Source: an optimization exercise on an open RTL-to-GDS flow (aim: small area and a short achievable clock period). Production flows keep margins and buffers that such runs may drop. RTL that was checked went through simulation tests only; none was proved equivalent to the original. The series may have gaps, and a smaller design here may also do less where the tests do not look. Only the layout flow was run in runs 1, 7 and 8; the RTL was not checked for function there.

--- flow/design.v: outline only ---
// module PE: 1572 lines
module PE#(
    parameter d_width = 32,
    parameter a_width = 8,
    parameter iact_size =  5,
    parameter kernel_size = 3
)
(
    input start,
    input clk, rst_n,
    input [d_width -1 : 0] weight,
    input [d_width -1 : 0] iact,
    output reg load_weight,
    output reg load_iact,
    output reg done,
    output reg [d_width -1 : 0] pe_out
);
  // ...
==> flow/run.sh <==
#!/bin/bash
# synth_recipe.tcl (not shown) runs the flow's synth.tcl, then flattens the netlist and writes it again
# the make line also repeats each setting of config.mk as NAME=value (left out here)
make -C /OpenROAD-flow-scripts/flow DESIGN_CONFIG=/design/flow/config.mk WORK_HOME=/design/flow/orfs CLKGATE_MAP_FILE= SYNTH_SCRIPT=/design/flow/synth_recipe.tcl finish
==> flow/config.mk <==
export PLATFORM = sky130hd
export DESIGN_NAME = PE
export DESIGN_NICKNAME = PE
export VERILOG_FILES = /design/flow/design.v
export SDC_FILE = /design/flow/constraint.sdc
export NUM_CORES = 4
export LEC_CHECK = 0
export CAP_MARGIN = 20
export CORE_MARGIN = 2
export CORE_UTILIZATION = 80
export CTS_BUF_LIST = sky130_fd_sc_hd__clkbuf_16
export CTS_CLUSTER_DIAMETER = 60
export CTS_CLUSTER_SIZE = 30
export SLEW_MARGIN = 20
==> flow/constraint.sdc <==
create_clock -name core_clock -period 10.0 [get_ports {clk}]
set_input_delay 2.0000 -clock core_clock [delete_from_list [all_inputs] [get_ports {clk}]]
set_output_delay 2.0000 -clock core_clock [all_outputs]
set_load 0.01 [all_outputs]
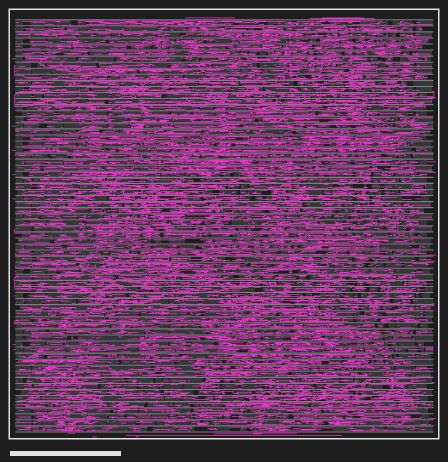
run_1/m1.png
Scale bar: 50 µm. Supply wires on this layer in gray. Cells faint in the background.
- share of all routed wire: 38%
- nets with wire on the layer: 2872
- wire length on this layer: 29.5 mm
- main direction: horizontal
vias: 21.8k
met1 usage: 52.4%
routed wire length: 76.7 mm

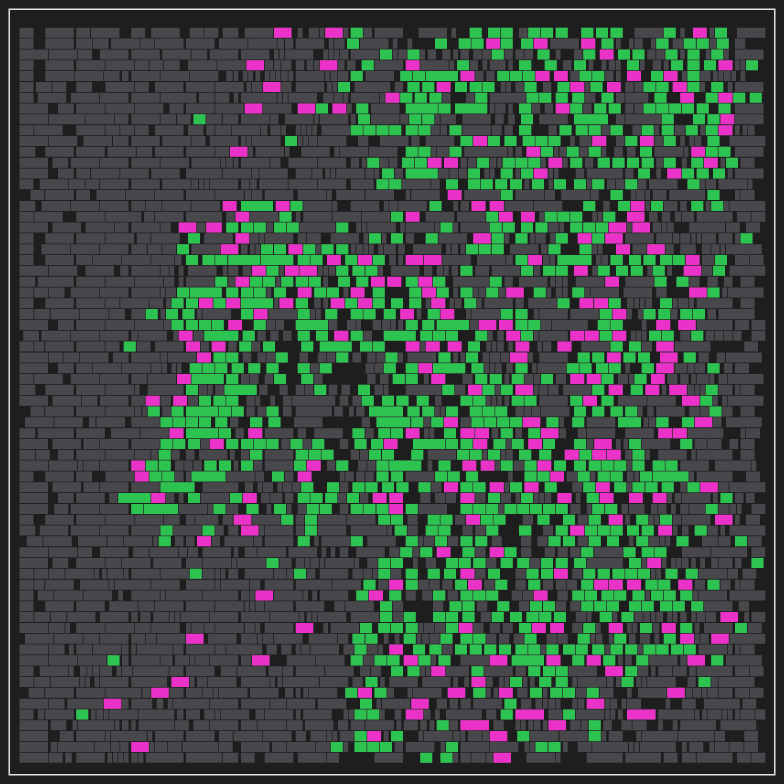
run_1/gates.png
- green: xor and xnor cells (cells 809; most used xnor2_1)
- magenta: fa/ha/maj cells (cells 239; most used maj3_1)
Non-Filler Instances: 3380
fraction of area in multi-input gates: 54.2%
commonest non-fill, non-tap cell in the layout: xnor2_1

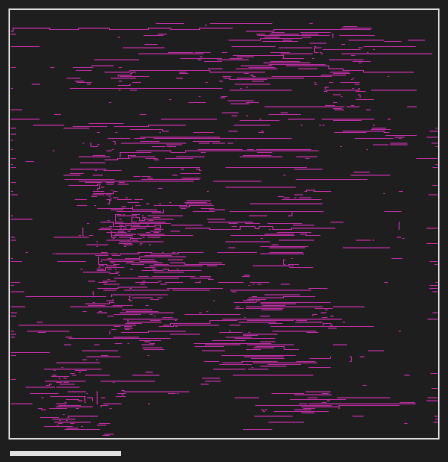
run_1/m3.png
Scale bar: 50 µm.
- nets with wire on the layer: 478
- longest straight run: 68.3 µm
- share of all routed wire: 9.3%
- wire length on this layer: 7140 µm
met3 GRT Util: 6.92%

==> impl_metrics.csv, run 1 <==
group,metric,value,unit
global_routing,grt_pass1_vias,21906,
global_routing,overflow,0,
synthesis,ys_ff_latch,516,
synthesis,syn_inst,2912,
setup_path,critPathMaxStageDelay,0.66,ns
synthesis,synth-edff-count,0,
sta,setup_viol,0,
clock_tree,cts_tree,"yes",
sta,timing.hold.ws,0.330,ns
routing,ant_nets,0,
synthesis,yosysUniqueCellTypes,68,
final_layout,synthToLayoutAreaGrowth,7.76,%
clock_tree,cts_resized,0,
final_layout,diodes,0,
sta,finalCriticalPeriod,3.82,ns
die,fp.dieW,192,µm
clock_tree,htree_levels,2,
global_routing,grt_max_degree,55,
sta,layout_setup_ws,6.18,ns
synthesis,yosysMostFrequentCell,"xnor2_1",
die,core_area,34700,µm²
synthesis,netlist.area_leader.share,33.3,%
clock_tree,clkSlewWorstSetupHoldPaths,0.11,ns
placed_design,place_area,29300,µm²
clock_tree,cts_buffer_depth,3,
placed_design,dp.cells,3320,
clock_tree,cts_buffers,34,
placed_design,dp_slack,6.38,ns
job,cap_violations,0,
synthesis,synth.area.top_cells,"dfxtp_1 (33%), xnor2_1 (16%), xor2_1 (8.0%)",
run_status,outcome,"complete, no violations",
synthesis,syn_avg_cell_area,9.72,µm²
sta,final-hold-violation-count,0,
routing,drt_iter0_markers,2359,
final_layout,final_cell_mix,"xnor2_1 (517), dfxtp_1 (470), xor2_1 (260)",
clock_tree,hold_buffers,0,
sta,slew_headroom,29.0,%
[run 1: layer usage]
metal	vias to the layer above	global-route usage (%)	wire length, µm
li1	9736	-	-
met1	10346	52.4	29500
met2	1378	69.9	36100
met3	333	6.92	7140
met4	0	20.0	4020
met5	-	0	0
[run 1: cell type report]
| cell class | count | area, µm² |
|---|---|---|
| multi-input cells | 2091 | 16500 |
| repair buffers | 110 | 1080 |
| clock inverters | 24 | 287 |
| flip-flops and latches | 516 | 10600 |
| clock buffers | 36 | 901 |
| inverters | 148 | 556 |
| well taps | 455 | 569 |
| fillers | 1733 | 4230 |
[run 1: critical path, delay by kind of cell, from the launching register on]
kind | cells | cell delay (ns)
xor gates and xnor gates | 8 | 2.67
and+or+nand+nor | 1 | 0.09
DFF | 1 | 0.39
AOI/OAI and AO/OA | 1 | 0.28
adders and majority gates | 1 | 0.26
[run 1: kinds of logic after synthesis]
kind of cell	Yosys count	synth area share (%)
XOR/XNOR	809	26.6
buffers and inverters	305	4.25
flip-flops	516	37.3
adder cells (fa/ha/maj)	239	9.10
multiplexers	136	5.18
AND/OR/NAND/NOR	455	7.24
AO/OA/AOI/OAI	452	10.3
==> run 1 -> run 2 <==
--- a/flow/design.v
+++ b/flow/design.v
@@ -1405,157 +1405,3 @@
     assign m_c[31] = c886;
-    wire [31:0] sum_p = m_s ^ m_c;
-    wire [31:0] sum_g = m_s & m_c;
-    wire G892 = sum_g[1] | (sum_p[1] & sum_g[0]);
-    wire G894 = sum_g[3] | (sum_p[3] & sum_g[2]);
-    wire P895 = sum_p[3] & sum_p[2];
-    wire G896 = sum_g[5] | (sum_p[5] & sum_g[4]);
-    wire P897 = sum_p[5] & sum_p[4];
-    wire G898 = sum_g[7] | (sum_p[7] & sum_g[6]);
-    wire P899 = sum_p[7] & sum_p[6];
-    wire G900 = sum_g[9] | (sum_p[9] & sum_g[8]);
-    wire P901 = sum_p[9] & sum_p[8];
-    wire G902 = sum_g[11] | (sum_p[11] & sum_g[10]);
-    wire P903 = sum_p[11] & sum_p[10];
-    wire G904 = sum_g[13] | (sum_p[13] & sum_g[12]);
-    wire P905 = sum_p[13] & sum_p[12];
-    wire G906 = sum_g[15] | (sum_p[15] & sum_g[14]);
-    wire P907 = sum_p[15] & sum_p[14];
-    wire G908 = sum_g[17] | (sum_p[17] & sum_g[16]);
-    wire P909 = sum_p[17] & sum_p[16];
-    wire G910 = sum_g[19] | (sum_p[19] & sum_g[18]);
-    wire P911 = sum_p[19] & sum_p[18];
-    wire G912 = sum_g[21] | (sum_p[21] & sum_g[20]);
-    wire P913 = sum_p[21] & sum_p[20];
-    wire G914 = sum_g[23] | (sum_p[23] & sum_g[22]);
-    wire P915 = sum_p[23] & sum_p[22];
-    wire G916 = sum_g[25] | (sum_p[25] & sum_g[24]);
-    wire P917 = sum_p[25] & sum_p[24];
-    wire G918 = sum_g[27] | (sum_p[27] & sum_g[26]);
-    wire P919 = sum_p[27] & sum_p[26];
-    wire G920 = sum_g[29] | (sum_p[29] & sum_g[28]);
-    wire P921 = sum_p[29] & sum_p[28];
-    wire G922 = sum_g[2] | (sum_p[2] & G892);
-    wire G924 = G894 | (P895 & G892);
-    wire G926 = sum_g[6] | (sum_p[6] & G896);
-    wire P927 = sum_p[6] & P897;
-    wire G928 = G898 | (P899 & G896);
-    wire P929 = P899 & P897;
-    wire G930 = sum_g[10] | (sum_p[10] & G900);
-    wire P931 = sum_p[10] & P901;
-    wire G932 = G902 | (P903 & G900);
-    wire P933 = P903 & P901;
-    wire G934 = sum_g[14] | (sum_p[14] & G904);
-    wire P935 = sum_p[14] & P905;
-    wire G936 = G906 | (P907 & G904);
-    wire P937 = P907 & P905;
-    wire G938 = sum_g[18] | (sum_p[18] & G908);
-    wire P939 = sum_p[18] & P909;
-    wire G940 = G910 | (P911 & G908);
-    wire P941 = P911 & P909;
-    wire G942 = sum_g[22] | (sum_p[22] & G912);
-    wire P943 = sum_p[22] & P913;
-    wire G944 = G914 | (P915 & G912);
-    wire P945 = P915 & P913;
-    wire G946 = sum_g[26] | (sum_p[26] & G916);
-    wire P947 = sum_p[26] & P917;
-    wire G948 = G918 | (P919 & G916);
-    wire P949 = P919 & P917;
-    wire G950 = sum_g[30] | (sum_p[30] & G920);
-    wire P951 = sum_p[30] & P921;
-    wire G952 = sum_g[4] | (sum_p[4] & G924);
-    wire G954 = G896 | (P897 & G924);
-    wire G956 = G926 | (P927 & G924);
-    wire G958 = G928 | (P929 & G924);
-    wire G960 = sum_g[12] | (sum_p[12] & G932);
-    wire P961 = sum_p[12] & P933;
-    wire G962 = G904 | (P905 & G932);
-    wire P963 = P905 & P933;
-    wire G964 = G934 | (P935 & G932);
-    wire P965 = P935 & P933;
-    wire G966 = G936 | (P937 & G932);
-    wire P967 = P937 & P933;
-    wire G968 = sum_g[20] | (sum_p[20] & G940);
-    wire P969 = sum_p[20] & P941;
-    wire G970 = G912 | (P913 & G940);
-    wire P971 = P913 & P941;
-    wire G972 = G942 | (P943 & G940);
-    wire P973 = P943 & P941;
-    wire G974 = G944 | (P945 & G940);
-    wire P975 = P945 & P941;
-    wire G976 = sum_g[28] | (sum_p[28] & G948);
-    wire P977 = sum_p[28] & P949;
-    wire G978 = G920 | (P921 & G948);
-    wire P979 = P921 & P949;
-    wire G980 = G950 | (P951 & G948);
-    wire P981 = P951 & P949;
-    wire G982 = sum_g[8] | (sum_p[8] & G958);
-    wire G984 = G900 | (P901 & G958);
-    wire G986 = G930 | (P931 & G958);
-    wire G988 = G932 | (P933 & G958);
-    wire G990 = G960 | (P961 & G958);
-    wire G992 = G962 | (P963 & G958);
-    wire G994 = G964 | (P965 & G958);
-    wire G996 = G966 | (P967 & G958);
-    wire G998 = sum_g[24] | (sum_p[24] & G974);
-    wire P999 = sum_p[24] & P975;
-    wire G1000 = G916 | (P917 & G974);
-    wire P1001 = P917 & P975;
-    wire G1002 = G946 | (P947 & G974);
-    wire P1003 = P947 & P975;
-    wire G1004 = G948 | (P949 & G974);
-    wire P1005 = P949 & P975;
-    wire G1006 = G976 | (P977 & G974);
-    wire P1007 = P977 & P975;
-    wire G1008 = G978 | (P979 & G974);
-    wire P1009 = P979 & P975;
-    wire G1010 = G980 | (P981 & G974);
-    wire P1011 = P981 & P975;
-    wire G1012 = sum_g[16] | (sum_p[16] & G996);
-    wire G1014 = G908 | (P909 & G996);
-    wire G1016 = G938 | (P939 & G996);
-    wire G1018 = G940 | (P941 & G996);
-    wire G1020 = G968 | (P969 & G996);
-    wire G1022 = G970 | (P971 & G996);
-    wire G1024 = G972 | (P973 & G996);
-    wire G1026 = G974 | (P975 & G996);
-    wire G1028 = G998 | (P999 & G996);
-    wire G1030 = G1000 | (P1001 & G996);
-    wire G1032 = G1002 | (P1003 & G996);
-    wire G1034 = G1004 | (P1005 & G996);
-    wire G1036 = G1006 | (P1007 & G996);
-    wire G1038 = G1008 | (P1009 & G996);
-    wire G1040 = G1010 | (P1011 & G996);
-    wire [31:0] sum;
-    assign sum[0] = sum_p[0];
-    assign sum[1] = sum_p[1] ^ sum_g[0];
-    assign sum[2] = sum_p[2] ^ G892;
-    assign sum[3] = sum_p[3] ^ G922;
-    assign sum[4] = sum_p[4] ^ G924;
-    assign sum[5] = sum_p[5] ^ G952;
-    assign sum[6] = sum_p[6] ^ G954;
-    assign sum[7] = sum_p[7] ^ G956;
-    assign sum[8] = sum_p[8] ^ G958;
-    assign sum[9] = sum_p[9] ^ G982;
-    assign sum[10] = sum_p[10] ^ G984;
-    assign sum[11] = sum_p[11] ^ G986;
-    assign sum[12] = sum_p[12] ^ G988;
-    assign sum[13] = sum_p[13] ^ G990;
-    assign sum[14] = sum_p[14] ^ G992;
-    assign sum[15] = sum_p[15] ^ G994;
-    assign sum[16] = sum_p[16] ^ G996;
-    assign sum[17] = sum_p[17] ^ G1012;
-    assign sum[18] = sum_p[18] ^ G1014;
-    assign sum[19] = sum_p[19] ^ G1016;
-    assign sum[20] = sum_p[20] ^ G1018;
-    assign sum[21] = sum_p[21] ^ G1020;
-    assign sum[22] = sum_p[22] ^ G1022;
-    assign sum[23] = sum_p[23] ^ G1024;
-    assign sum[24] = sum_p[24] ^ G1026;
-    assign sum[25] = sum_p[25] ^ G1028;
-    assign sum[26] = sum_p[26] ^ G1030;
-    assign sum[27] = sum_p[27] ^ G1032;
-    assign sum[28] = sum_p[28] ^ G1034;
-    assign sum[29] = sum_p[29] ^ G1036;
-    assign sum[30] = sum_p[30] ^ G1038;
-    assign sum[31] = sum_p[31] ^ G1040;
+    wire [31:0] sum = m_s + m_c;
     always @(posedge clk or negedge rst_n)
--- a/flow/config.mk
+++ b/flow/config.mk
@@ -9,3 +9,3 @@
 export CORE_MARGIN = 2
-export CORE_UTILIZATION = 80
+export CORE_UTILIZATION = 60
 export CTS_BUF_LIST = sky130_fd_sc_hd__clkbuf_16
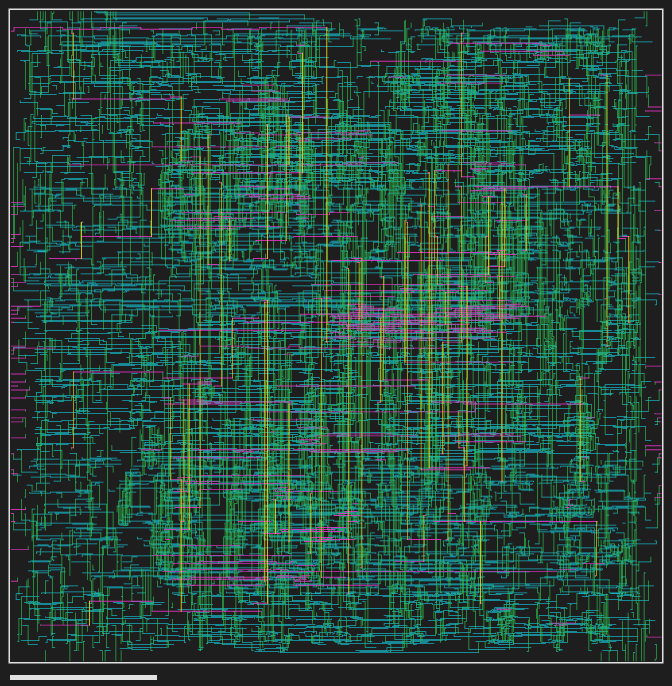
run_2/layers.png
Scale bar: 50 µm.
- magenta: M3 (wire length 4220 µm)
- yellow: M4 (wire length 2800 µm)
- cyan: M1 (wire length 32.3 mm)
- green: M2 (wire length 32.0 mm)

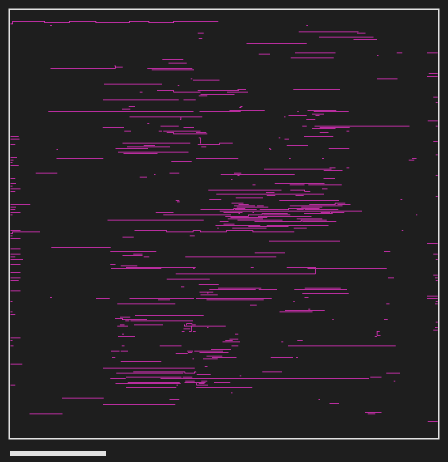
run_2/m3.png
Scale bar: 50 µm.
- share of all routed wire: 5.9%
- nets with wire on the layer: 223
- longest straight run: 108 µm
vias: 20.5k
routed wire length: 71.4 mm

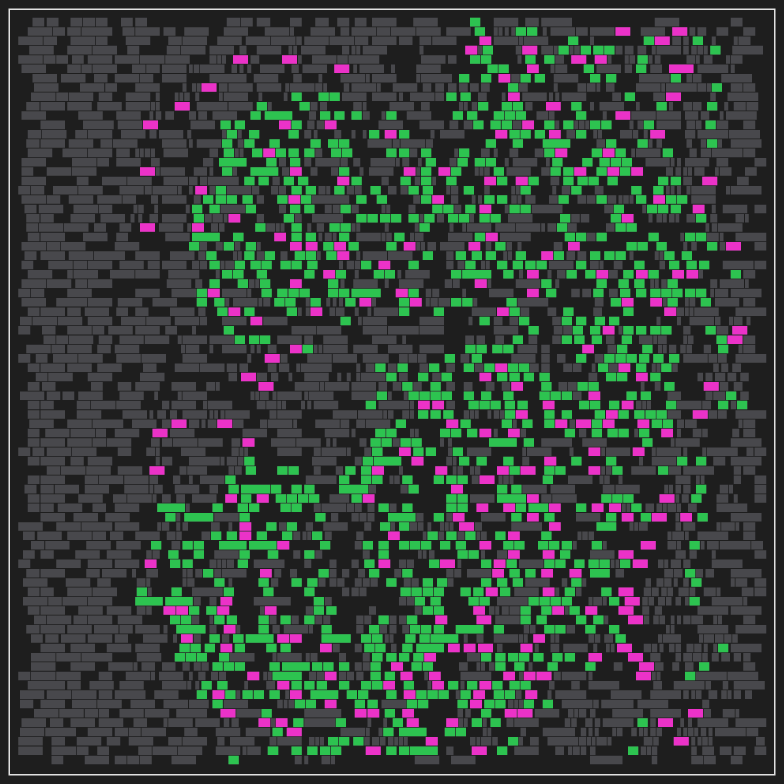
run_2/gates.png
- magenta: fa/ha/maj cells (cells 236; most used maj3_1)
- green: xor and xnor cells (cells 808; most used xnor2_1)
Non-Filler Instances: 3610
fraction of area in multi-input gates: 53.8%

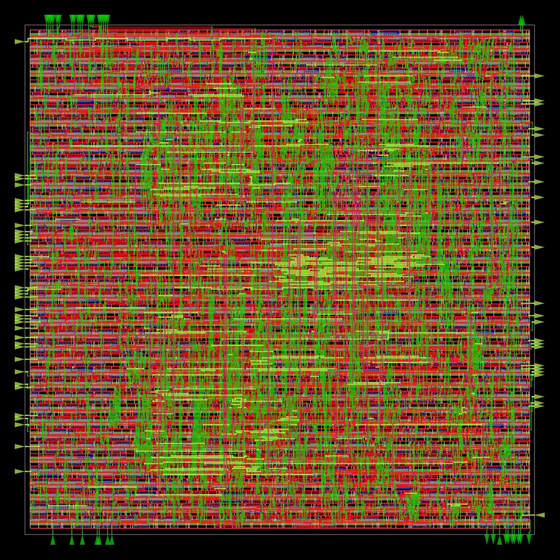
run_2/routed.png
routed metal-1 wirelength: 32.3 mm
met2 WL post-DR: 32.0 mm
DR WL met3: 4.22 mm

==> run 2 against run 1 <==
Routed wire length is 7.0% lower. Final area up 2.4%. Non-clock buffer count increased by 5. Worst setup slack better by 0.32 ns. First-iteration DRC count is 41% lower. Clock-buffer cell count up 4. Still clean on timing, DRC and antenna. Synthesized area up 1.2%. Flip-flop and latch count unchanged. Highest routed layer unchanged. Register-to-register slack improved by 0.34 ns.
==> impl_metrics.csv, run 2 <==
group,metric,value,unit
global_routing,grt_usage,28.4,%
sta,rsz0062_at_grt,"no",
clock_tree,clk_latency,0.61,ns
die,core_area,47400,µm²
placed_design,place_area,29800,µm²
synthesis,synth-edff-count,0,
routing,routedWlPerCell,19.8,µm
synthesis,ys_warn_count,1,
global_routing,grt_max_degree,80,
setup_path,end_kind,"output port",
setup_path,crit_chain,"clkdlybuf4s50_1",
synthesis,synth_area,28600,µm²
setup_path,cp.required,8.00,ns
clock_tree,cts.sinks,516,
setup_path,cp_slowest_cell,"clkdlybuf4s50_1",
final_layout,post-route-util,65.8,%
sta,fmax,0.285,GHz
synthesis,netlist.area_leader.share,32.8,%
sta,layout_setup_ws,6.50,ns
placed_design,portBuffers,101,
global_routing,grt_pass1_wl,111,mm
placed_design,gp_congestion,0.956,
clock_tree,cts-root-buf,"clkbuf_16",
sta,max_slew.worst_pin.slew,1.04,ns
global_routing,antenna_found_initial,2,
setup_path,critPathMaxStageDelay,0.55,ns
routing,ant_nets,0,
sta,final-hold-violation-count,0,
die,fp.dieW,222,µm
setup_path,cp_max_fo,3,
clock_tree,cts_setup_buffers,0,
die,io-pin-count,102,
setup_path,arrival,1.50,ns
job,cap_violations,0,
clock_tree,htree_levels,2,
setup_path,path_class,"flip-flop to output port",
synthesis,ys_ff_latch,516,
synthesis,syn_avg_cell_area,9.62,µm²
final_layout,synthToLayoutAreaGrowth,8.98,%
clock_tree,cts_tree,"yes",
sta,finalClockSkew,0.0427,ns
setup_path,path_delay_family,"buffers and inverters",
run_status,outcome,"complete, no violations",
synthesis,synth_nets,3105,
setup_path,crit_path_start_kind,"flip-flop",
clock_tree,cts_buffer_depth,3,
die,num_rows,80,
setup_path,r2r_cells,11,
synthesis,yosys.area.top_type,"dfxtp_1",
placed_design,dp_slack,6.64,ns
placed_design,place_hpwl,53.5,mm
sta,timing.hold.ws,0.305,ns
synthesis,syn_inst,2978,
worst_hold_path,min_path_cells,0,
sta,finalCriticalPeriod,3.50,ns
die,die_h,222,µm
sta,slew_headroom,30.5,%
die,die_area,49500,µm²
routing,vias_per_cell,5.66,
sta,setup_viol,0,
setup_path,critPathBufInv,1,
synthesis,yosysSeqAreaShare,36.9,%
final_layout,final_nets,3093,
worst_hold_path,hp-class,"flip-flop to flip-flop",
clock_tree,cts_resized,0,
routing,drt_iter0_markers,1396,
clock_tree,cts_buffers,39,
global_routing,overflow,0,
synthesis,synthArstFlopShare,8.91,%
final_layout,diodes,0,
sta,tns,0,ns
final_layout,final_cell_mix,"xnor2_1 (510), dfxtp_1 (469), xor2_1 (265)",
synthesis,yosysMostFrequentCell,"xnor2_1",
global_routing,grt_pass1_vias,19960,
synthesis,synth_flop_cell,"dfxtp_1",
routing,drc,0,
clock_tree,hold_buffers,0,
synthesis,yosysUniqueCellTypes,67,
setup_path,cp.depth,1,
final_layout,design_area,31200,µm²
sta,fin_crit_sh,35.0,%
routing,first_pass_iters,6,
final_layout,final_common_cell,"xnor2_1",
setup_path,rrSetupSlack,6.52,ns
synthesis,synth_commonest_cells,"xnor2_1 (510), dfxtp_1 (470), xor2_1 (265)",
final_layout,drive_gt1_share,6.48,%
synthesis,synth.area.top_cells,"dfxtp_1 (33%), xnor2_1 (16%), xor2_1 (8.1%)",
placed_design,dp.cells,3540,
sta,maxSlewViolCount,0,
final_layout,nFillCells,3899,
die,start_util,60.4,%
clock_tree,clkSlewWorstSetupHoldPaths,0.10,ns
-- run 2: per-layer routing --
layer	wire length (µm)	up-vias	global-route usage, %
li1	-	9988	-
met1	32300	9741	38.4
met2	32000	584	45.7
met3	4220	137	4.21
met4	2800	0	11.8
met5	0	-	0
-- run 2: logic make-up (layout without fill, tap and decap cells) --
kind of cell | after synthesis | after routing | synth area share (%)
AO/OA/AOI/OAI | 498 | 498 | 11.2
XOR/XNOR | 808 | 808 | 26.3
adder cells (fa/ha/maj) | 236 | 236 | 8.80
buffers and inverters | 321 | 338 | 4.48
flip-flops | 516 | 516 | 36.9
multiplexers | 132 | 132 | 4.98
AND/OR/NAND/NOR | 467 | 467 | 7.40
-- run 2: cell type report --
cell class | instances | area [µm²] | area share, %
Multi-Input combinational cell | 2141 | 16800 | 53.8
Sequential cell | 516 | 10600 | 33.8
Timing Repair Buffer | 115 | 1110 | 3.57
Clock buffer | 40 | 1000 | 3.21
Tap cell | 615 | 769 | 2.47
Inverter | 153 | 574 | 1.84
Clock inverter | 30 | 389 | 1.25
==> run 2 -> run 3 <==
==> flow/flow/run.sh (new file) <==
#!/bin/bash
# Layout flow: the standard layout (standard.sh) with two changes:
#  - the port buffers are buf_2 cells instead of the cell buffer_ports picks;
#  - timing repair aims at 6.9 ns of setup slack at the 10 ns clock.
set -euo pipefail
cat >> config.mk <<'EOC'
export BUFFER_PORTS_ARGS = -buffer_cell sky130_fd_sc_hd__buf_2
export SETUP_SLACK_MARGIN = 6.9
EOC
bash standard.sh > standard.log 2>&1
==> flow/standard.sh (new file) <==
#!/bin/bash
# synth_recipe.tcl (not shown) runs the flow's synth.tcl, then flattens the netlist and writes it again
# the make line also repeats each setting of config.mk as NAME=value (left out here)
make -C /OpenROAD-flow-scripts/flow DESIGN_CONFIG=/design/flow/config.mk WORK_HOME=/design/flow/orfs CLKGATE_MAP_FILE= SYNTH_SCRIPT=/design/flow/synth_recipe.tcl "${@:-finish}"
--- a/flow/config.mk
+++ b/flow/config.mk
@@ -14 +14,3 @@
 export SLEW_MARGIN = 20
+export BUFFER_PORTS_ARGS = -buffer_cell sky130_fd_sc_hd__buf_2
+export SETUP_SLACK_MARGIN = 6.9
removed: flow/run.sh
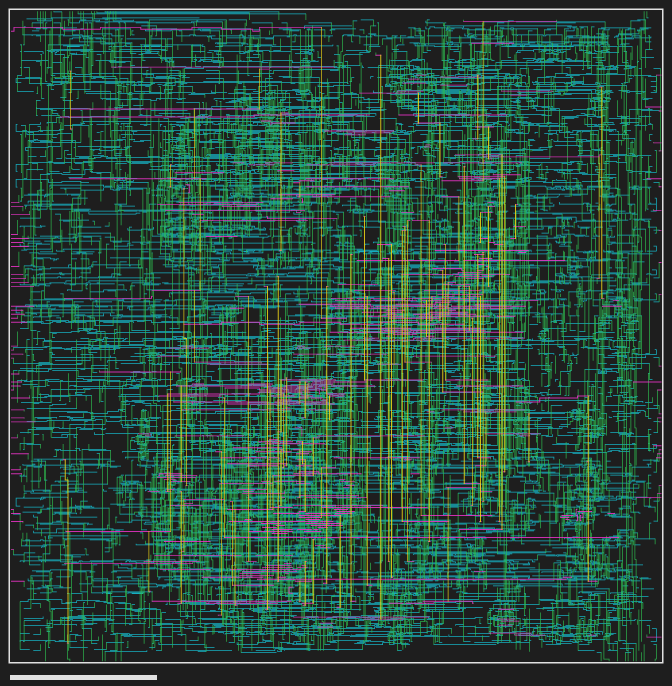
run_3/layers.png
Scale bar: 50 µm.
- yellow: M4 (wire length 4060 µm)
- magenta: M3 (wire length 5000 µm)
- cyan: M1 (wire length 32.8 mm)
- green: M2 (wire length 32.9 mm)
wire per inst: 20.0 µm
routed wire length: 74.8 mm

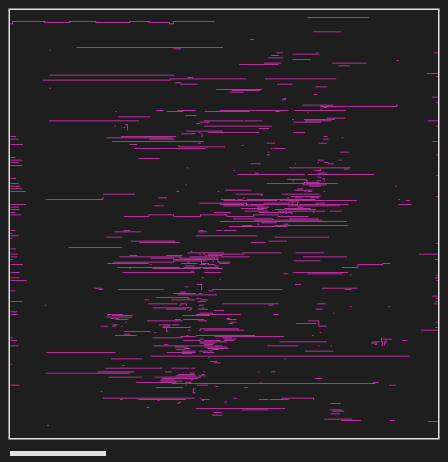
run_3/m3.png
Scale bar: 50 µm.
- share of all routed wire: 6.7%
- wire length on this layer: 5000 µm
met3 GRT Util: 4.35%
vias: 21.4k

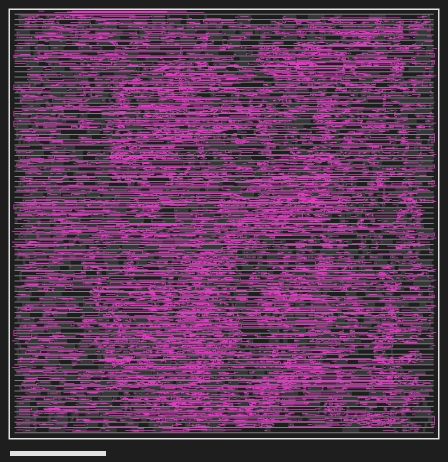
run_3/m1.png
Scale bar: 50 µm. Supply wires on this layer in gray. Cells faint in the background.
- main direction: horizontal
- longest straight run: 101 µm
- nets with wire on the layer: 3043
- wire length on this layer: 32.8 mm
met1 usage: 39.0%

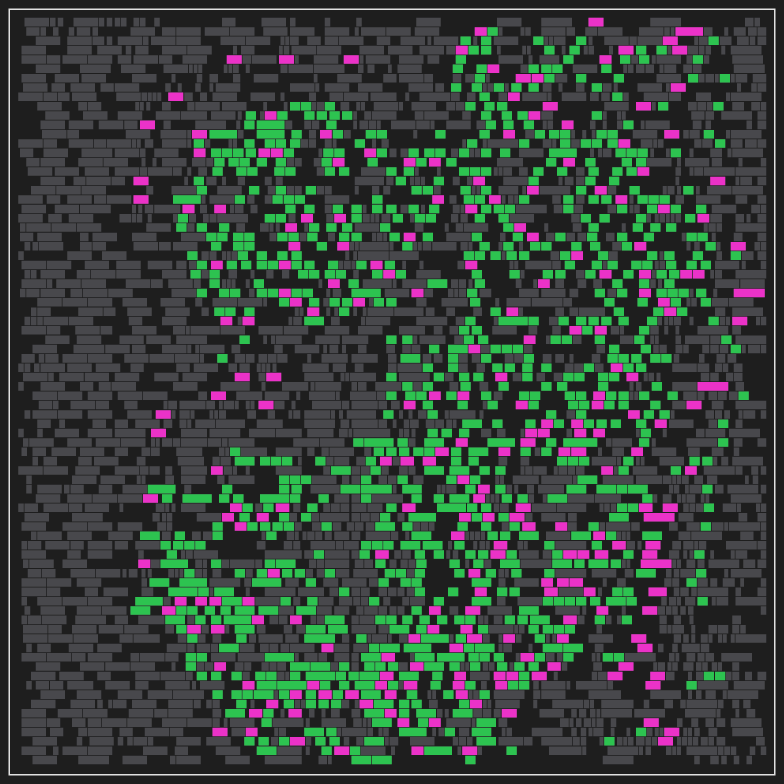
run_3/gates.png
- green: xor and xnor cells (cells 808; most used xnor2_1)
- magenta: fa/ha/maj cells (cells 236; most used maj3_1)

==> run 3 against run 2 <==
Still clean on timing, DRC and antenna. Routed wire length is 4.8% higher. Synthesized area stayed put. Clock-buffer cell count is 1 higher. Worst hold slack better by 0.022 ns. Fmax is 9.5% higher. Cell count is 3.3% higher. Critical endpoint is now acc0_s[19].
==> impl_metrics.csv, run 3 <==
group,metric,value,unit
run_status,outcome,"complete, no violations",
placed_design,dp_slack,6.65,ns
sta,fin_crit_sh,32.0,%
final_layout,final_nets,3214,
final_layout,comb.multi_input.count,2141,
setup_path,path_delay_family,"XOR/XNOR gates",
setup_path,arrival,3.62,ns
final_layout,nNonClkBuffers,234,
setup_path,cp.required,10.42,ns
setup_path,path_class,"flip-flop to flip-flop",
sta,tns,0,ns
die,die_area,49500,µm²
clock_tree,clkSlewWorstSetupHoldPaths,0.11,ns
sta,max_slew.worst_pin.slew,0.968,ns
routing,vias_per_cell,5.74,
final_layout,design_area,32900,µm²
placed_design,portBuffers,101,
final_layout,clk_share,4.24,%
worst_hold_path,hp-class,"flip-flop to flip-flop",
setup_path,critPathMaxStageDelay,0.45,ns
clock_tree,cts.sinks,516,
die,nWellTaps,615,
setup_path,rrSetupSlack,6.80,ns
global_routing,grt_usage,28.8,%
final_layout,design.seq.count,516,
final_layout,layout.cells.non_filler,3729,
synthesis,yosysSeqAreaShare,36.9,%
sta,finalCriticalPeriod,3.20,ns
synthesis,synth-edff-count,0,
setup_path,crit_chain,"buf_4 -> clkinvlp_4 -> o22ai_1 -> xor2_1 -> xnor3_2 -> xnor2_2 -> xnor2_2 -> xor2_1 -> xnor2_1 -> xor2_1 -> ha_1 -> nor2b_1",
clock_tree,clk_latency,0.61,ns
setup_path,critPathBufInv,2,
synthesis,ys_warn_count,1,
final_layout,nFillCells,3685,
synthesis,synth_area,28600,µm²
setup_path,end_kind,"flip-flop",
final_layout,nClkBuffers,41,
final_layout,buf_share,4.77,%
synthesis,syn_avg_cell_area,9.62,µm²
final_layout,final_cell_mix,"xnor2_1 (458), dfxtp_1 (403), xor2_1 (238)",
clock_tree,cts-root-buf,"clkbuf_16",
setup_path,r2r_cells,12,
synthesis,synth.area.top_cells,"dfxtp_1 (33%), xnor2_1 (16%), xor2_1 (8.1%)",
==> run 3: cell types whose count changed in the layout (fill, tap and decap cells not counted), moves of 51 or more <==
cell	change
dfxtp_1	-66
clkdlybuf4s50_1	-100
buf_4	+107
buf_2	+99
xnor2_2	+51
xnor2_1	-52
dfxtp_2	+52
==> run 3: what timing repair did <==
item                                    in CTS  in global routing
endpoints found under the setup margin      65                 70
pin swaps                                   26                 89
cloned                                       1                  1
gates resized for setup                    102                193
buffers inserted                            53                 63
==> run 3: cells by family (layout without fill, tap and decap cells) <==
kind of cell / count (synthesis) / in the layout / share of synthesized area, %
adders and majority gates: 236 / 236 / 8.80
DFF: 516 / 516 / 36.9
and+or+nand+nor: 467 / 467 / 7.40
buffers and inverters: 321 / 457 / 4.48
AOI/OAI and AO/OA: 498 / 498 / 11.2
muxes: 132 / 132 / 4.98
xor gates and xnor gates: 808 / 808 / 26.3
==> run 3: layer usage <==
metal,track usage [%],vias to the layer above
met1,39.0,10162
li1,-,10219
met2,45.0,822
met4,13.9,0
met5,0,-
met3,4.35,187
==> run 3 -> run 4 <==
==> flow/flow/run.sh (replaced) <==
#!/bin/bash
# Layout flow: the standard layout (standard.sh) with two changes:
#  - the port buffers are buf_2 cells instead of the cell buffer_ports picks;
#  - timing repair aims at 6.6 ns of setup slack at the 10 ns clock.
set -euo pipefail
cat >> config.mk <<'EOC'
export BUFFER_PORTS_ARGS = -buffer_cell sky130_fd_sc_hd__buf_2
export SETUP_SLACK_MARGIN = 6.6
EOC
bash standard.sh > standard.log 2>&1
--- a/flow/config.mk
+++ b/flow/config.mk
@@ -15,2 +15,2 @@
 export BUFFER_PORTS_ARGS = -buffer_cell sky130_fd_sc_hd__buf_2
-export SETUP_SLACK_MARGIN = 6.9
+export SETUP_SLACK_MARGIN = 6.6
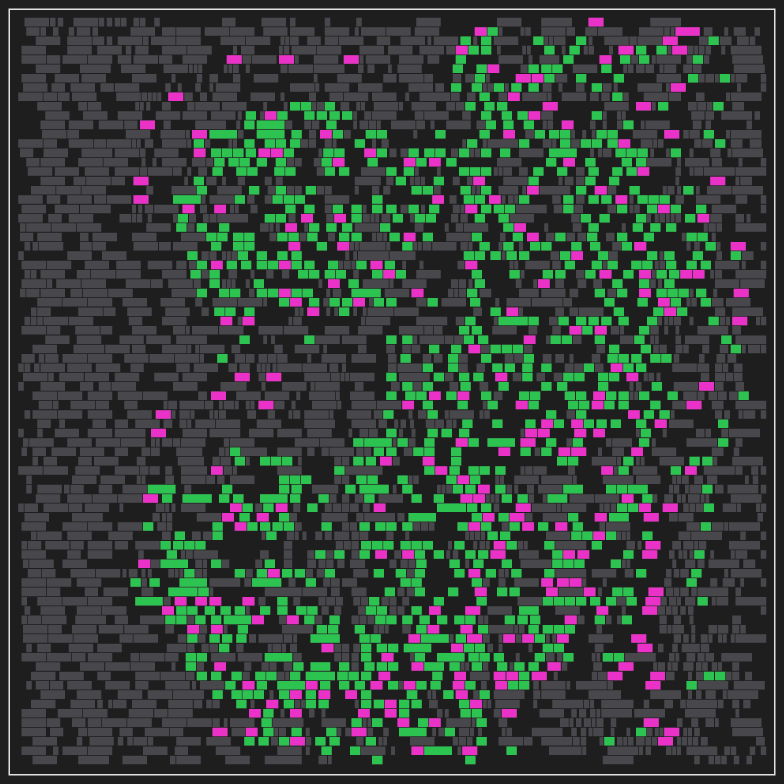
run_4/gates.png
- green: xor and xnor cells (cells 808; most used xnor2_1)
- magenta: fa/ha/maj cells (cells 236; most used maj3_1)
fraction of area in multi-input gates: 54.4%
Non-Filler Instances: 3630

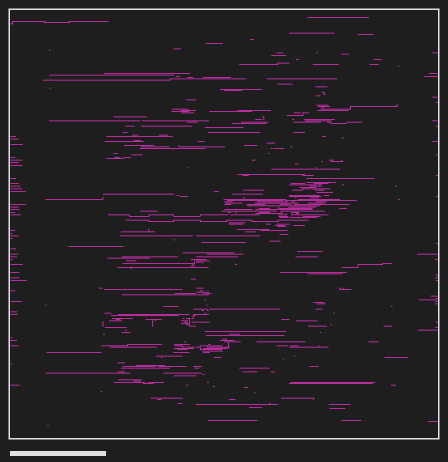
run_4/m3.png
Scale bar: 50 µm.
- nets with wire on the layer: 254
- longest straight run: 66.0 µm
vias: 20.7k
met3 GRT Util: 3.91%

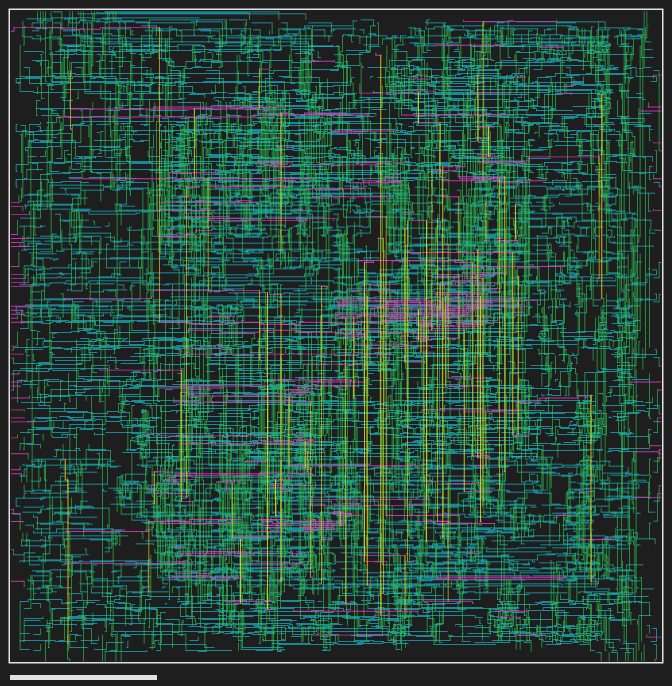
run_4/layers.png
Scale bar: 50 µm.
- yellow: M4 (wire length 3530 µm)
- green: M2 (wire length 31.1 mm)
- magenta: M3 (wire length 4230 µm)
- cyan: M1 (wire length 32.7 mm)

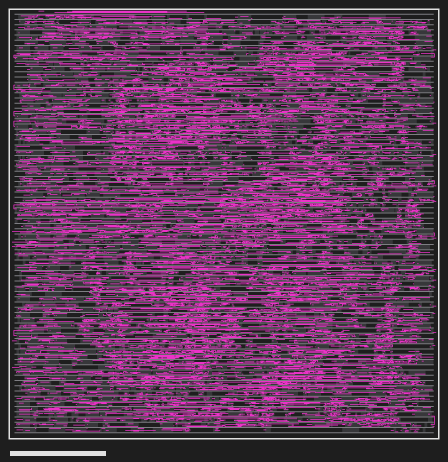
run_4/m1.png
Scale bar: 50 µm. Supply wires on this layer in gray. Cells faint in the background.
- wire length on this layer: 32.7 mm
- nets with wire on the layer: 2938

==> run 4 against run 3 <==
Still clean on timing, DRC and antenna. Worst hold slack hardly changed. Synthesized cell count stayed put. Flip-flop and latch count is the same. Global-route usage down 0.46 points. Critical path depth shrank 3. Die area unchanged.
==> impl_metrics.csv, run 4 <==
group,metric,value,unit
setup_path,critPathBufInv,0,
run_status,outcome,"complete, no violations",
synthesis,yosys.area_share.simple,7.40,%
die,num_rows,80,
global_routing,overflow,0,
final_layout,nFillCells,3946,
placed_design,dp_slack,6.65,ns
clock_tree,clk_latency,0.62,ns
final_layout,final_common_cell,"xnor2_1",
synthesis,yosysMostFrequentCell,"xnor2_1",
routing,first_pass_iters,8,
synthesis,syn_inst,2978,
synthesis,synth_commonest_cells,"xnor2_1 (510), dfxtp_1 (470), xor2_1 (265)",
synthesis,synth-compound-area-share,11.2,%
sta,timing.hold.ws,0.327,ns
setup_path,path_delay_family,"XOR/XNOR gates",
routing,ant_nets,0,
routing,totalWireLength,71.5,mm
setup_path,arrival,3.73,ns
setup_path,r2r_cells,9,
clock_tree,clkSlewWorstSetupHoldPaths,0.10,ns
sta,max_slew.worst_pin.slew,1.00,ns
clock_tree,hold_buffers,0,
sta,rsz0062_at_grt,"yes",
synthesis,ys_warn_count,1,
placed_design,gp_congestion,0.927,
synthesis,ys_ff_latch,516,
synthesis,synthMuxAreaShare,4.98,%
worst_hold_path,hp-class,"flip-flop to flip-flop",
clock_tree,cts_buffer_depth,3,
clock_tree,cts_resized,1,
clock_tree,cts.sinks,516,
global_routing,grt_busiest_layer,"met2",
global_routing,use_met1,39.0,%
sta,setup_viol,0,
routing,wl_met3,4.23,mm
synthesis,syn_avg_cell_area,9.62,µm²
setup_path,critPathMaxStageDelay,0.76,ns
setup_path,cp.required,10.42,ns
die,die_h,222,µm
routing,wl_met1,32.7,mm
placed_design,portBuffers,101,
synthesis,synth_flop_cell,"dfxtp_1",
synthesis,netlist.area_leader.share,32.8,%
final_layout,diodes,0,
sta,finalCriticalPeriod,3.30,ns
synthesis,synth_nets,3105,
worst_hold_path,min_path_cells,0,
sta,tns,0,ns
die,die_area,49500,µm²
clock_tree,htree_levels,2,
sta,fin_crit_sh,33.0,%
synthesis,yosysSeqAreaShare,36.9,%
final_layout,final_nets,3115,
sta,fmax,0.303,GHz
placed_design,dp.cells,3543,
## run 4: cell counts after synthesis
Identical to the previous run, type by type.
## run 4: cell families after synthesis
kind of cell,Yosys count
AND/OR/NAND/NOR,467
XOR/XNOR,808
AO/OA/AOI/OAI,498
multiplexers,132
adder cells (fa/ha/maj),236
buffers and inverters,321
flip-flops,516
## run 4: cell type report
| type | instances | area (µm²) | share of cell area (%) |
|---|---|---|---|
| Multi-Input combinational cell | 2141 | 16900 | 54.4 |
| Inverter | 153 | 612 | 1.97 |
| Tap cell | 615 | 769 | 2.48 |
| Clock inverter | 27 | 369 | 1.19 |
| Sequential cell | 516 | 10600 | 34.1 |
| Timing Repair inverter | 1 | 7.51 | 0.0242 |
| Timing Repair Buffer | 136 | 783 | 2.53 |
| Clock buffer | 41 | 1030 | 3.31 |
==> run 4 -> run 5 <==
==> flow/flow/run.sh (replaced) <==
#!/bin/bash
# Layout flow: the standard layout (standard.sh), with the port buffers
# made as buf_2 cells instead of the cell buffer_ports picks by default.
set -euo pipefail
cat >> config.mk <<'EOC'
export BUFFER_PORTS_ARGS = -buffer_cell sky130_fd_sc_hd__buf_2
EOC
bash standard.sh > standard.log 2>&1
--- a/flow/config.mk
+++ b/flow/config.mk
@@ -15,2 +15 @@
 export BUFFER_PORTS_ARGS = -buffer_cell sky130_fd_sc_hd__buf_2
-export SETUP_SLACK_MARGIN = 6.6
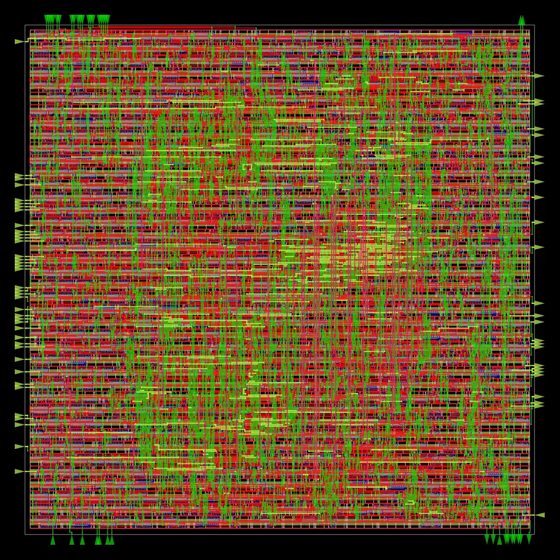
run_5/routed.png
All-Layer GR Usage: 28.3%
routed wire length: 71.1 mm

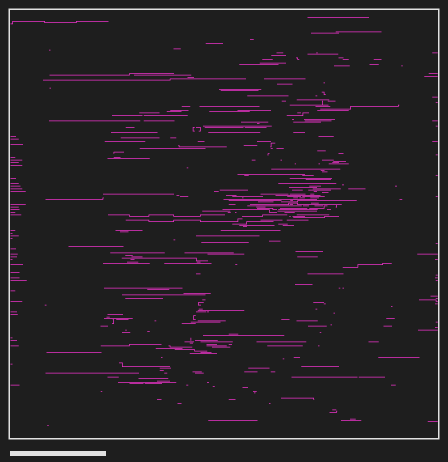
run_5/m3.png
Scale bar: 50 µm.
- main direction: horizontal
- longest straight run: 66.0 µm
- share of all routed wire: 5.4%
- nets with wire on the layer: 239
- wire length on this layer: 3810 µm

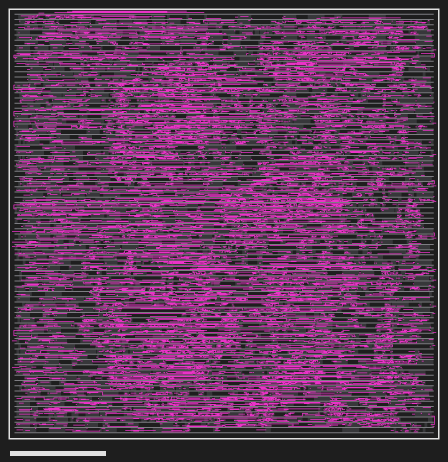
run_5/m1.png
Scale bar: 50 µm. Supply wires on this layer in gray. Cells faint in the background.
- wire length on this layer: 32.9 mm
- nets with wire on the layer: 2921
- longest straight run: 85.6 µm
- share of all routed wire: 46%

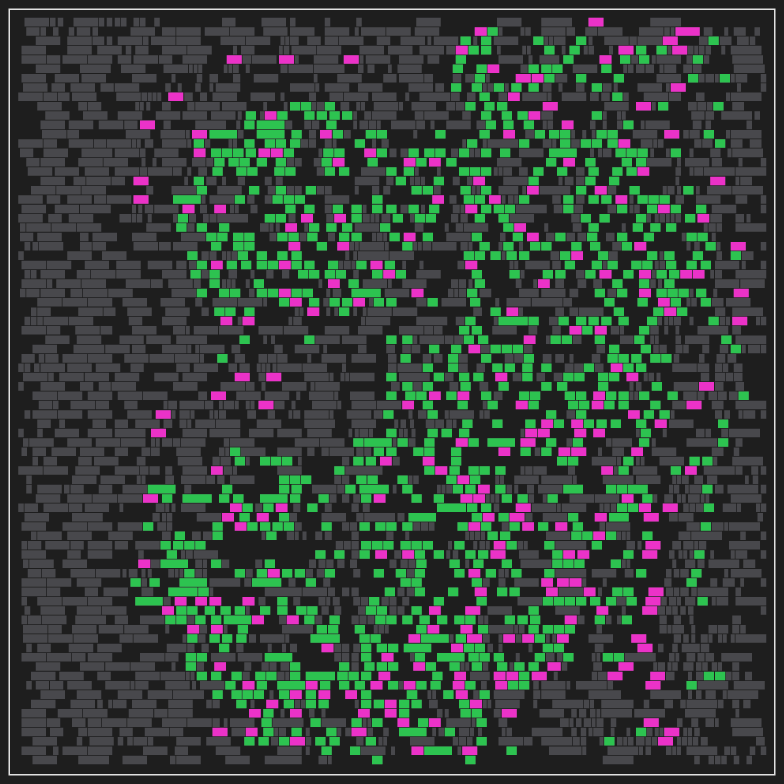
run_5/gates.png
- magenta: fa/ha/maj cells (cells 236; most used maj3_1)
- green: xor and xnor cells (cells 808; most used xnor2_1)
Non-Filler Instances: 3611
fraction of area in multi-input gates: 54.7%

==> run 5 against run 4 <==
Utilization down 0.57 points. First-iteration DRC count is 1.4% lower. Still clean on timing, DRC and antenna. Critical path depth grew 2. Clock-buffer cell count unchanged.
==> impl_metrics.csv, run 5 <==
group,metric,value,unit
run_status,outcome,"complete, no violations",
job,cap_violations,0,
global_routing,grt_pass1_vias,19814,
final_layout,drive_gt1_share,9.88,%
global_routing,grt_max_degree,80,
synthesis,syn_avg_cell_area,9.62,µm²
setup_path,rrSetupSlack,6.58,ns
setup_path,critPathBufInv,0,
clock_tree,cts-root-buf,"clkbuf_16",
synthesis,yosysUniqueCellTypes,67,
die,core_area,47400,µm²
setup_path,critPathMaxStageDelay,0.87,ns
sta,setup_viol,0,
synthesis,syn_inst,2978,
synthesis,netlist.area_leader.share,32.8,%
final_layout,design_area,30700,µm²
clock_tree,cts_resized,0,
synthesis,synthAdderAreaFrac,8.80,%
sta,finalClockSkew,0.0637,ns
synthesis,yosys.area_share.simple,7.40,%
sta,max_slew.worst_pin.slew,1.03,ns
sta,maxSlewViolCount,0,
die,start_util,60.4,%
clock_tree,cts_buffer_depth,3,
routing,first_pass_iters,6,
setup_path,path_class,"flip-flop to flip-flop",
placed_design,portBuffers,101,
clock_tree,clk_latency,0.62,ns
routing,ant_nets,0,
synthesis,synth-edff-count,0,
setup_path,cp.depth,11,
setup_path,end_kind,"flip-flop",
global_routing,grt_pass1_wl,111,mm
synthesis,ys_warn_count,1,
final_layout,final_common_cell,"xnor2_1",
clock_tree,cts_setup_buffers,0,
final_layout,final_cell_mix,"xnor2_1 (510), dfxtp_1 (470), xor2_1 (265)",
routing,routedWlPerCell,19.7,µm
setup_path,cp_slowest_cell,"dfxtp_1",
die,die_area,49500,µm²
clock_tree,cts_tree,"yes",
clock_tree,cts.sinks,516,
synthesis,synthArstFlopShare,8.91,%
clock_tree,hold_buffers,0,
placed_design,place_area,29300,µm²
routing,drt_iter0_markers,1460,
global_routing,antenna_found_initial,0,
die,fp.dieW,222,µm
setup_path,r2r_cells,11,
synthesis,synth_commonest_cells,"xnor2_1 (510), dfxtp_1 (470), xor2_1 (265)",
sta,layout_setup_ws,6.58,ns
synthesis,synthXorXnorAreaFrac,26.3,%
final_layout,diodes,0,
routing,wl_met3,3.81,mm
sta,rsz0062_at_grt,"no",
sta,fin_crit_sh,34.2,%
setup_path,crit_path_start_kind,"flip-flop",
synthesis,yosys.area.top_type,"dfxtp_1",
setup_path,path_delay_family,"XOR/XNOR gates",
synthesis,synth_area,28600,µm²
synthesis,synthMuxAreaShare,4.98,%
die,num_rows,80,
placed_design,dp_slack,6.65,ns
global_routing,use_met1,39.0,%
setup_path,cp.required,10.41,ns
setup_path,crit_chain,"a22oi_1 -> xnor2_1 -> xor2_1 -> xnor2_1 -> nor2_1 -> o21ai_0 -> xor2_1 -> xnor2_1 -> xnor2_1 -> ha_1 -> nor2b_1",
final_layout,synthToLayoutAreaGrowth,7.32,%
die,io-pin-count,102,
sta,slew_headroom,31.4,%
clock_tree,htree_levels,2,
sta,finalCriticalPeriod,3.42,ns
global_routing,grt_busiest_layer,"met2",
synthesis,ys_ff_latch,516,
placed_design,place_hpwl,53.7,mm
sta,final-hold-violation-count,0,
sta,tns,0,ns
routing,vias,20477,
routing,top_layer,"met4",
worst_hold_path,min_path_cells,0,
clock_tree,cts_buffers,39,
routing,wl_met2,30.9,mm
global_routing,grtUsageMet3,3.91,%
sta,fmax,0.292,GHz
## run 5: final cells by class
class / count / area [µm²] / share of cell area [%]
inverters: 153 / 574 / 1.87
clock inverters: 27 / 369 / 1.20
multi-input cells: 2141 / 16800 / 54.7
well taps: 615 / 769 / 2.50
flip-flops and latches: 516 / 10600 / 34.4
repair buffers: 118 / 636 / 2.07
clock buffers: 41 / 1030 / 3.34
## run 5: through the flow
stage	hold WS [ns]	cells	util (%)
6_report	0.326	3611	64.8
5_1_grt	0.339	3611	64.8
4_1_cts	0.332	3611	64.8
3_5_place_dp	0.312	3543	61.8
3_3_place_gp	0.310	3543	61.8
2_1_floorplan	0.310	2978	-
## run 5: cells by family (layout without fill, tap and decap cells)
family / after synthesis / count (layout)
flip-flops: 516 / 516
AO/OA/AOI/OAI: 498 / 498
AND/OR/NAND/NOR: 467 / 467
XOR/XNOR: 808 / 808
buffers and inverters: 321 / 339
adder cells (fa/ha/maj): 236 / 236
multiplexers: 132 / 132
==> run 5 -> run 6 <==
==> flow/flow/run.sh (replaced) <==
#!/bin/bash
# Layout flow: the standard layout (standard.sh) with these changes:
#  - the port buffers are buf_2 cells instead of the cell buffer_ports picks;
#  - timing repair aims at 6.8 ns of setup slack at the 10 ns clock, and
#    may only resize cells and swap pins (no buffers, no cloning).
set -euo pipefail
cat >> config.mk <<'EOC'
export BUFFER_PORTS_ARGS = -buffer_cell sky130_fd_sc_hd__buf_2
export SETUP_SLACK_MARGIN = 6.8
export SETUP_MOVE_SEQUENCE = sizeup,swap
EOC
bash standard.sh > standard.log 2>&1
--- a/flow/config.mk
+++ b/flow/config.mk
@@ -15 +15,3 @@
 export BUFFER_PORTS_ARGS = -buffer_cell sky130_fd_sc_hd__buf_2
+export SETUP_SLACK_MARGIN = 6.8
+export SETUP_MOVE_SEQUENCE = sizeup,swap
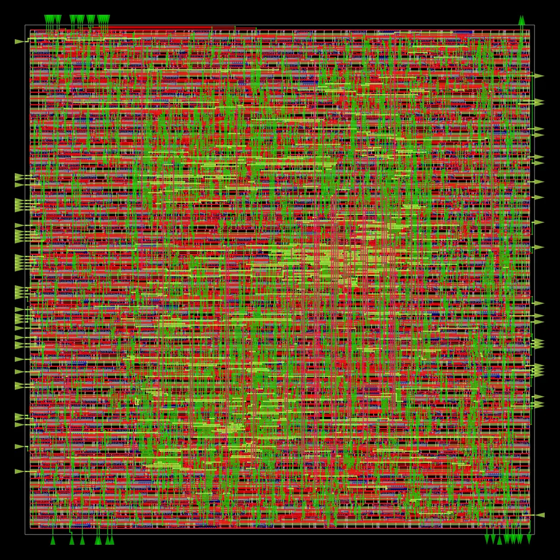
run_6/routed.png
All-Layer GR Usage: 28.4%
routed metal-1 wirelength: 32.3 mm
vias: 20.6k
wire per inst: 20.0 µm

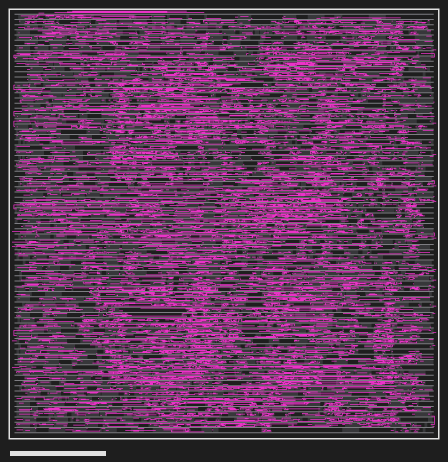
run_6/m1.png
Scale bar: 50 µm. Supply wires on this layer in gray. Cells faint in the background.
- main direction: horizontal
- longest straight run: 116 µm
- share of all routed wire: 45%
- wire length on this layer: 32.3 mm
- nets with wire on the layer: 2928

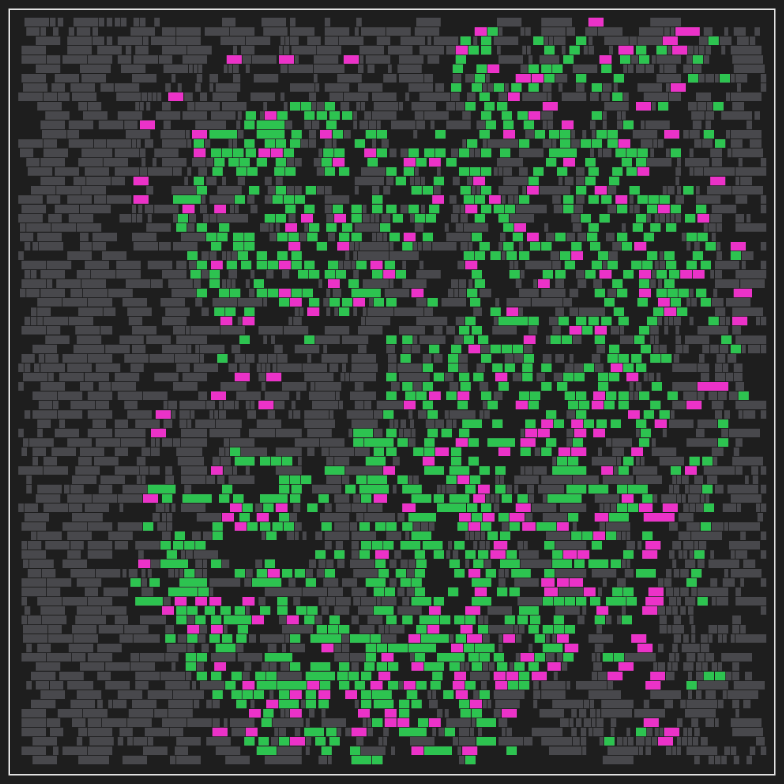
run_6/gates.png
- magenta: fa/ha/maj cells (cells 236; most used maj3_1)
- green: xor and xnor cells (cells 808; most used xnor2_1)
fraction of area in multi-input gates: 55.5%

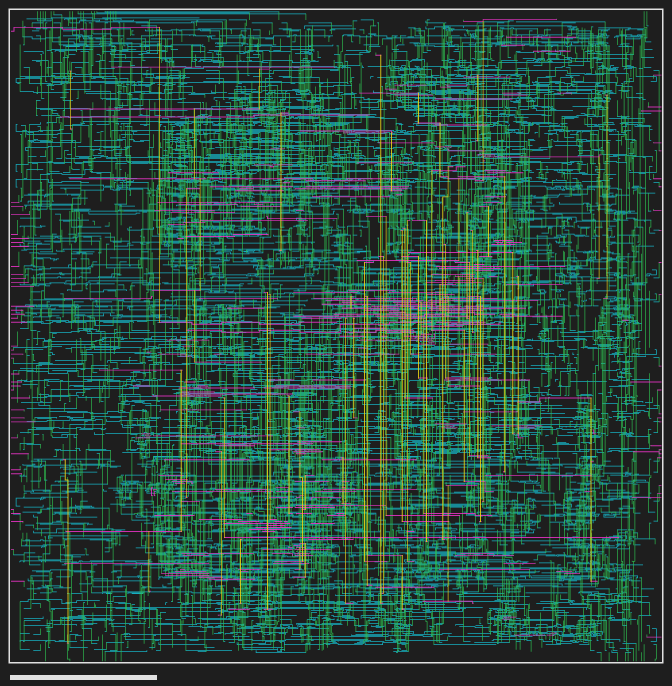
run_6/layers.png
Scale bar: 50 µm.
- cyan: M1 (wire length 32.3 mm)
- green: M2 (wire length 31.7 mm)
- yellow: M4 (wire length 3550 µm)
- magenta: M3 (wire length 4600 µm)
routed wire length: 72.1 mm

==> run 6 against run 5 <==
Utilization is 1.7 points higher. Still clean. Fmax is 6.6% higher. Flip-flop and latch count stayed put.
==> impl_metrics.csv, run 6 <==
group,metric,value,unit
sta,tns,0,ns
global_routing,overflow,0,
placed_design,portBuffers,101,
synthesis,synth_commonest_cells,"xnor2_1 (510), dfxtp_1 (470), xor2_1 (265)",
sta,maxSlewViolCount,0,
routing,wl_met3,4.60,mm
clock_tree,cts-root-buf,"clkbuf_16",
final_layout,final_cell_mix,"xnor2_1 (481), dfxtp_1 (422), xor2_1 (247)",
synthesis,ys_ff_latch,516,
setup_path,cp.required,10.42,ns
setup_path,arrival,3.64,ns
final_layout,nFillCells,3852,
worst_hold_path,hp-class,"flip-flop to flip-flop",
sta,finalCriticalPeriod,3.21,ns
clock_tree,cts.sinks,516,
placed_design,gp_congestion,0.927,
placed_design,dp.cells,3543,
synthesis,synth_area,28600,µm²
routing,drc,0,
setup_path,critPathBufInv,1,
synthesis,ys_warn_count,1,
synthesis,synthArstFlopShare,8.91,%
global_routing,grt_max_degree,80,
die,die_area,49500,µm²
setup_path,cp.depth,11,
clock_tree,cts_tree,"yes",
routing,ant_nets,0,
placed_design,place_area,29300,µm²
setup_path,critPathMaxStageDelay,0.43,ns
synthesis,synth-edff-count,0,
synthesis,yosysUniqueCellTypes,67,
final_layout,diodes,0,
sta,rsz0062_at_grt,"yes",
setup_path,end_kind,"flip-flop",
placed_design,place_hpwl,53.7,mm
global_routing,use_met2,44.1,%
synthesis,syn_inst,2978,
die,die_h,222,µm
setup_path,path_delay_family,"adder cells",
setup_path,crit_path_start_kind,"flip-flop",
clock_tree,cts_setup_buffers,0,
run_status,outcome,"complete, no violations",
clock_tree,hold_buffers,0,
synthesis,syn_avg_cell_area,9.62,µm²
die,fp.dieW,222,µm
global_routing,grt_pass1_vias,19840,
die,core_area,47400,µm²
sta,final-hold-violation-count,0,
final_layout,final_common_cell,"xnor2_1",
setup_path,crit_chain,"inv_1 -> o22ai_2 -> xnor2_1 -> maj3_1 -> maj3_1 -> xnor2_1 -> xnor2_1 -> xnor2_1 -> xor2_1 -> ha_1 -> nor2b_1",
synthesis,yosys.area.top_type,"dfxtp_1",
sta,fin_crit_sh,32.1,%
routing,vias_per_cell,5.71,
die,num_rows,80,
final_layout,synthToLayoutAreaGrowth,10.2,%
synthesis,yosysMostFrequentCell,"xnor2_1",
synthesis,netlist.area_leader.share,32.8,%
sta,timing.hold.ws,0.327,ns
final_layout,design_area,31600,µm²
routing,first_pass_iters,8,
sta,layout_setup_ws,6.79,ns
final_layout,layout.cells.non_filler,3611,
routing,drt_iter0_markers,1561,
setup_path,r2r_cells,11,
setup_path,rrSetupSlack,6.79,ns
clock_tree,htree_levels,2,
sta,slew_headroom,30.9,%
clock_tree,clkSlewWorstSetupHoldPaths,0.10,ns
global_routing,use_met1,38.8,%
clock_tree,cts_buffers,39,
synthesis,synth_nets,3105,
sta,setup_viol,0,
synthesis,synth.area.top_cells,"dfxtp_1 (33%), xnor2_1 (16%), xor2_1 (8.1%)",
final_layout,final_nets,3096,
die,start_util,60.4,%
sta,max_slew.worst_pin.slew,1.03,ns
synthesis,yosysSeqAreaShare,36.9,%
setup_path,path_class,"flip-flop to flip-flop",
clock_tree,cts_buffer_depth,3,
placed_design,dp_slack,6.65,ns
job,cap_violations,0,
global_routing,antenna_found_initial,1,
routing,top_layer,"met4",
-- run 6: cell counts after synthesis --
No cell type changed its count.
-- run 6: cell type report --
type	count	area [µm²]	area share [%]
inverters	153	609	1.93
repair buffers	118	636	2.01
well taps	615	769	2.44
flip-flops and latches	516	10600	33.7
multi-input cells	2141	17500	55.5
clock inverters	27	369	1.17
clock buffers	41	1030	3.25
-- run 6: kinds of logic (layout without fill, tap and decap cells) --
logic type	count (synthesis)	count (layout)	synth area share, %
adder cells (fa/ha/maj)	236	236	8.80
flip-flops	516	516	36.9
AND/OR/NAND/NOR	467	467	7.40
AO/OA/AOI/OAI	498	498	11.2
buffers and inverters	321	339	4.48
XOR/XNOR	808	808	26.3
multiplexers	132	132	4.98
-- run 6: repair_timing --
item | CTS | global route
pin swaps | 7 | 45
gates resized for setup | 49 | 139
endpoints found under the setup margin | 28 | 40
==> run 7: too many edits to list; what changed since run 6 <==
flow/design.v: 1418 -> 1572 lines; modules unchanged: 0
  PE: edited, 1418 -> 1572 lines
==> flow/flow/run.sh (replaced) <==
#!/bin/bash
# Layout flow: the standard layout (standard.sh), with the port buffers
# made as buf_2 cells instead of the cell buffer_ports picks by default.
set -euo pipefail
cat >> config.mk <<'EOC'
export BUFFER_PORTS_ARGS = -buffer_cell sky130_fd_sc_hd__buf_2
EOC
bash standard.sh > standard.log 2>&1
--- a/flow/config.mk
+++ b/flow/config.mk
@@ -14,4 +14,2 @@
 export SLEW_MARGIN = 20
 export BUFFER_PORTS_ARGS = -buffer_cell sky130_fd_sc_hd__buf_2
-export SETUP_SLACK_MARGIN = 6.8
-export SETUP_MOVE_SEQUENCE = sizeup,swap
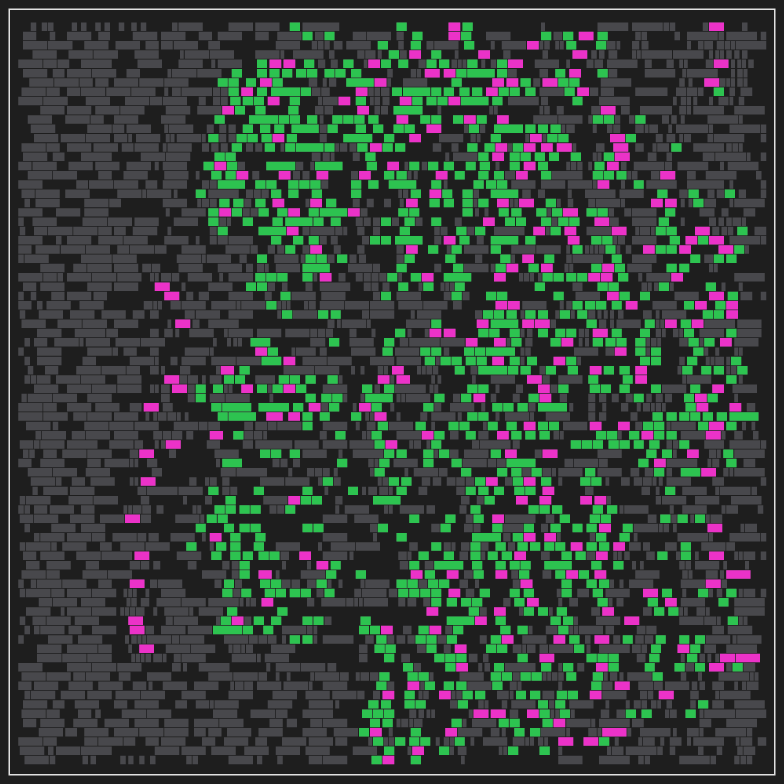
run_7/gates.png
- magenta: fa/ha/maj cells (cells 247; most used maj3_1)
- green: xor and xnor cells (cells 804; most used xnor2_1)
fraction of area in multi-input gates: 53.3%
Non-Filler Instances: 3585

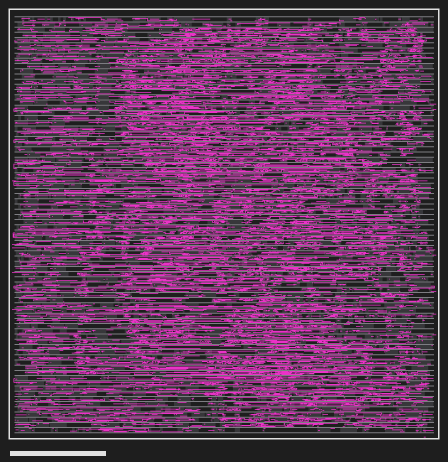
run_7/m1.png
Scale bar: 50 µm. Supply wires on this layer in gray. Cells faint in the background.
- longest straight run: 74.1 µm
- main direction: horizontal
- share of all routed wire: 46%
- wire length on this layer: 34.6 mm

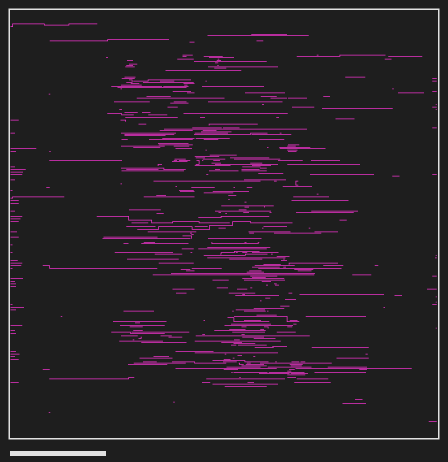
run_7/m3.png
Scale bar: 50 µm.
- share of all routed wire: 7.5%
- longest straight run: 84.2 µm
- main direction: horizontal
- wire length on this layer: 5590 µm
- nets with wire on the layer: 262

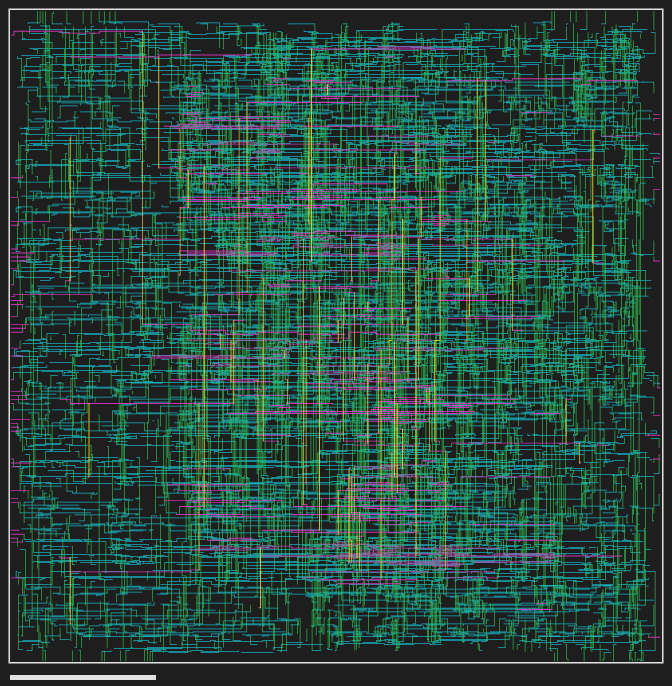
run_7/layers.png
Scale bar: 50 µm.
- cyan: M1 (wire length 34.6 mm)
- yellow: M4 (wire length 2300 µm)
- magenta: M3 (wire length 5590 µm)
- green: M2 (wire length 32.5 mm)
All-Layer GR Usage: 29.9%
vias: 20.5k
routed wire length: 75.0 mm
wire per inst: 20.9 µm

==> run 7 against run 6 <==
Flip-flop and latch count increased by 26. Worst hold slack about the same. Clock-buffer cell count unchanged. Non-clock buffer count decreased by 5. Still clean.
==> impl_metrics.csv, run 7 <==
group,metric,value,unit
die,start_util,60.7,%
synthesis,synth-edff-count,0,
final_layout,drive_gt1_share,10.3,%
final_layout,seqCellArea,11100,µm²
synthesis,synthArstFlopShare,8.49,%
routing,drc,0,
placed_design,portBuffers,101,
sta,max_slew.worst_pin.slew,1.17,ns
synthesis,netlist.area_leader.share,34.2,%
global_routing,grt_max_degree,52,
routing,ant_nets,0,
clock_tree,cts_buffer_depth,3,
routing,vias_per_cell,5.71,
sta,slew_headroom,22.1,%
synthesis,synth_flop_cell,"dfxtp_1",
synthesis,yosys.area.top_type,"dfxtp_1",
clock_tree,clkSlewWorstSetupHoldPaths,0.10,ns
synthesis,ys_warn_count,1,
final_layout,nFillCells,3930,
setup_path,path_class,"flip-flop to flip-flop",
clock_tree,htree_levels,2,
sta,tns,0,ns
worst_hold_path,min_path_cells,0,
final_layout,buf_share,1.92,%
die,io-pin-count,102,
final_layout,comb.multi_input.count,2057,
clock_tree,hold_buffers,0,
global_routing,grt_pass1_vias,19985,
placed_design,gp_congestion,0.977,
die,num_rows,80,
run_status,outcome,"complete, no violations",
sta,timing.hold.ws,0.327,ns
synthesis,synth_commonest_cells,"dfxtp_1 (496), xnor2_1 (483), xor2_1 (278)",
sta,final-hold-violation-count,0,
placed_design,dp.cells,3516,
setup_path,end_kind,"flip-flop",
placed_design,dp_slack,6.48,ns
synthesis,yosysSeqAreaShare,38.2,%
clock_tree,cts-root-buf,"clkbuf_16",
final_layout,nNonClkBuffers,113,
final_layout,multi_input_area,16600,µm²
final_layout,largest_class,"multi-input combinational cells",
synthesis,synth_area,29000,µm²
die,core_area,47700,µm²
global_routing,grt_pass1_wl,116,mm
synthesis,yosysUniqueCellTypes,74,
final_layout,post-route-util,65.1,%
setup_path,crit_path_start_kind,"flip-flop",
final_layout,final_cell_mix,"dfxtp_1 (496), xnor2_1 (483), xor2_1 (278)",
setup_path,cp.required,10.44,ns
final_layout,inverters,189,
synthesis,yosysMostFrequentCell,"dfxtp_1",
clock_tree,cts_resized,0,
clock_tree,cts_buffers,39,
clock_tree,clk_latency,0.61,ns
final_layout,final_common_cell,"dfxtp_1",
job,cap_violations,0,
synthesis,synth_nets,3060,
sta,maxSlewViolCount,0,
clock_tree,cts_setup_buffers,0,
global_routing,overflow,0,
setup_path,r2r_cells,11,
die,die_area,50100,µm²
routing,drt_iter0_markers,1595,
routing,first_pass_iters,6,
global_routing,antenna_found_initial,1,
synthesis,synth.area.top_cells,"dfxtp_1 (34%), xnor2_1 (15%), xor2_1 (8.4%)",
placed_design,place_area,29700,µm²
placed_design,place_hpwl,56.7,mm
final_layout,design.seq.count,542,
sta,fmax,0.280,GHz
sta,setup_viol,0,
final_layout,nClkBuffers,41,
clock_tree,cts.sinks,542,
final_layout,clk_share,4.36,%
final_layout,design_area,31100,µm²
final_layout,final_nets,3072,
setup_path,cp_max_fo,11,
final_layout,diodes,0,
sta,layout_setup_ws,6.43,ns
sta,finalCriticalPeriod,3.57,ns
die,nWellTaps,615,
final_layout,sh_seq_area,35.6,%
synthesis,syn_inst,2930,
setup_path,arrival,4.01,ns
setup_path,rrSetupSlack,6.43,ns
synthesis,syn_avg_cell_area,9.90,µm²
clock_tree,cts_tree,"yes",
sta,finalClockSkew,0.0439,ns
sta,fin_crit_sh,35.7,%
die,fp.dieW,224,µm
sta,rsz0062_at_grt,"no",
die,die_h,224,µm
[run 7: kinds of logic after synthesis]
family | Yosys count | share of synthesized area [%]
compound gates | 452 | 10.1
xor+xnor | 804 | 26.3
buf+inv | 331 | 4.65
flops | 542 | 38.2
fa+ha+maj | 247 | 9.18
mux | 134 | 4.91
simple gates | 420 | 6.64
[run 7: critical path, cell delays in order (launching register included)]
cell	delay [ns]
dfxtp_1	0.56
inv_2	0.13
a22oi_1	0.43
xnor2_1	0.17
maj3_1	0.46
maj3_1	0.42
xor2_1	0.20
xnor2_1	0.26
xnor2_1	0.19
xor2_1	0.20
ha_1	0.26
nor2b_1	0.12
[run 7: per-layer routing]
metal / track usage [%] / part of all wire [%] / vias up
met1: 41.8 / 46 / 9724
met5: 0 / 0 / -
met3: 5.46 / 7.5 / 153
li1: - / - / 9832
met2: 46.5 / 43 / 764
met4: 10.0 / 3.1 / 0
==> run 7 -> run 8 <==
--- a/flow/config.mk
+++ b/flow/config.mk
@@ -7,2 +7,3 @@
 export LEC_CHECK = 0
+export ABC_AREA = 1
 export CAP_MARGIN = 20
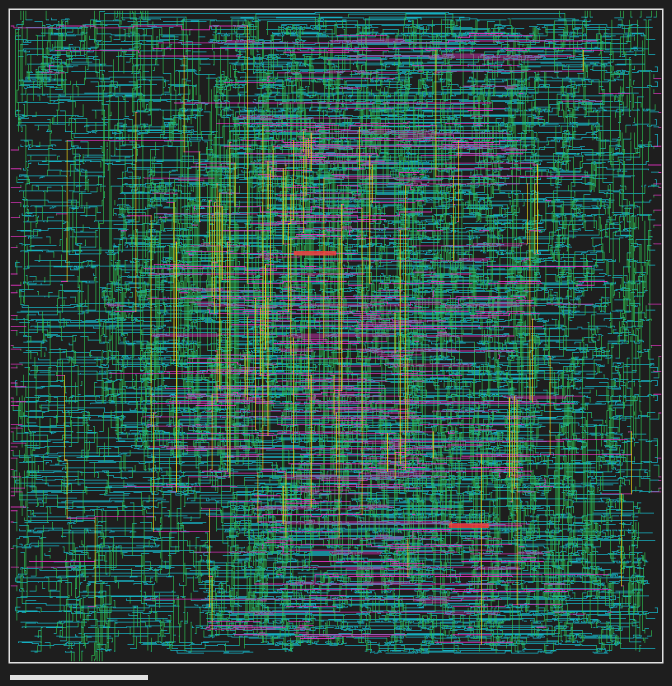
run_8/layers.png
Scale bar: 50 µm.
- yellow: M4 (wire length 3320 µm)
- magenta: M3 (wire length 10500 µm)
- cyan: M1 (wire length 44.5 mm)
- red: M5 (wire length 26.7 µm)
- green: M2 (wire length 37.4 mm)
routed wire length: 95.7 mm
vias: 30.8k
wire per inst: 16.6 µm
All-Layer GR Usage: 34.0%

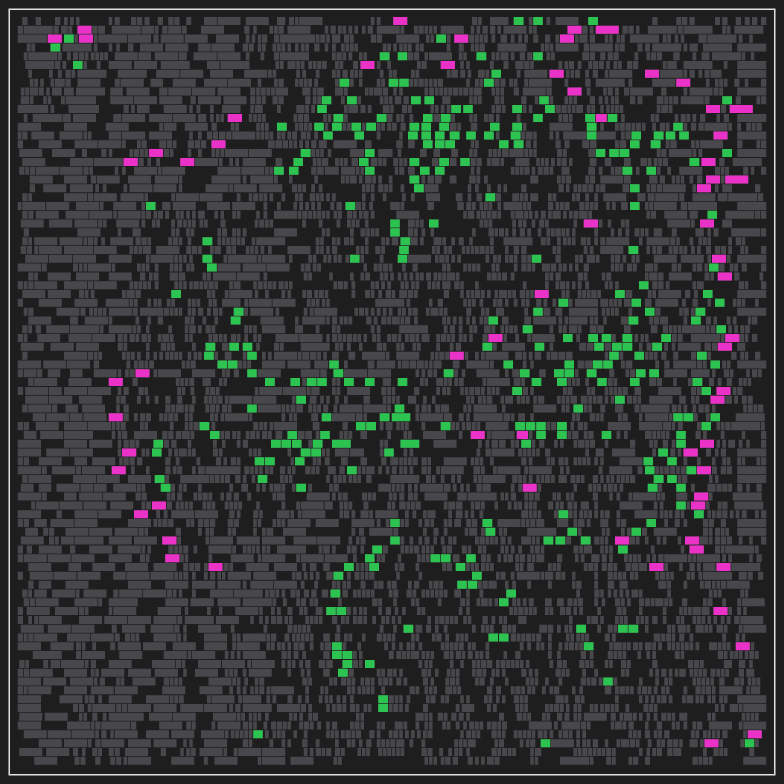
run_8/gates.png
- green: xor and xnor cells (cells 281; most used xor2_1)
- magenta: fa/ha/maj cells (cells 65; most used ha_1; where widely spread)

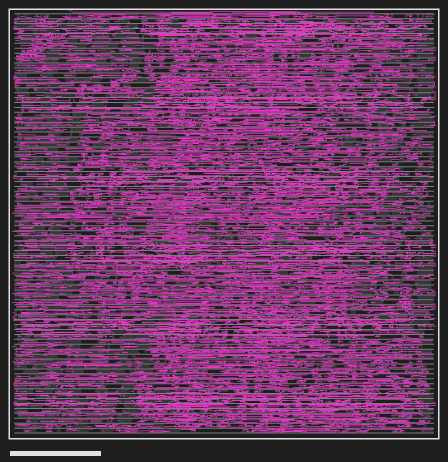
run_8/m1.png
Scale bar: 50 µm. Supply wires on this layer in gray. Cells faint in the background.
- main direction: horizontal
- share of all routed wire: 46%
- wire length on this layer: 44.5 mm
- nets with wire on the layer: 4964

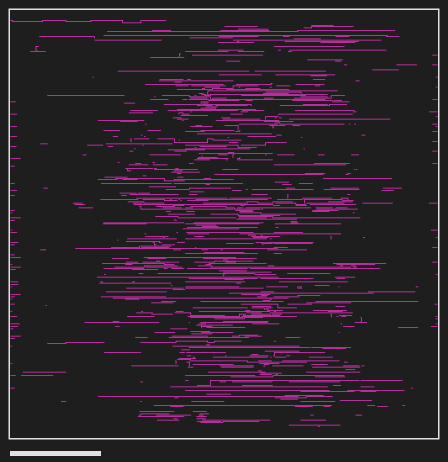
run_8/m3.png
Scale bar: 50 µm.
- wire length on this layer: 10500 µm
- share of all routed wire: 11%
- nets with wire on the layer: 440
- main direction: horizontal
- longest straight run: 156 µm
met3 GRT Util: 5.82%

==> run 8 against run 7 <==
Largest cell class unchanged. Final area increased by 11%. Sequential share of layout area decreased by 3.6 points. Flip-flop and latch count unchanged. Worst setup slack improved by 0.15 ns. Still clean on timing, DRC and antenna. Critical path type unchanged. Clock skew decreased by 0.015 ns. Routed wire length increased by 28%. Register-to-register slack improved by 0.15 ns. Via count increased by 51%.
==> impl_metrics.csv, run 8 <==
group,metric,value,unit
run_status,outcome,"complete, no violations",
synthesis,netlist.area_leader.share,30.8,%
final_layout,drive_gt1_share,6.14,%
placed_design,dp.cells,5692,
setup_path,r2r_cells,16,
synthesis,synthAdderAreaFrac,2.57,%
synthesis,syn_avg_cell_area,6.46,µm²
synthesis,yosys.area.top_type,"dfxtp_1",
final_layout,final_cell_mix,"nand2_1 (1926), inv_1 (652), nand3_1 (507)",
die,fp.dieW,236,µm
clock_tree,cts.sinks,542,
sta,slew_headroom,31.1,%
sta,rsz0062_at_grt,"no",
sta,final-hold-violation-count,0,
sta,finalCriticalPeriod,3.42,ns
final_layout,design_area,34600,µm²
sta,timing.hold.ws,0.322,ns
placed_design,place_hpwl,75.8,mm
clock_tree,cts_resized,0,
sta,maxSlewViolCount,0,
global_routing,overflow,0,
routing,drt_iter0_markers,3087,
sta,fin_crit_sh,34.2,%
die,core_area,53500,µm²
clock_tree,clkSlewWorstSetupHoldPaths,0.10,ns
die,die_h,236,µm
clock_tree,htree_levels,2,
setup_path,crit_chain,"inv_1 -> xor2_1 -> nand2_1 -> a21boi_0 -> nand2_1 -> nand3b_1 -> nand2_1 -> inv_1 -> nand2_1 -> nand2_1 -> nand2_1 -> nand2_1 -> inv_1 -> ha_1 -> inv_1 -> nor2_1",
routing,vias_per_cell,5.35,
sta,fmax,0.293,GHz
clock_tree,clk_latency,0.61,ns
synthesis,synth.area.top_cells,"dfxtp_1 (31%), nand2_1 (22%), nand3_1 (7.9%)",
synthesis,yosys.area_share.simple,35.0,%
job,cap_violations,0,
placed_design,place_area,33200,µm²
clock_tree,cts_tree,"yes",
clock_tree,cts_buffers,39,
synthesis,yosysUniqueCellTypes,54,
setup_path,crit_path_start_kind,"flip-flop",
routing,ant_nets,0,
setup_path,cp_max_fo,16,
synthesis,ys_ff_latch,542,
synthesis,synth-edff-count,0,
setup_path,critPathMaxStageDelay,0.78,ns
synthesis,synth_nets,5126,
synthesis,synthXorXnorAreaFrac,7.69,%
synthesis,synthArstFlopShare,8.49,%
die,start_util,60.3,%
setup_path,path_class,"flip-flop to flip-flop",
placed_design,dp_slack,6.69,ns
synthesis,synth_area,32300,µm²
placed_design,gp_congestion,1.00,
synthesis,synth_commonest_cells,"nand2_1 (1926), inv_1 (653), nand3_1 (507)",
die,die_area,55700,µm²
setup_path,cp_slowest_cell,"dfxtp_1",
sta,setup_viol,0,
global_routing,grt_max_degree,65,
final_layout,layout.cells.non_filler,5761,
synthesis,synthMuxAreaShare,1.18,%
sta,tns,0,ns
setup_path,end_kind,"flip-flop",
global_routing,antenna_found_initial,3,
final_layout,post-route-util,64.7,%
synthesis,synth_top_family_by_area,"simple AND/OR/NAND/NOR gates",
clock_tree,hold_buffers,0,
die,io-pin-count,102,
global_routing,grt_pass1_wl,147,mm
final_layout,synthToLayoutAreaGrowth,7.21,%
synthesis,yosysMostFrequentCell,"nand2_1",
setup_path,critPathMostFrequentCell,"nand2_1",
worst_hold_path,hp-class,"flip-flop to flip-flop",
routing,first_pass_iters,7,
worst_hold_path,min_path_cells,0,
placed_design,portBuffers,101,
sta,finalClockSkew,0.0291,ns
synthesis,yosysSeqAreaShare,34.3,%
synthesis,synth-compound-area-share,9.33,%
clock_tree,cts-root-buf,"clkbuf_16",
sta,max_slew.worst_pin.slew,1.02,ns
synthesis,ys_warn_count,1,
[run 8: worst max-delay path: cells and delay by family, from the launching register on]
family | cells | cell delay (ns)
AO/OA/AOI/OAI | 1 | 0.45
XOR/XNOR | 1 | 0.28
adder cells (fa/ha/maj) | 1 | 0.28
buffers and inverters | 4 | 0.68
flip-flops | 1 | 0.78
AND/OR/NAND/NOR | 9 | 0.80
[run 8: layout make-up]
class | count | area (µm²)
Tap cell | 696 | 871
Clock inverter | 27 | 392
Multi-Input combinational cell | 3643 | 18000
Inverter | 699 | 2630
Fill cell | 5106 | 18900
Sequential cell | 542 | 11100
Clock buffer | 41 | 1030
Antenna cell | 1 | 2.50
Timing Repair Buffer | 112 | 588
[run 8: cell families after synthesis]
family / after synthesis
and+or+nand+nor: 2751
adders and majority gates: 65
xor gates and xnor gates: 281
DFF: 542
AOI/OAI and AO/OA: 512
buffers and inverters: 811
muxes: 34
[run 8: metal layers]
metal / routed length, µm / vias up / global-route usage (%)
met1: 44500 / 13638 / 51.4
met4: 3320 / 4 / 11.1
met3: 10500 / 195 / 5.82
met2: 37400 / 1223 / 48.4
met5: 26 / - / 0
li1: - / 15764 / -
==> run 9: too many edits to list; what changed since run 8 <==
flow/design.v: 1572 -> 1572 lines; modules unchanged: 0
  PE: edited, 1572 -> 1572 lines
==> flow/flow/run.sh (replaced) <==
#!/bin/bash
# Layout flow: the standard layout (standard.sh) with two changes:
#  - the port buffers are buf_2 cells instead of the cell buffer_ports picks;
#  - timing repair aims at 6.6 ns of setup slack at the 10 ns clock.
set -euo pipefail
cat >> config.mk <<'EOC'
export BUFFER_PORTS_ARGS = -buffer_cell sky130_fd_sc_hd__buf_2
export SETUP_SLACK_MARGIN = 6.6
EOC
bash standard.sh > standard.log 2>&1
--- a/flow/config.mk
+++ b/flow/config.mk
@@ -6,5 +6,4 @@
 export NUM_CORES = 4
 export LEC_CHECK = 0
-export ABC_AREA = 1
 export CAP_MARGIN = 20
 export CORE_MARGIN = 2
@@ -15,2 +14,3 @@
 export SLEW_MARGIN = 20
 export BUFFER_PORTS_ARGS = -buffer_cell sky130_fd_sc_hd__buf_2
+export SETUP_SLACK_MARGIN = 6.6
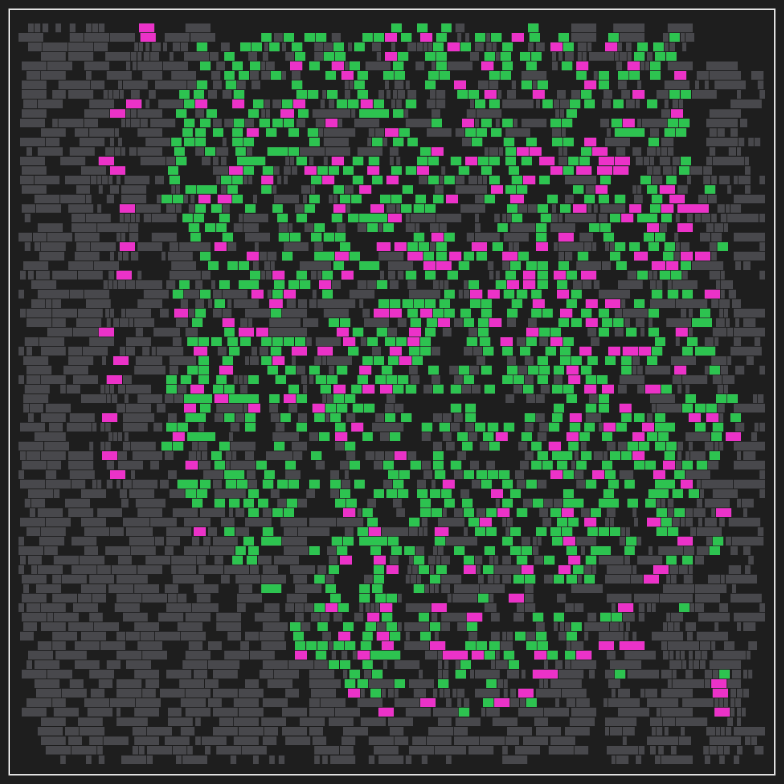
run_9/gates.png
- magenta: fa/ha/maj cells (cells 242; most used maj3_1)
- green: xor and xnor cells (cells 817; most used xnor2_1)
fraction of area in multi-input gates: 56.8%
Non-Filler Instances: 3444

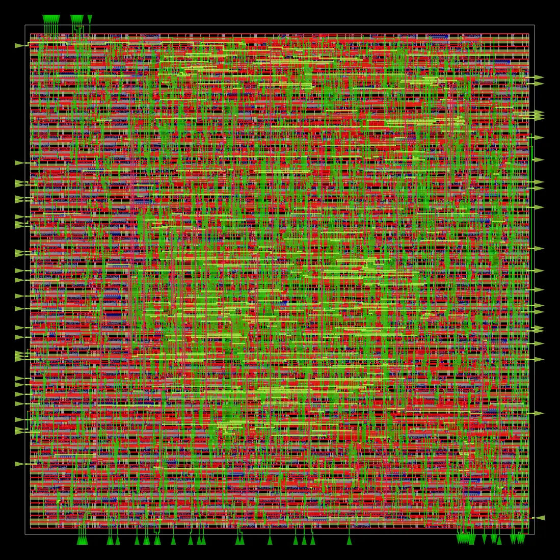
run_9/routed.png
Max Used Layer: met4
DR WL met3: 4.24 mm
routed wire length: 67.6 mm
routed metal-1 wirelength: 30.0 mm

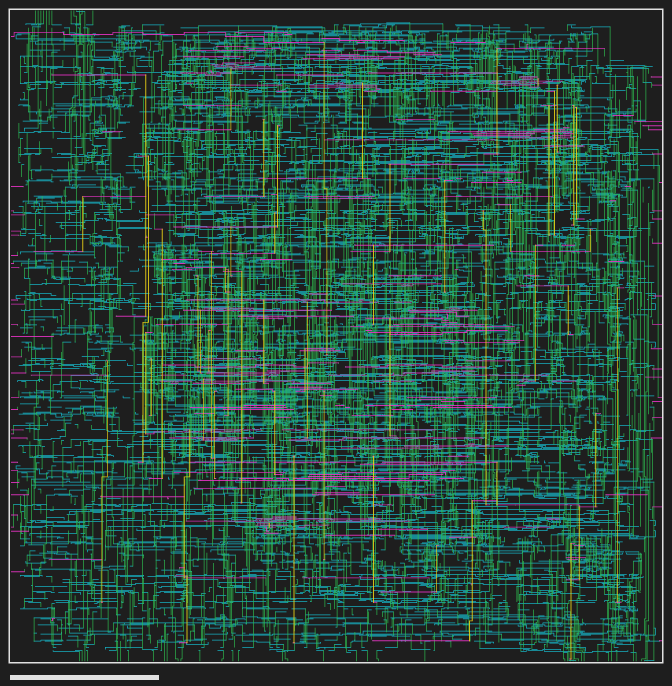
run_9/layers.png
Scale bar: 50 µm.
- yellow: M4 (wire length 2170 µm)
- green: M2 (wire length 31.2 mm)
- magenta: M3 (wire length 4240 µm)
- cyan: M1 (wire length 30.0 mm)
All-Layer GR Usage: 28.3%
wire per inst: 19.6 µm

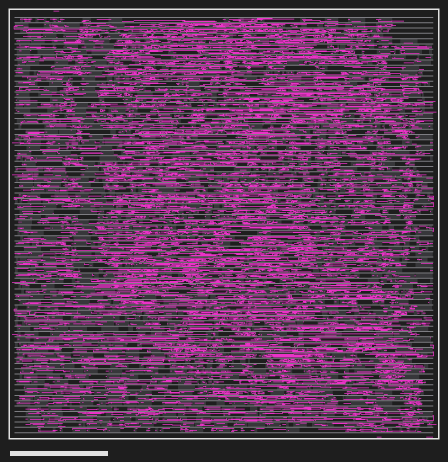
run_9/m1.png
Scale bar: 50 µm. Supply wires on this layer in gray. Cells faint in the background.
- share of all routed wire: 44%
- wire length on this layer: 30.0 mm
- main direction: horizontal
- longest straight run: 93.4 µm
- nets with wire on the layer: 2755
vias: 19.8k
met1 usage: 37.9%

==> run 9 against run 8 <==
Clock skew up 0.020 ns. Routed wire length fell by 29%. Via count fell by 36%. Die area decreased by 14%. Critical endpoint is now acc0_s[26].
==> impl_metrics.csv, run 9 <==
group,metric,value,unit
synthesis,synth_commonest_cells,"xnor2_1 (633), dfxtp_1 (430), a22oi_1 (248)",
sta,fmax,0.314,GHz
final_layout,nFillCells,3818,
final_layout,inverters,44,
routing,ant_nets,0,
die,start_util,60.9,%
final_layout,final_common_cell,"xnor2_1",
synthesis,yosys.area.top_type,"dfxtp_1",
final_layout,sh_seq_area,33.1,%
setup_path,critPathMaxStageDelay,0.92,ns
setup_path,cp_max_fo,17,
sta,finalCriticalPeriod,3.19,ns
clock_tree,cts.sinks,476,
sta,rsz0062_at_grt,"yes",
final_layout,buf_share,2.64,%
clock_tree,hold_buffers,0,
final_layout,final_nets,2947,
final_layout,clk_share,4.35,%
routing,wl_met2,31.2,mm
synthesis,netlist.area_leader.share,31.1,%
die,core_area,45400,µm²
final_layout,final_cell_mix,"xnor2_1 (631), dfxtp_1 (407), a22oi_1 (248)",
die,num_rows,78,
routing,drc,0,
sta,setup_viol,0,
setup_path,r2r_cells,9,
synthesis,synthArstFlopShare,9.66,%
placed_design,dp_slack,6.53,ns
setup_path,cp.depth,9,
die,nWellTaps,600,
setup_path,crit_chain,"a22oi_1 -> xnor2_1 -> xnor3_1 -> xnor2_1 -> xnor2_1 -> xnor2_1 -> xor2_1 -> ha_1 -> nor2b_1",
placed_design,place_hpwl,47.0,mm
final_layout,design_area,29600,µm²
synthesis,synth_area,27600,µm²
routing,vias_per_cell,5.74,
sta,max_slew.worst_pin.slew,1.11,ns
sta,finalClockSkew,0.0494,ns
clock_tree,cts_resized,7,
setup_path,arrival,3.59,ns
clock_tree,clkSlewWorstSetupHoldPaths,0.10,ns
final_layout,multi_input_area,16800,µm²
worst_hold_path,min_path_cells,0,
run_status,outcome,"complete, no violations",
synthesis,yosysSeqAreaShare,35.3,%
placed_design,place_area,28200,µm²
clock_tree,cts-root-buf,"clkbuf_16",
clock_tree,cts_setup_buffers,0,
job,cap_violations,0,
global_routing,grt_pass1_vias,19722,
synthesis,ys_warn_count,1,
==> run 9: stage by stage <==
stage | util (%) | instances
after detailed placement | 62.2 | 3377
final | 65.3 | 3444
after global routing | 65.3 | 3444
after CTS | 65.1 | 3442
after floorplan | - | 2822
after global placement | 62.2 | 3377
==> run 9: kinds of logic (layout without fill, tap and decap cells) <==
group | after synthesis | count (layout) | synth area share (%)
AO/OA/AOI/OAI | 452 | 452 | 11.4
multiplexers | 136 | 136 | 5.37
flip-flops | 476 | 476 | 35.3
AND/OR/NAND/NOR | 476 | 476 | 7.62
XOR/XNOR | 817 | 817 | 26.8
buffers and inverters | 223 | 245 | 3.98
adder cells (fa/ha/maj) | 242 | 242 | 9.50
==> run 9: routing by layer <==
metal | vias up | global-route usage, %
met5 | - | 0
met4 | 0 | 10.6
met3 | 129 | 3.22
met2 | 618 | 46.9
met1 | 9496 | 37.9
li1 | 9530 | -
==> run 9 -> run 10 <==
==> flow/flow/run.sh (replaced) <==
#!/bin/bash
# Layout flow: the standard layout (standard.sh) with these changes:
#  - the port buffers are buf_2 cells instead of the cell buffer_ports picks;
#  - timing repair aims at 7.0 ns of setup slack at the 10 ns clock, and
#    may only resize cells and swap pins (no buffers, no cloning).
set -euo pipefail
cat >> config.mk <<'EOC'
export BUFFER_PORTS_ARGS = -buffer_cell sky130_fd_sc_hd__buf_2
export SETUP_SLACK_MARGIN = 7.0
export SETUP_MOVE_SEQUENCE = sizeup,swap
EOC
bash standard.sh > standard.log 2>&1
--- a/flow/config.mk
+++ b/flow/config.mk
@@ -15,2 +15,3 @@
 export BUFFER_PORTS_ARGS = -buffer_cell sky130_fd_sc_hd__buf_2
-export SETUP_SLACK_MARGIN = 6.6
+export SETUP_SLACK_MARGIN = 7.0
+export SETUP_MOVE_SEQUENCE = sizeup,swap
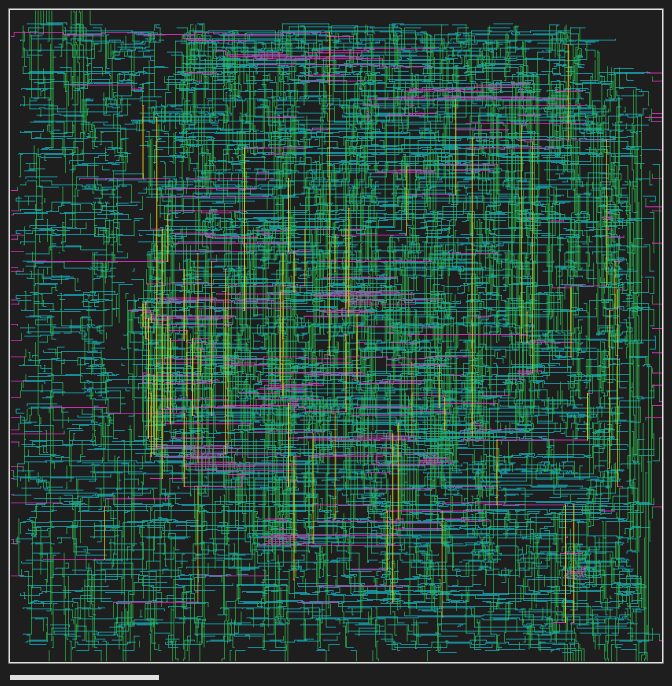
run_10/layers.png
Scale bar: 50 µm.
- yellow: M4 (wire length 2230 µm)
- magenta: M3 (wire length 4160 µm)
- green: M2 (wire length 31.9 mm)
- cyan: M1 (wire length 30.3 mm)

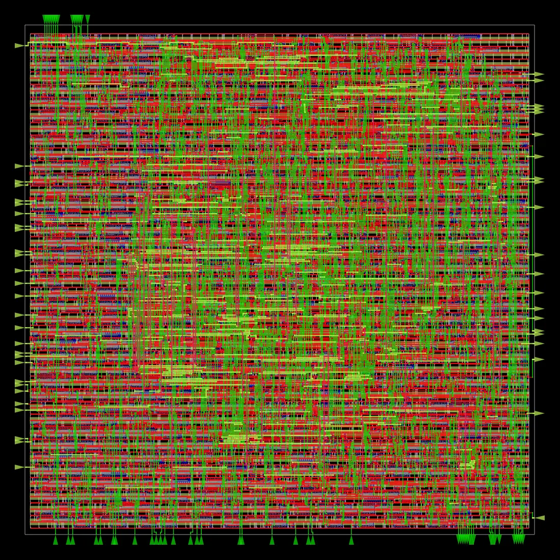
run_10/routed.png
routed metal-1 wirelength: 30.3 mm
vias: 19.9k

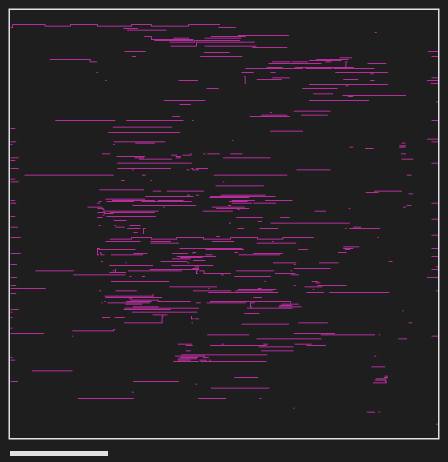
run_10/m3.png
Scale bar: 50 µm.
- share of all routed wire: 6.1%
- wire length on this layer: 4160 µm

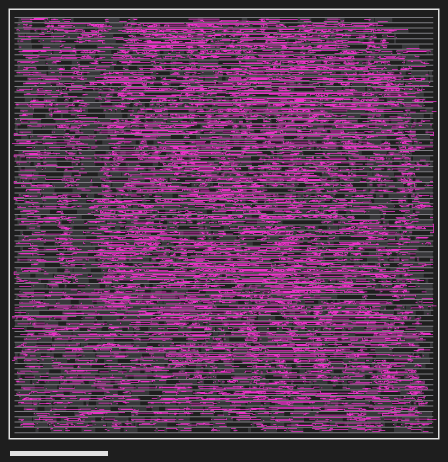
run_10/m1.png
Scale bar: 50 µm. Supply wires on this layer in gray. Cells faint in the background.
- share of all routed wire: 44%
- main direction: horizontal
routed wire length: 68.6 mm
met1 usage: 38.8%

==> run 10 against run 9 <==
Flip-flop and latch count unchanged. Via count up 0.86%. Clock skew down 0.018 ns. Clock-buffer cell count down 1. Critical path depth down 8. Final area up 3.8%. Worst hold slack better by 0.018 ns. Register-to-register slack better by 0.15 ns. Synthesized area unchanged. First-iteration DRC count up 8.4%. Critical path type is now flip-flop to output port.
==> impl_metrics.csv, run 10 <==
group,metric,value,unit
run_status,outcome,"complete, no violations",
clock_tree,hold_buffers,0,
final_layout,design.seq.count,476,
global_routing,grt_max_degree,69,
clock_tree,cts.sinks,476,
sta,slew_headroom,38.4,%
clock_tree,cts-root-buf,"clkbuf_16",
setup_path,critPathBufInv,1,
sta,fmax,0.317,GHz
final_layout,drive_gt1_share,18.5,%
routing,routedWlPerCell,19.9,µm
sta,max_slew.worst_pin.slew,0.912,ns
final_layout,nFillCells,3636,
final_layout,final_cell_mix,"xnor2_1 (577), dfxtp_1 (377), a22oi_1 (235)",
setup_path,path_delay_family,"flip-flops",
sta,tns,0,ns
synthesis,synth_area,27600,µm²
final_layout,multi_input_area,17600,µm²
sta,rsz0062_at_grt,"yes",
clock_tree,cts_setup_buffers,0,
global_routing,grt_usage,28.6,%
synthesis,yosys.area.top_type,"dfxtp_1",
final_layout,nNonClkBuffers,135,
final_layout,largest_class,"multi-input combinational cells",
synthesis,syn_inst,2822,
final_layout,synthToLayoutAreaGrowth,11.2,%
die,num_rows,78,
final_layout,diodes,0,
synthesis,synthArstFlopShare,9.66,%
synthesis,netlist.area_leader.share,31.1,%
sta,final-hold-violation-count,0,
synthesis,ys_ff_latch,476,
synthesis,synth-edff-count,0,
placed_design,dp.cells,3378,
final_layout,final_common_cell,"xnor2_1",
placed_design,portBuffers,101,
die,die_h,219,µm
die,fp.dieW,219,µm
setup_path,cp_slowest_cell,"dfrtp_2",
final_layout,clk_share,4.36,%
setup_path,cp.depth,1,
setup_path,rrSetupSlack,6.96,ns
synthesis,ys_warn_count,1,
synthesis,synth.area.top_cells,"dfxtp_1 (31%), xnor2_1 (20%), a22oi_1 (6.7%)",
clock_tree,cts_buffer_depth,3,
setup_path,critPathMaxStageDelay,0.44,ns
setup_path,crit_path_start_kind,"flip-flop",
final_layout,multi_input_area_share,57.3,%
die,io-pin-count,102,
placed_design,gp_congestion,0.883,
clock_tree,clk_latency,0.59,ns
final_layout,final_nets,2947,
sta,setup_viol,0,
global_routing,grt_pass1_vias,19650,
final_layout,sh_seq_area,32.2,%
synthesis,yosysUniqueCellTypes,70,
placed_design,place_hpwl,47.6,mm
routing,ant_nets,0,
synthesis,syn_avg_cell_area,9.80,µm²
global_routing,overflow,0,
clock_tree,htree_levels,2,
sta,finalClockSkew,0.0311,ns
setup_path,path_class,"flip-flop to output port",
die,core_area,45400,µm²
clock_tree,clkSlewWorstSetupHoldPaths,0.10,ns
synthesis,yosysSeqAreaShare,35.3,%
setup_path,crit_chain,"buf_6",
final_layout,inverters,44,
final_layout,seqCellArea,9890,µm²
routing,drc,0,
sta,finalCriticalPeriod,3.15,ns
clock_tree,cts_resized,133,
setup_path,arrival,1.15,ns
worst_hold_path,min_path_cells,0,
job,cap_violations,0,
-- run 10: cell counts after synthesis --
Identical to the previous run, type by type.
-- run 10: kinds of logic after synthesis --
logic type,synth area share (%)
AO/OA/AOI/OAI,11.4
XOR/XNOR,26.8
adder cells (fa/ha/maj),9.50
buffers and inverters,3.98
flip-flops,35.3
multiplexers,5.37
AND/OR/NAND/NOR,7.62
-- run 10: per-layer routing --
layer | GRT usage [%] | vias to the layer above | part of all wire (%)
li1 | - | 9545 | -
met1 | 38.8 | 9613 | 44
met2 | 47.0 | 648 | 47
met3 | 3.28 | 137 | 6.1
met4 | 10.7 | 0 | 3.2
met5 | 0 | - | 0
-- run 10: per-stage QoR --
stage	worst slack [ns]	utilization (%)	cell area, µm²	hold WS, ns
2_1_floorplan	7.02	-	27700	0.310
6_report	6.85	67.8	30700	0.319
4_1_cts	6.81	66.2	30100	0.327
5_1_grt	6.83	67.8	30700	0.318
3_5_place_dp	6.49	62.3	28300	0.312
3_3_place_gp	6.57	62.3	28300	0.310
==> run 10 -> run 11 <==
==> flow/flow/run.sh (replaced) <==
#!/bin/bash
# Layout flow: the standard layout (standard.sh) with these changes:
#  - the port buffers are buf_2 cells instead of the cell buffer_ports picks;
#  - timing repair aims at 6.8 ns of setup slack at the 10 ns clock, and
#    may only resize cells and swap pins (no buffers, no cloning).
set -euo pipefail
cat >> config.mk <<'EOC'
export BUFFER_PORTS_ARGS = -buffer_cell sky130_fd_sc_hd__buf_2
export SETUP_SLACK_MARGIN = 6.8
export SETUP_MOVE_SEQUENCE = sizeup,swap
EOC
bash standard.sh > standard.log 2>&1
--- a/flow/config.mk
+++ b/flow/config.mk
@@ -9,3 +9,3 @@
 export CORE_MARGIN = 2
-export CORE_UTILIZATION = 60
+export CORE_UTILIZATION = 70
 export CTS_BUF_LIST = sky130_fd_sc_hd__clkbuf_16
@@ -15,3 +15,3 @@
 export BUFFER_PORTS_ARGS = -buffer_cell sky130_fd_sc_hd__buf_2
-export SETUP_SLACK_MARGIN = 7.0
+export SETUP_SLACK_MARGIN = 6.8
 export SETUP_MOVE_SEQUENCE = sizeup,swap
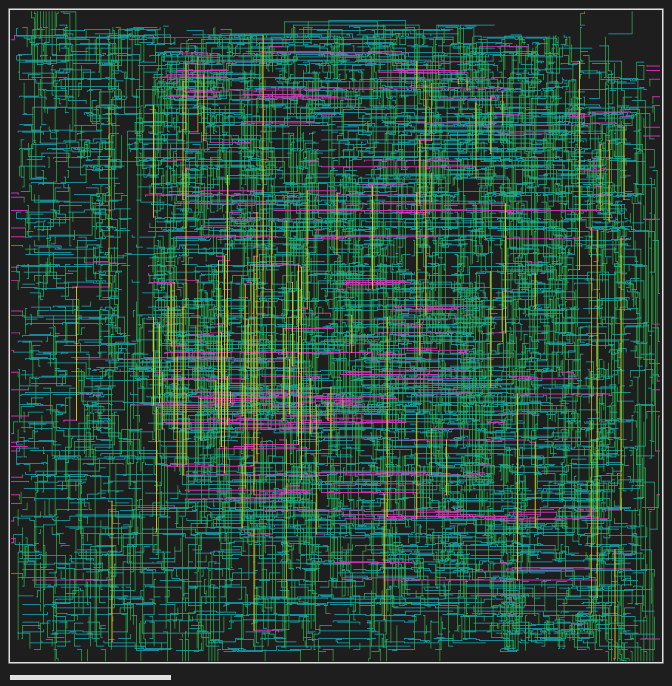
run_11/layers.png
Scale bar: 50 µm.
- green: M2 (wire length 31.2 mm)
- magenta: M3 (wire length 4720 µm)
- cyan: M1 (wire length 28.1 mm)
- yellow: M4 (wire length 2900 µm)

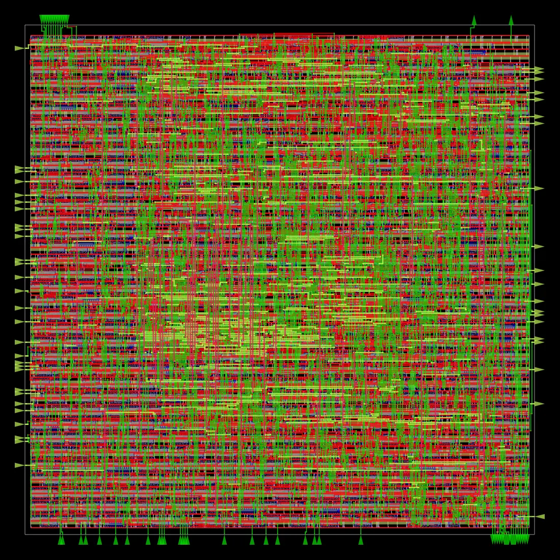
run_11/routed.png
met2 WL post-DR: 31.2 mm
vias: 20.1k
DR WL met3: 4.72 mm
routed wire length: 66.9 mm
All-Layer GR Usage: 32.6%

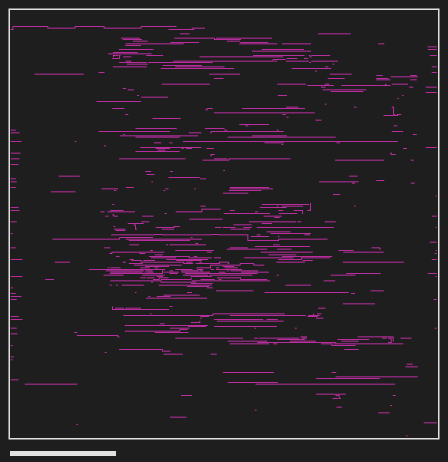
run_11/m3.png
Scale bar: 50 µm.
- longest straight run: 101 µm
- wire length on this layer: 4720 µm
- share of all routed wire: 7.0%
met3 GRT Util: 4.09%

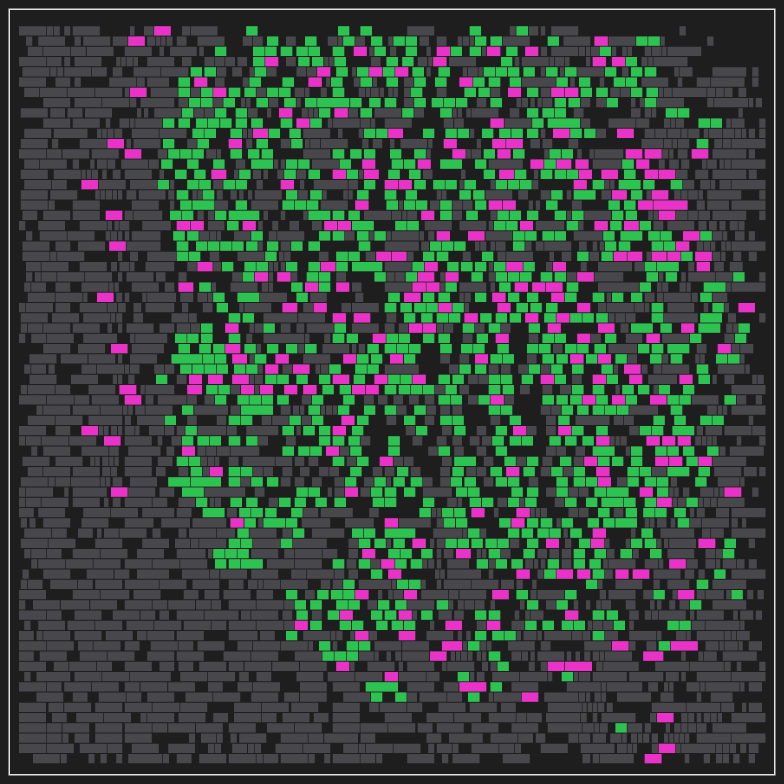
run_11/gates.png
- green: xor and xnor cells (cells 817; most used xnor2_1)
- magenta: fa/ha/maj cells (cells 242; most used maj3_1)
fraction of area in multi-input gates: 57.2%
Non-Filler Instances: 3347

==> run 11 against run 10 <==
Non-clock buffer count fell by 3. Cell count fell by 2.8%. Worst setup slack got worse by 0.017 ns. First-iteration DRC count is 5.9% higher. Highest routed layer unchanged. Final area is 3.9% lower. Global-route usage increased by 4.0 points.
==> impl_metrics.csv, run 11 <==
group,metric,value,unit
synthesis,synthArstFlopShare,9.66,%
sta,timing.hold.ws,0.322,ns
job,cap_violations,0,
synthesis,syn_inst,2822,
global_routing,grt_pass1_vias,20586,
setup_path,arrival,1.17,ns
routing,ant_nets,0,
sta,tns,0,ns
clock_tree,cts_tree,"yes",
sta,fin_crit_sh,31.7,%
clock_tree,cts-root-buf,"clkbuf_16",
run_status,outcome,"complete, no violations",
synthesis,synth_top_family_by_area,"XOR/XNOR gates",
sta,finalCriticalPeriod,3.17,ns
synthesis,yosysSeqAreaShare,35.3,%
final_layout,final_nets,2938,
setup_path,rrSetupSlack,6.86,ns
sta,layout_setup_ws,6.83,ns
synthesis,synth.area.top_cells,"dfxtp_1 (31%), xnor2_1 (20%), a22oi_1 (6.7%)",
sta,max_slew.worst_pin.slew,0.956,ns
routing,first_pass_iters,6,
synthesis,synth_nets,2952,
worst_hold_path,hp-class,"flip-flop to flip-flop",
placed_design,gp_congestion,0.916,
die,num_rows,72,
sta,fmax,0.316,GHz
setup_path,crit_chain,"buf_2",
final_layout,final_cell_mix,"xnor2_1 (627), dfxtp_1 (389), a22oi_1 (248)",
setup_path,critPathBufInv,1,
final_layout,diodes,0,
clock_tree,htree_levels,1,
sta,slew_headroom,36.3,%
final_layout,final_common_cell,"xnor2_1",
setup_path,path_class,"flip-flop to output port",
setup_path,end_kind,"output port",
placed_design,dp_slack,6.57,ns
die,start_util,71.2,%
setup_path,cp_slowest_cell,"dfrtp_1",
sta,final-hold-violation-count,0,
final_layout,drive_gt1_share,14.2,%
clock_tree,clkSlewWorstSetupHoldPaths,0.10,ns
synthesis,ys_warn_count,1,
setup_path,cp_max_fo,3,
final_layout,synthToLayoutAreaGrowth,6.86,%
synthesis,synthAdderAreaFrac,9.50,%
routing,routedWlPerCell,20.0,µm
clock_tree,clk_latency,0.63,ns
die,die_h,203,µm
final_layout,nFillCells,2768,
final_layout,post-route-util,76.1,%
sta,setup_viol,0,
global_routing,grt_pass1_wl,108,mm
worst_hold_path,min_path_cells,0,
clock_tree,hold_buffers,0,
clock_tree,cts.sinks,476,
placed_design,place_area,28100,µm²
synthesis,synth_commonest_cells,"xnor2_1 (633), dfxtp_1 (430), a22oi_1 (248)",
synthesis,synthXorXnorAreaFrac,26.8,%
synthesis,yosys.area_share.simple,7.62,%
sta,rsz0062_at_grt,"yes",
synthesis,syn_avg_cell_area,9.80,µm²
die,die_area,41100,µm²
setup_path,r2r_cells,13,
clock_tree,cts_buffers,31,
global_routing,overflow,0,
setup_path,cp.depth,1,
synthesis,yosysUniqueCellTypes,70,
synthesis,yosysMostFrequentCell,"xnor2_1",
global_routing,antenna_found_initial,0,
die,core_area,38800,µm²
routing,vias_per_cell,6.02,
global_routing,grt_max_degree,82,
routing,drc,0,
sta,finalClockSkew,0.0250,ns
synthesis,synth_flop_cell,"dfxtp_1",
die,io-pin-count,102,
placed_design,place_hpwl,46.8,mm
placed_design,portBuffers,101,
setup_path,critPathMaxStageDelay,0.41,ns
setup_path,cp.required,8.00,ns
synthesis,synth-edff-count,0,
synthesis,ys_ff_latch,476,
routing,drt_iter0_markers,1589,
setup_path,path_delay_family,"flip-flops",
synthesis,synthMuxAreaShare,5.37,%
sta,maxSlewViolCount,0,
die,fp.dieW,203,µm
synthesis,synth_area,27600,µm²
synthesis,yosys.area.top_type,"dfxtp_1",
final_layout,design_area,29500,µm²
==> run 11: cell counts after synthesis <==
Identical to the previous run, type by type.
==> run 11: what timing repair did <==
item / 4_1_cts / 5_1_grt
setup endpoints to repair: 35 / 44
gates resized for setup: 26 / 60
pin swaps: 3 / 14
cloned: 0 / 0
hold endpoints to repair: 0 / 0
==> run 11: area by class of cell <==
cell class,instances,area (µm²),share of cell area [%]
clock buffers,32,801,2.71
multi-input cells,2123,16900,57.2
repair buffers,132,802,2.71
clock inverters,22,389,1.32
flip-flops and latches,476,9840,33.3
well taps,518,648,2.19
inverters,44,165,0.559
==> run 11: layer usage <==
metal  track usage [%]  wire (µm)  vias to the layer above
met5                 0          0                        -
met4              13.3       2900                        0
met3              4.09       4720                      191
met2              55.1      31200                      781
met1              42.4      28100                     9668
li1                  -          -                     9500
==> run 11 -> run 12 <==
--- a/flow/config.mk
+++ b/flow/config.mk
@@ -9,3 +9,3 @@
 export CORE_MARGIN = 2
-export CORE_UTILIZATION = 70
+export CORE_UTILIZATION = 60
 export CTS_BUF_LIST = sky130_fd_sc_hd__clkbuf_16
@@ -13,2 +13,3 @@
 export CTS_CLUSTER_SIZE = 30
+export GPL_TIMING_DRIVEN = 1
 export SLEW_MARGIN = 20
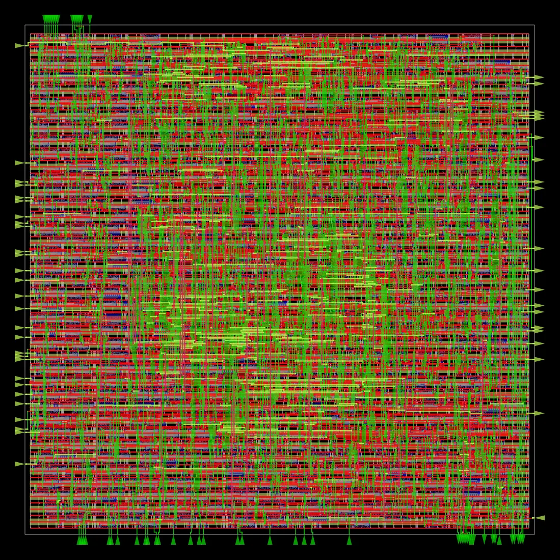
run_12/routed.png
vias: 19.8k
wire per inst: 19.6 µm

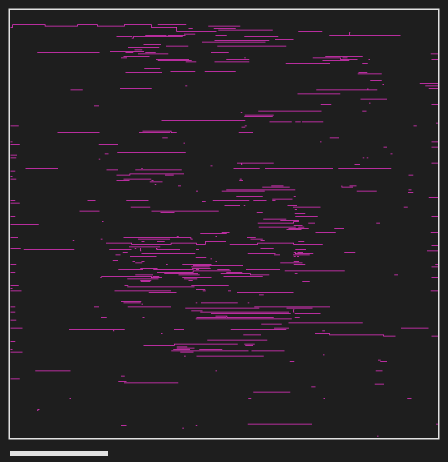
run_12/m3.png
Scale bar: 50 µm.
- wire length on this layer: 3680 µm
- share of all routed wire: 5.4%
- longest straight run: 48.8 µm
- main direction: horizontal
met3 GRT Util: 3.20%
routed wire length: 67.6 mm

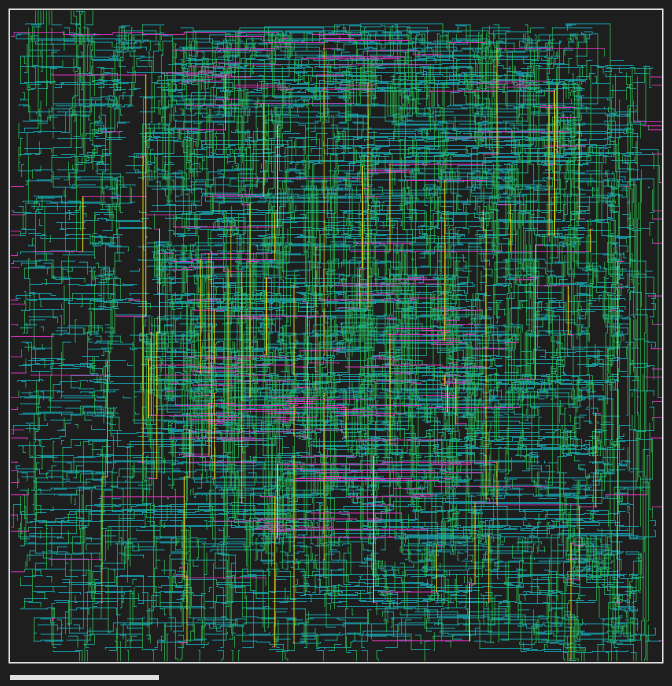
run_12/layers.png
Scale bar: 50 µm.
- yellow: M4 (wire length 2460 µm)
- green: M2 (wire length 31.0 mm)
- magenta: M3 (wire length 3680 µm)
- cyan: M1 (wire length 30.5 mm)

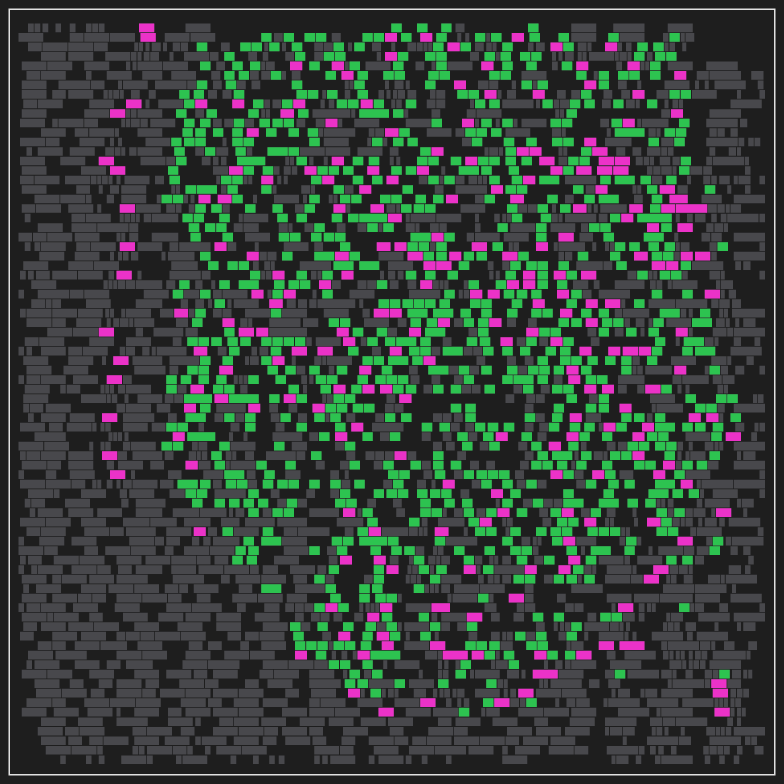
run_12/gates.png
- green: xor and xnor cells (cells 817; most used xnor2_1)
- magenta: fa/ha/maj cells (cells 242; most used maj3_1)

==> run 12 against run 11 <==
Utilization is 10 points lower. Global-route usage shrank 4.3 points. Sequential share of layout area is 0.31 points lower. Die area rose by 16%. Highest routed layer unchanged. Synthesized cell count is the same. Worst hold slack got worse by 0.022 ns. Fmax up 0.67%. Clock-buffer cell count up 7. Flip-flop and latch count did not move. Clock skew is 0.019 ns higher. First-iteration DRC count is 14% lower.
==> impl_metrics.csv, run 12 <==
group,metric,value,unit
sta,fmax,0.318,GHz
synthesis,syn_inst,2822,
routing,ant_nets,0,
setup_path,cp_slowest_cell,"dfrtp_2",
sta,max_slew.worst_pin.slew,1.11,ns
clock_tree,cts_buffer_depth,3,
sta,timing.hold.ws,0.300,ns
sta,slew_headroom,26.0,%
global_routing,grt_busiest_layer,"met2",
sta,final-hold-violation-count,0,
final_layout,design_area,29900,µm²
synthesis,synth_area,27600,µm²
clock_tree,cts_setup_buffers,0,
run_status,outcome,"complete, no violations",
final_layout,synthToLayoutAreaGrowth,8.12,%
final_layout,final_common_cell,"xnor2_1",
placed_design,dp_slack,6.53,ns
placed_design,portBuffers,101,
clock_tree,cts_tree,"yes",
placed_design,place_hpwl,47.0,mm
sta,finalClockSkew,0.0439,ns
final_layout,post-route-util,65.9,%
final_layout,final_nets,2945,
setup_path,crit_chain,"buf_2",
setup_path,crit_path_start_kind,"flip-flop",
global_routing,use_met2,46.6,%
worst_hold_path,hp-class,"flip-flop to flip-flop",
clock_tree,clkSlewWorstSetupHoldPaths,0.10,ns
setup_path,rrSetupSlack,6.92,ns
synthesis,yosysUniqueCellTypes,70,
sta,fin_crit_sh,31.5,%
die,start_util,60.9,%
die,die_area,47800,µm²
sta,tns,0,ns
clock_tree,cts-root-buf,"clkbuf_16",
sta,finalCriticalPeriod,3.15,ns
synthesis,synth_commonest_cells,"xnor2_1 (633), dfxtp_1 (430), a22oi_1 (248)",
final_layout,diodes,0,
synthesis,synth_flop_cell,"dfxtp_1",
global_routing,grt_pass1_wl,107,mm
global_routing,grt_usage,28.3,%
global_routing,use_met1,37.9,%
routing,drc,0,
synthesis,synth_nets,2952,
die,num_rows,78,
final_layout,drive_gt1_share,15.2,%
setup_path,critPathMaxStageDelay,0.44,ns
synthesis,syn_avg_cell_area,9.80,µm²
clock_tree,htree_levels,2,
global_routing,grt_max_degree,94,
clock_tree,cts.sinks,476,
setup_path,arrival,1.15,ns
clock_tree,clk_latency,0.59,ns
routing,drt_iter0_markers,1367,
die,core_area,45400,µm²
routing,vias_per_cell,5.74,
worst_hold_path,min_path_cells,0,
synthesis,yosysMostFrequentCell,"xnor2_1",
setup_path,r2r_cells,8,
synthesis,synth.area.top_cells,"dfxtp_1 (31%), xnor2_1 (20%), a22oi_1 (6.7%)",
==> run 12: cell counts after synthesis <==
No cell type changed its count.
==> run 12: what timing repair did <==
action	CTS	global route
resized for setup	30	88
pin swaps	1	22
setup endpoints to repair	38	41
==> run 12: cell families after synthesis <==
kind of cell	share of synthesized area (%)
xor gates and xnor gates	26.8
adders and majority gates	9.50
muxes	5.37
and+or+nand+nor	7.62
AOI/OAI and AO/OA	11.4
buffers and inverters	3.98
DFF	35.3
==> run 12: area by class of cell <==
type	instances	area, µm²	area share, %
clock buffers	39	976	3.26
clock inverters	26	313	1.05
inverters	44	165	0.553
multi-input cells	2123	17000	56.9
repair buffers	134	822	2.75
well taps	600	751	2.51
flip-flops and latches	476	9860	33.0
==> run 12: routing by layer <==
| layer | wire [µm] | vias to the layer above |
|---|---|---|
| met1 | 30500 | 9482 |
| met3 | 3680 | 147 |
| li1 | - | 9528 |
| met4 | 2460 | 0 |
| met2 | 31000 | 609 |
| met5 | 0 | - |

## static timing again, ports no longer ideal
Ports are ideal in the flow. The routed layouts listed here were re-timed in OpenROAD. Step 1 assumes that a clkbuf_16 drives the clock port and a buf_2 every other input. Step 2 also shifts input and output timing later by t, the mid clock arrival at the registers, as if the neighbouring blocks saw the same clock. Three values: no drivers, after step 1, after step 2; two values: the first two.
run | shift t [ns] | setup WS [ns] | hold WS [ns] | pins driven straight from the clock port
run 1 | 0.642 | 6.176 / 6.176 / 6.176 | 0.330 / 0.330 / 0.330 | 1
run 2 | 0.645 | 6.496 / 6.439 / 6.524 | 0.305 / 0.305 / 0.305 | 1
run 3 | 0.644 | 6.801 / 6.801 / 6.801 | 0.326 / 0.326 / 0.326 | 1
run 4 | 0.651 | 6.696 / 6.696 / 6.696 | 0.327 / 0.327 / 0.327 | 1
run 5 | 0.649 | 6.576 / 6.576 / 6.576 | 0.326 / 0.326 / 0.326 | 1
run 6 | 0.649 | 6.787 / 6.787 / 6.787 | 0.327 / 0.327 / 0.327 | 1
run 7 | 0.653 | 6.430 / 6.430 / 6.430 | 0.327 / 0.327 / 0.327 | 1
run 8 | 0.655 | 6.582 / 6.582 / 6.582 | 0.322 / 0.322 / 0.322 | 1
run 9 | 0.630 | 6.812 / 6.784 / 6.709 | 0.301 / 0.301 / 0.301 | 1
run 10 | 0.641 | 6.850 / 6.787 / 6.829 | 0.319 / 0.319 / 0.319 | 1
run 11 | 0.675 | 6.832 / 6.774 / 6.828 | 0.322 / 0.322 / 0.322 | 1
run 12 | 0.628 | 6.853 / 6.792 / 6.717 | 0.300 / 0.300 / 0.300 | 1
After both steps setup and hold are still met in every run listed. For run 12, which loses most, drivers alone change the setup slack by -0.061 ns; drivers and shift together by -0.136 ns.
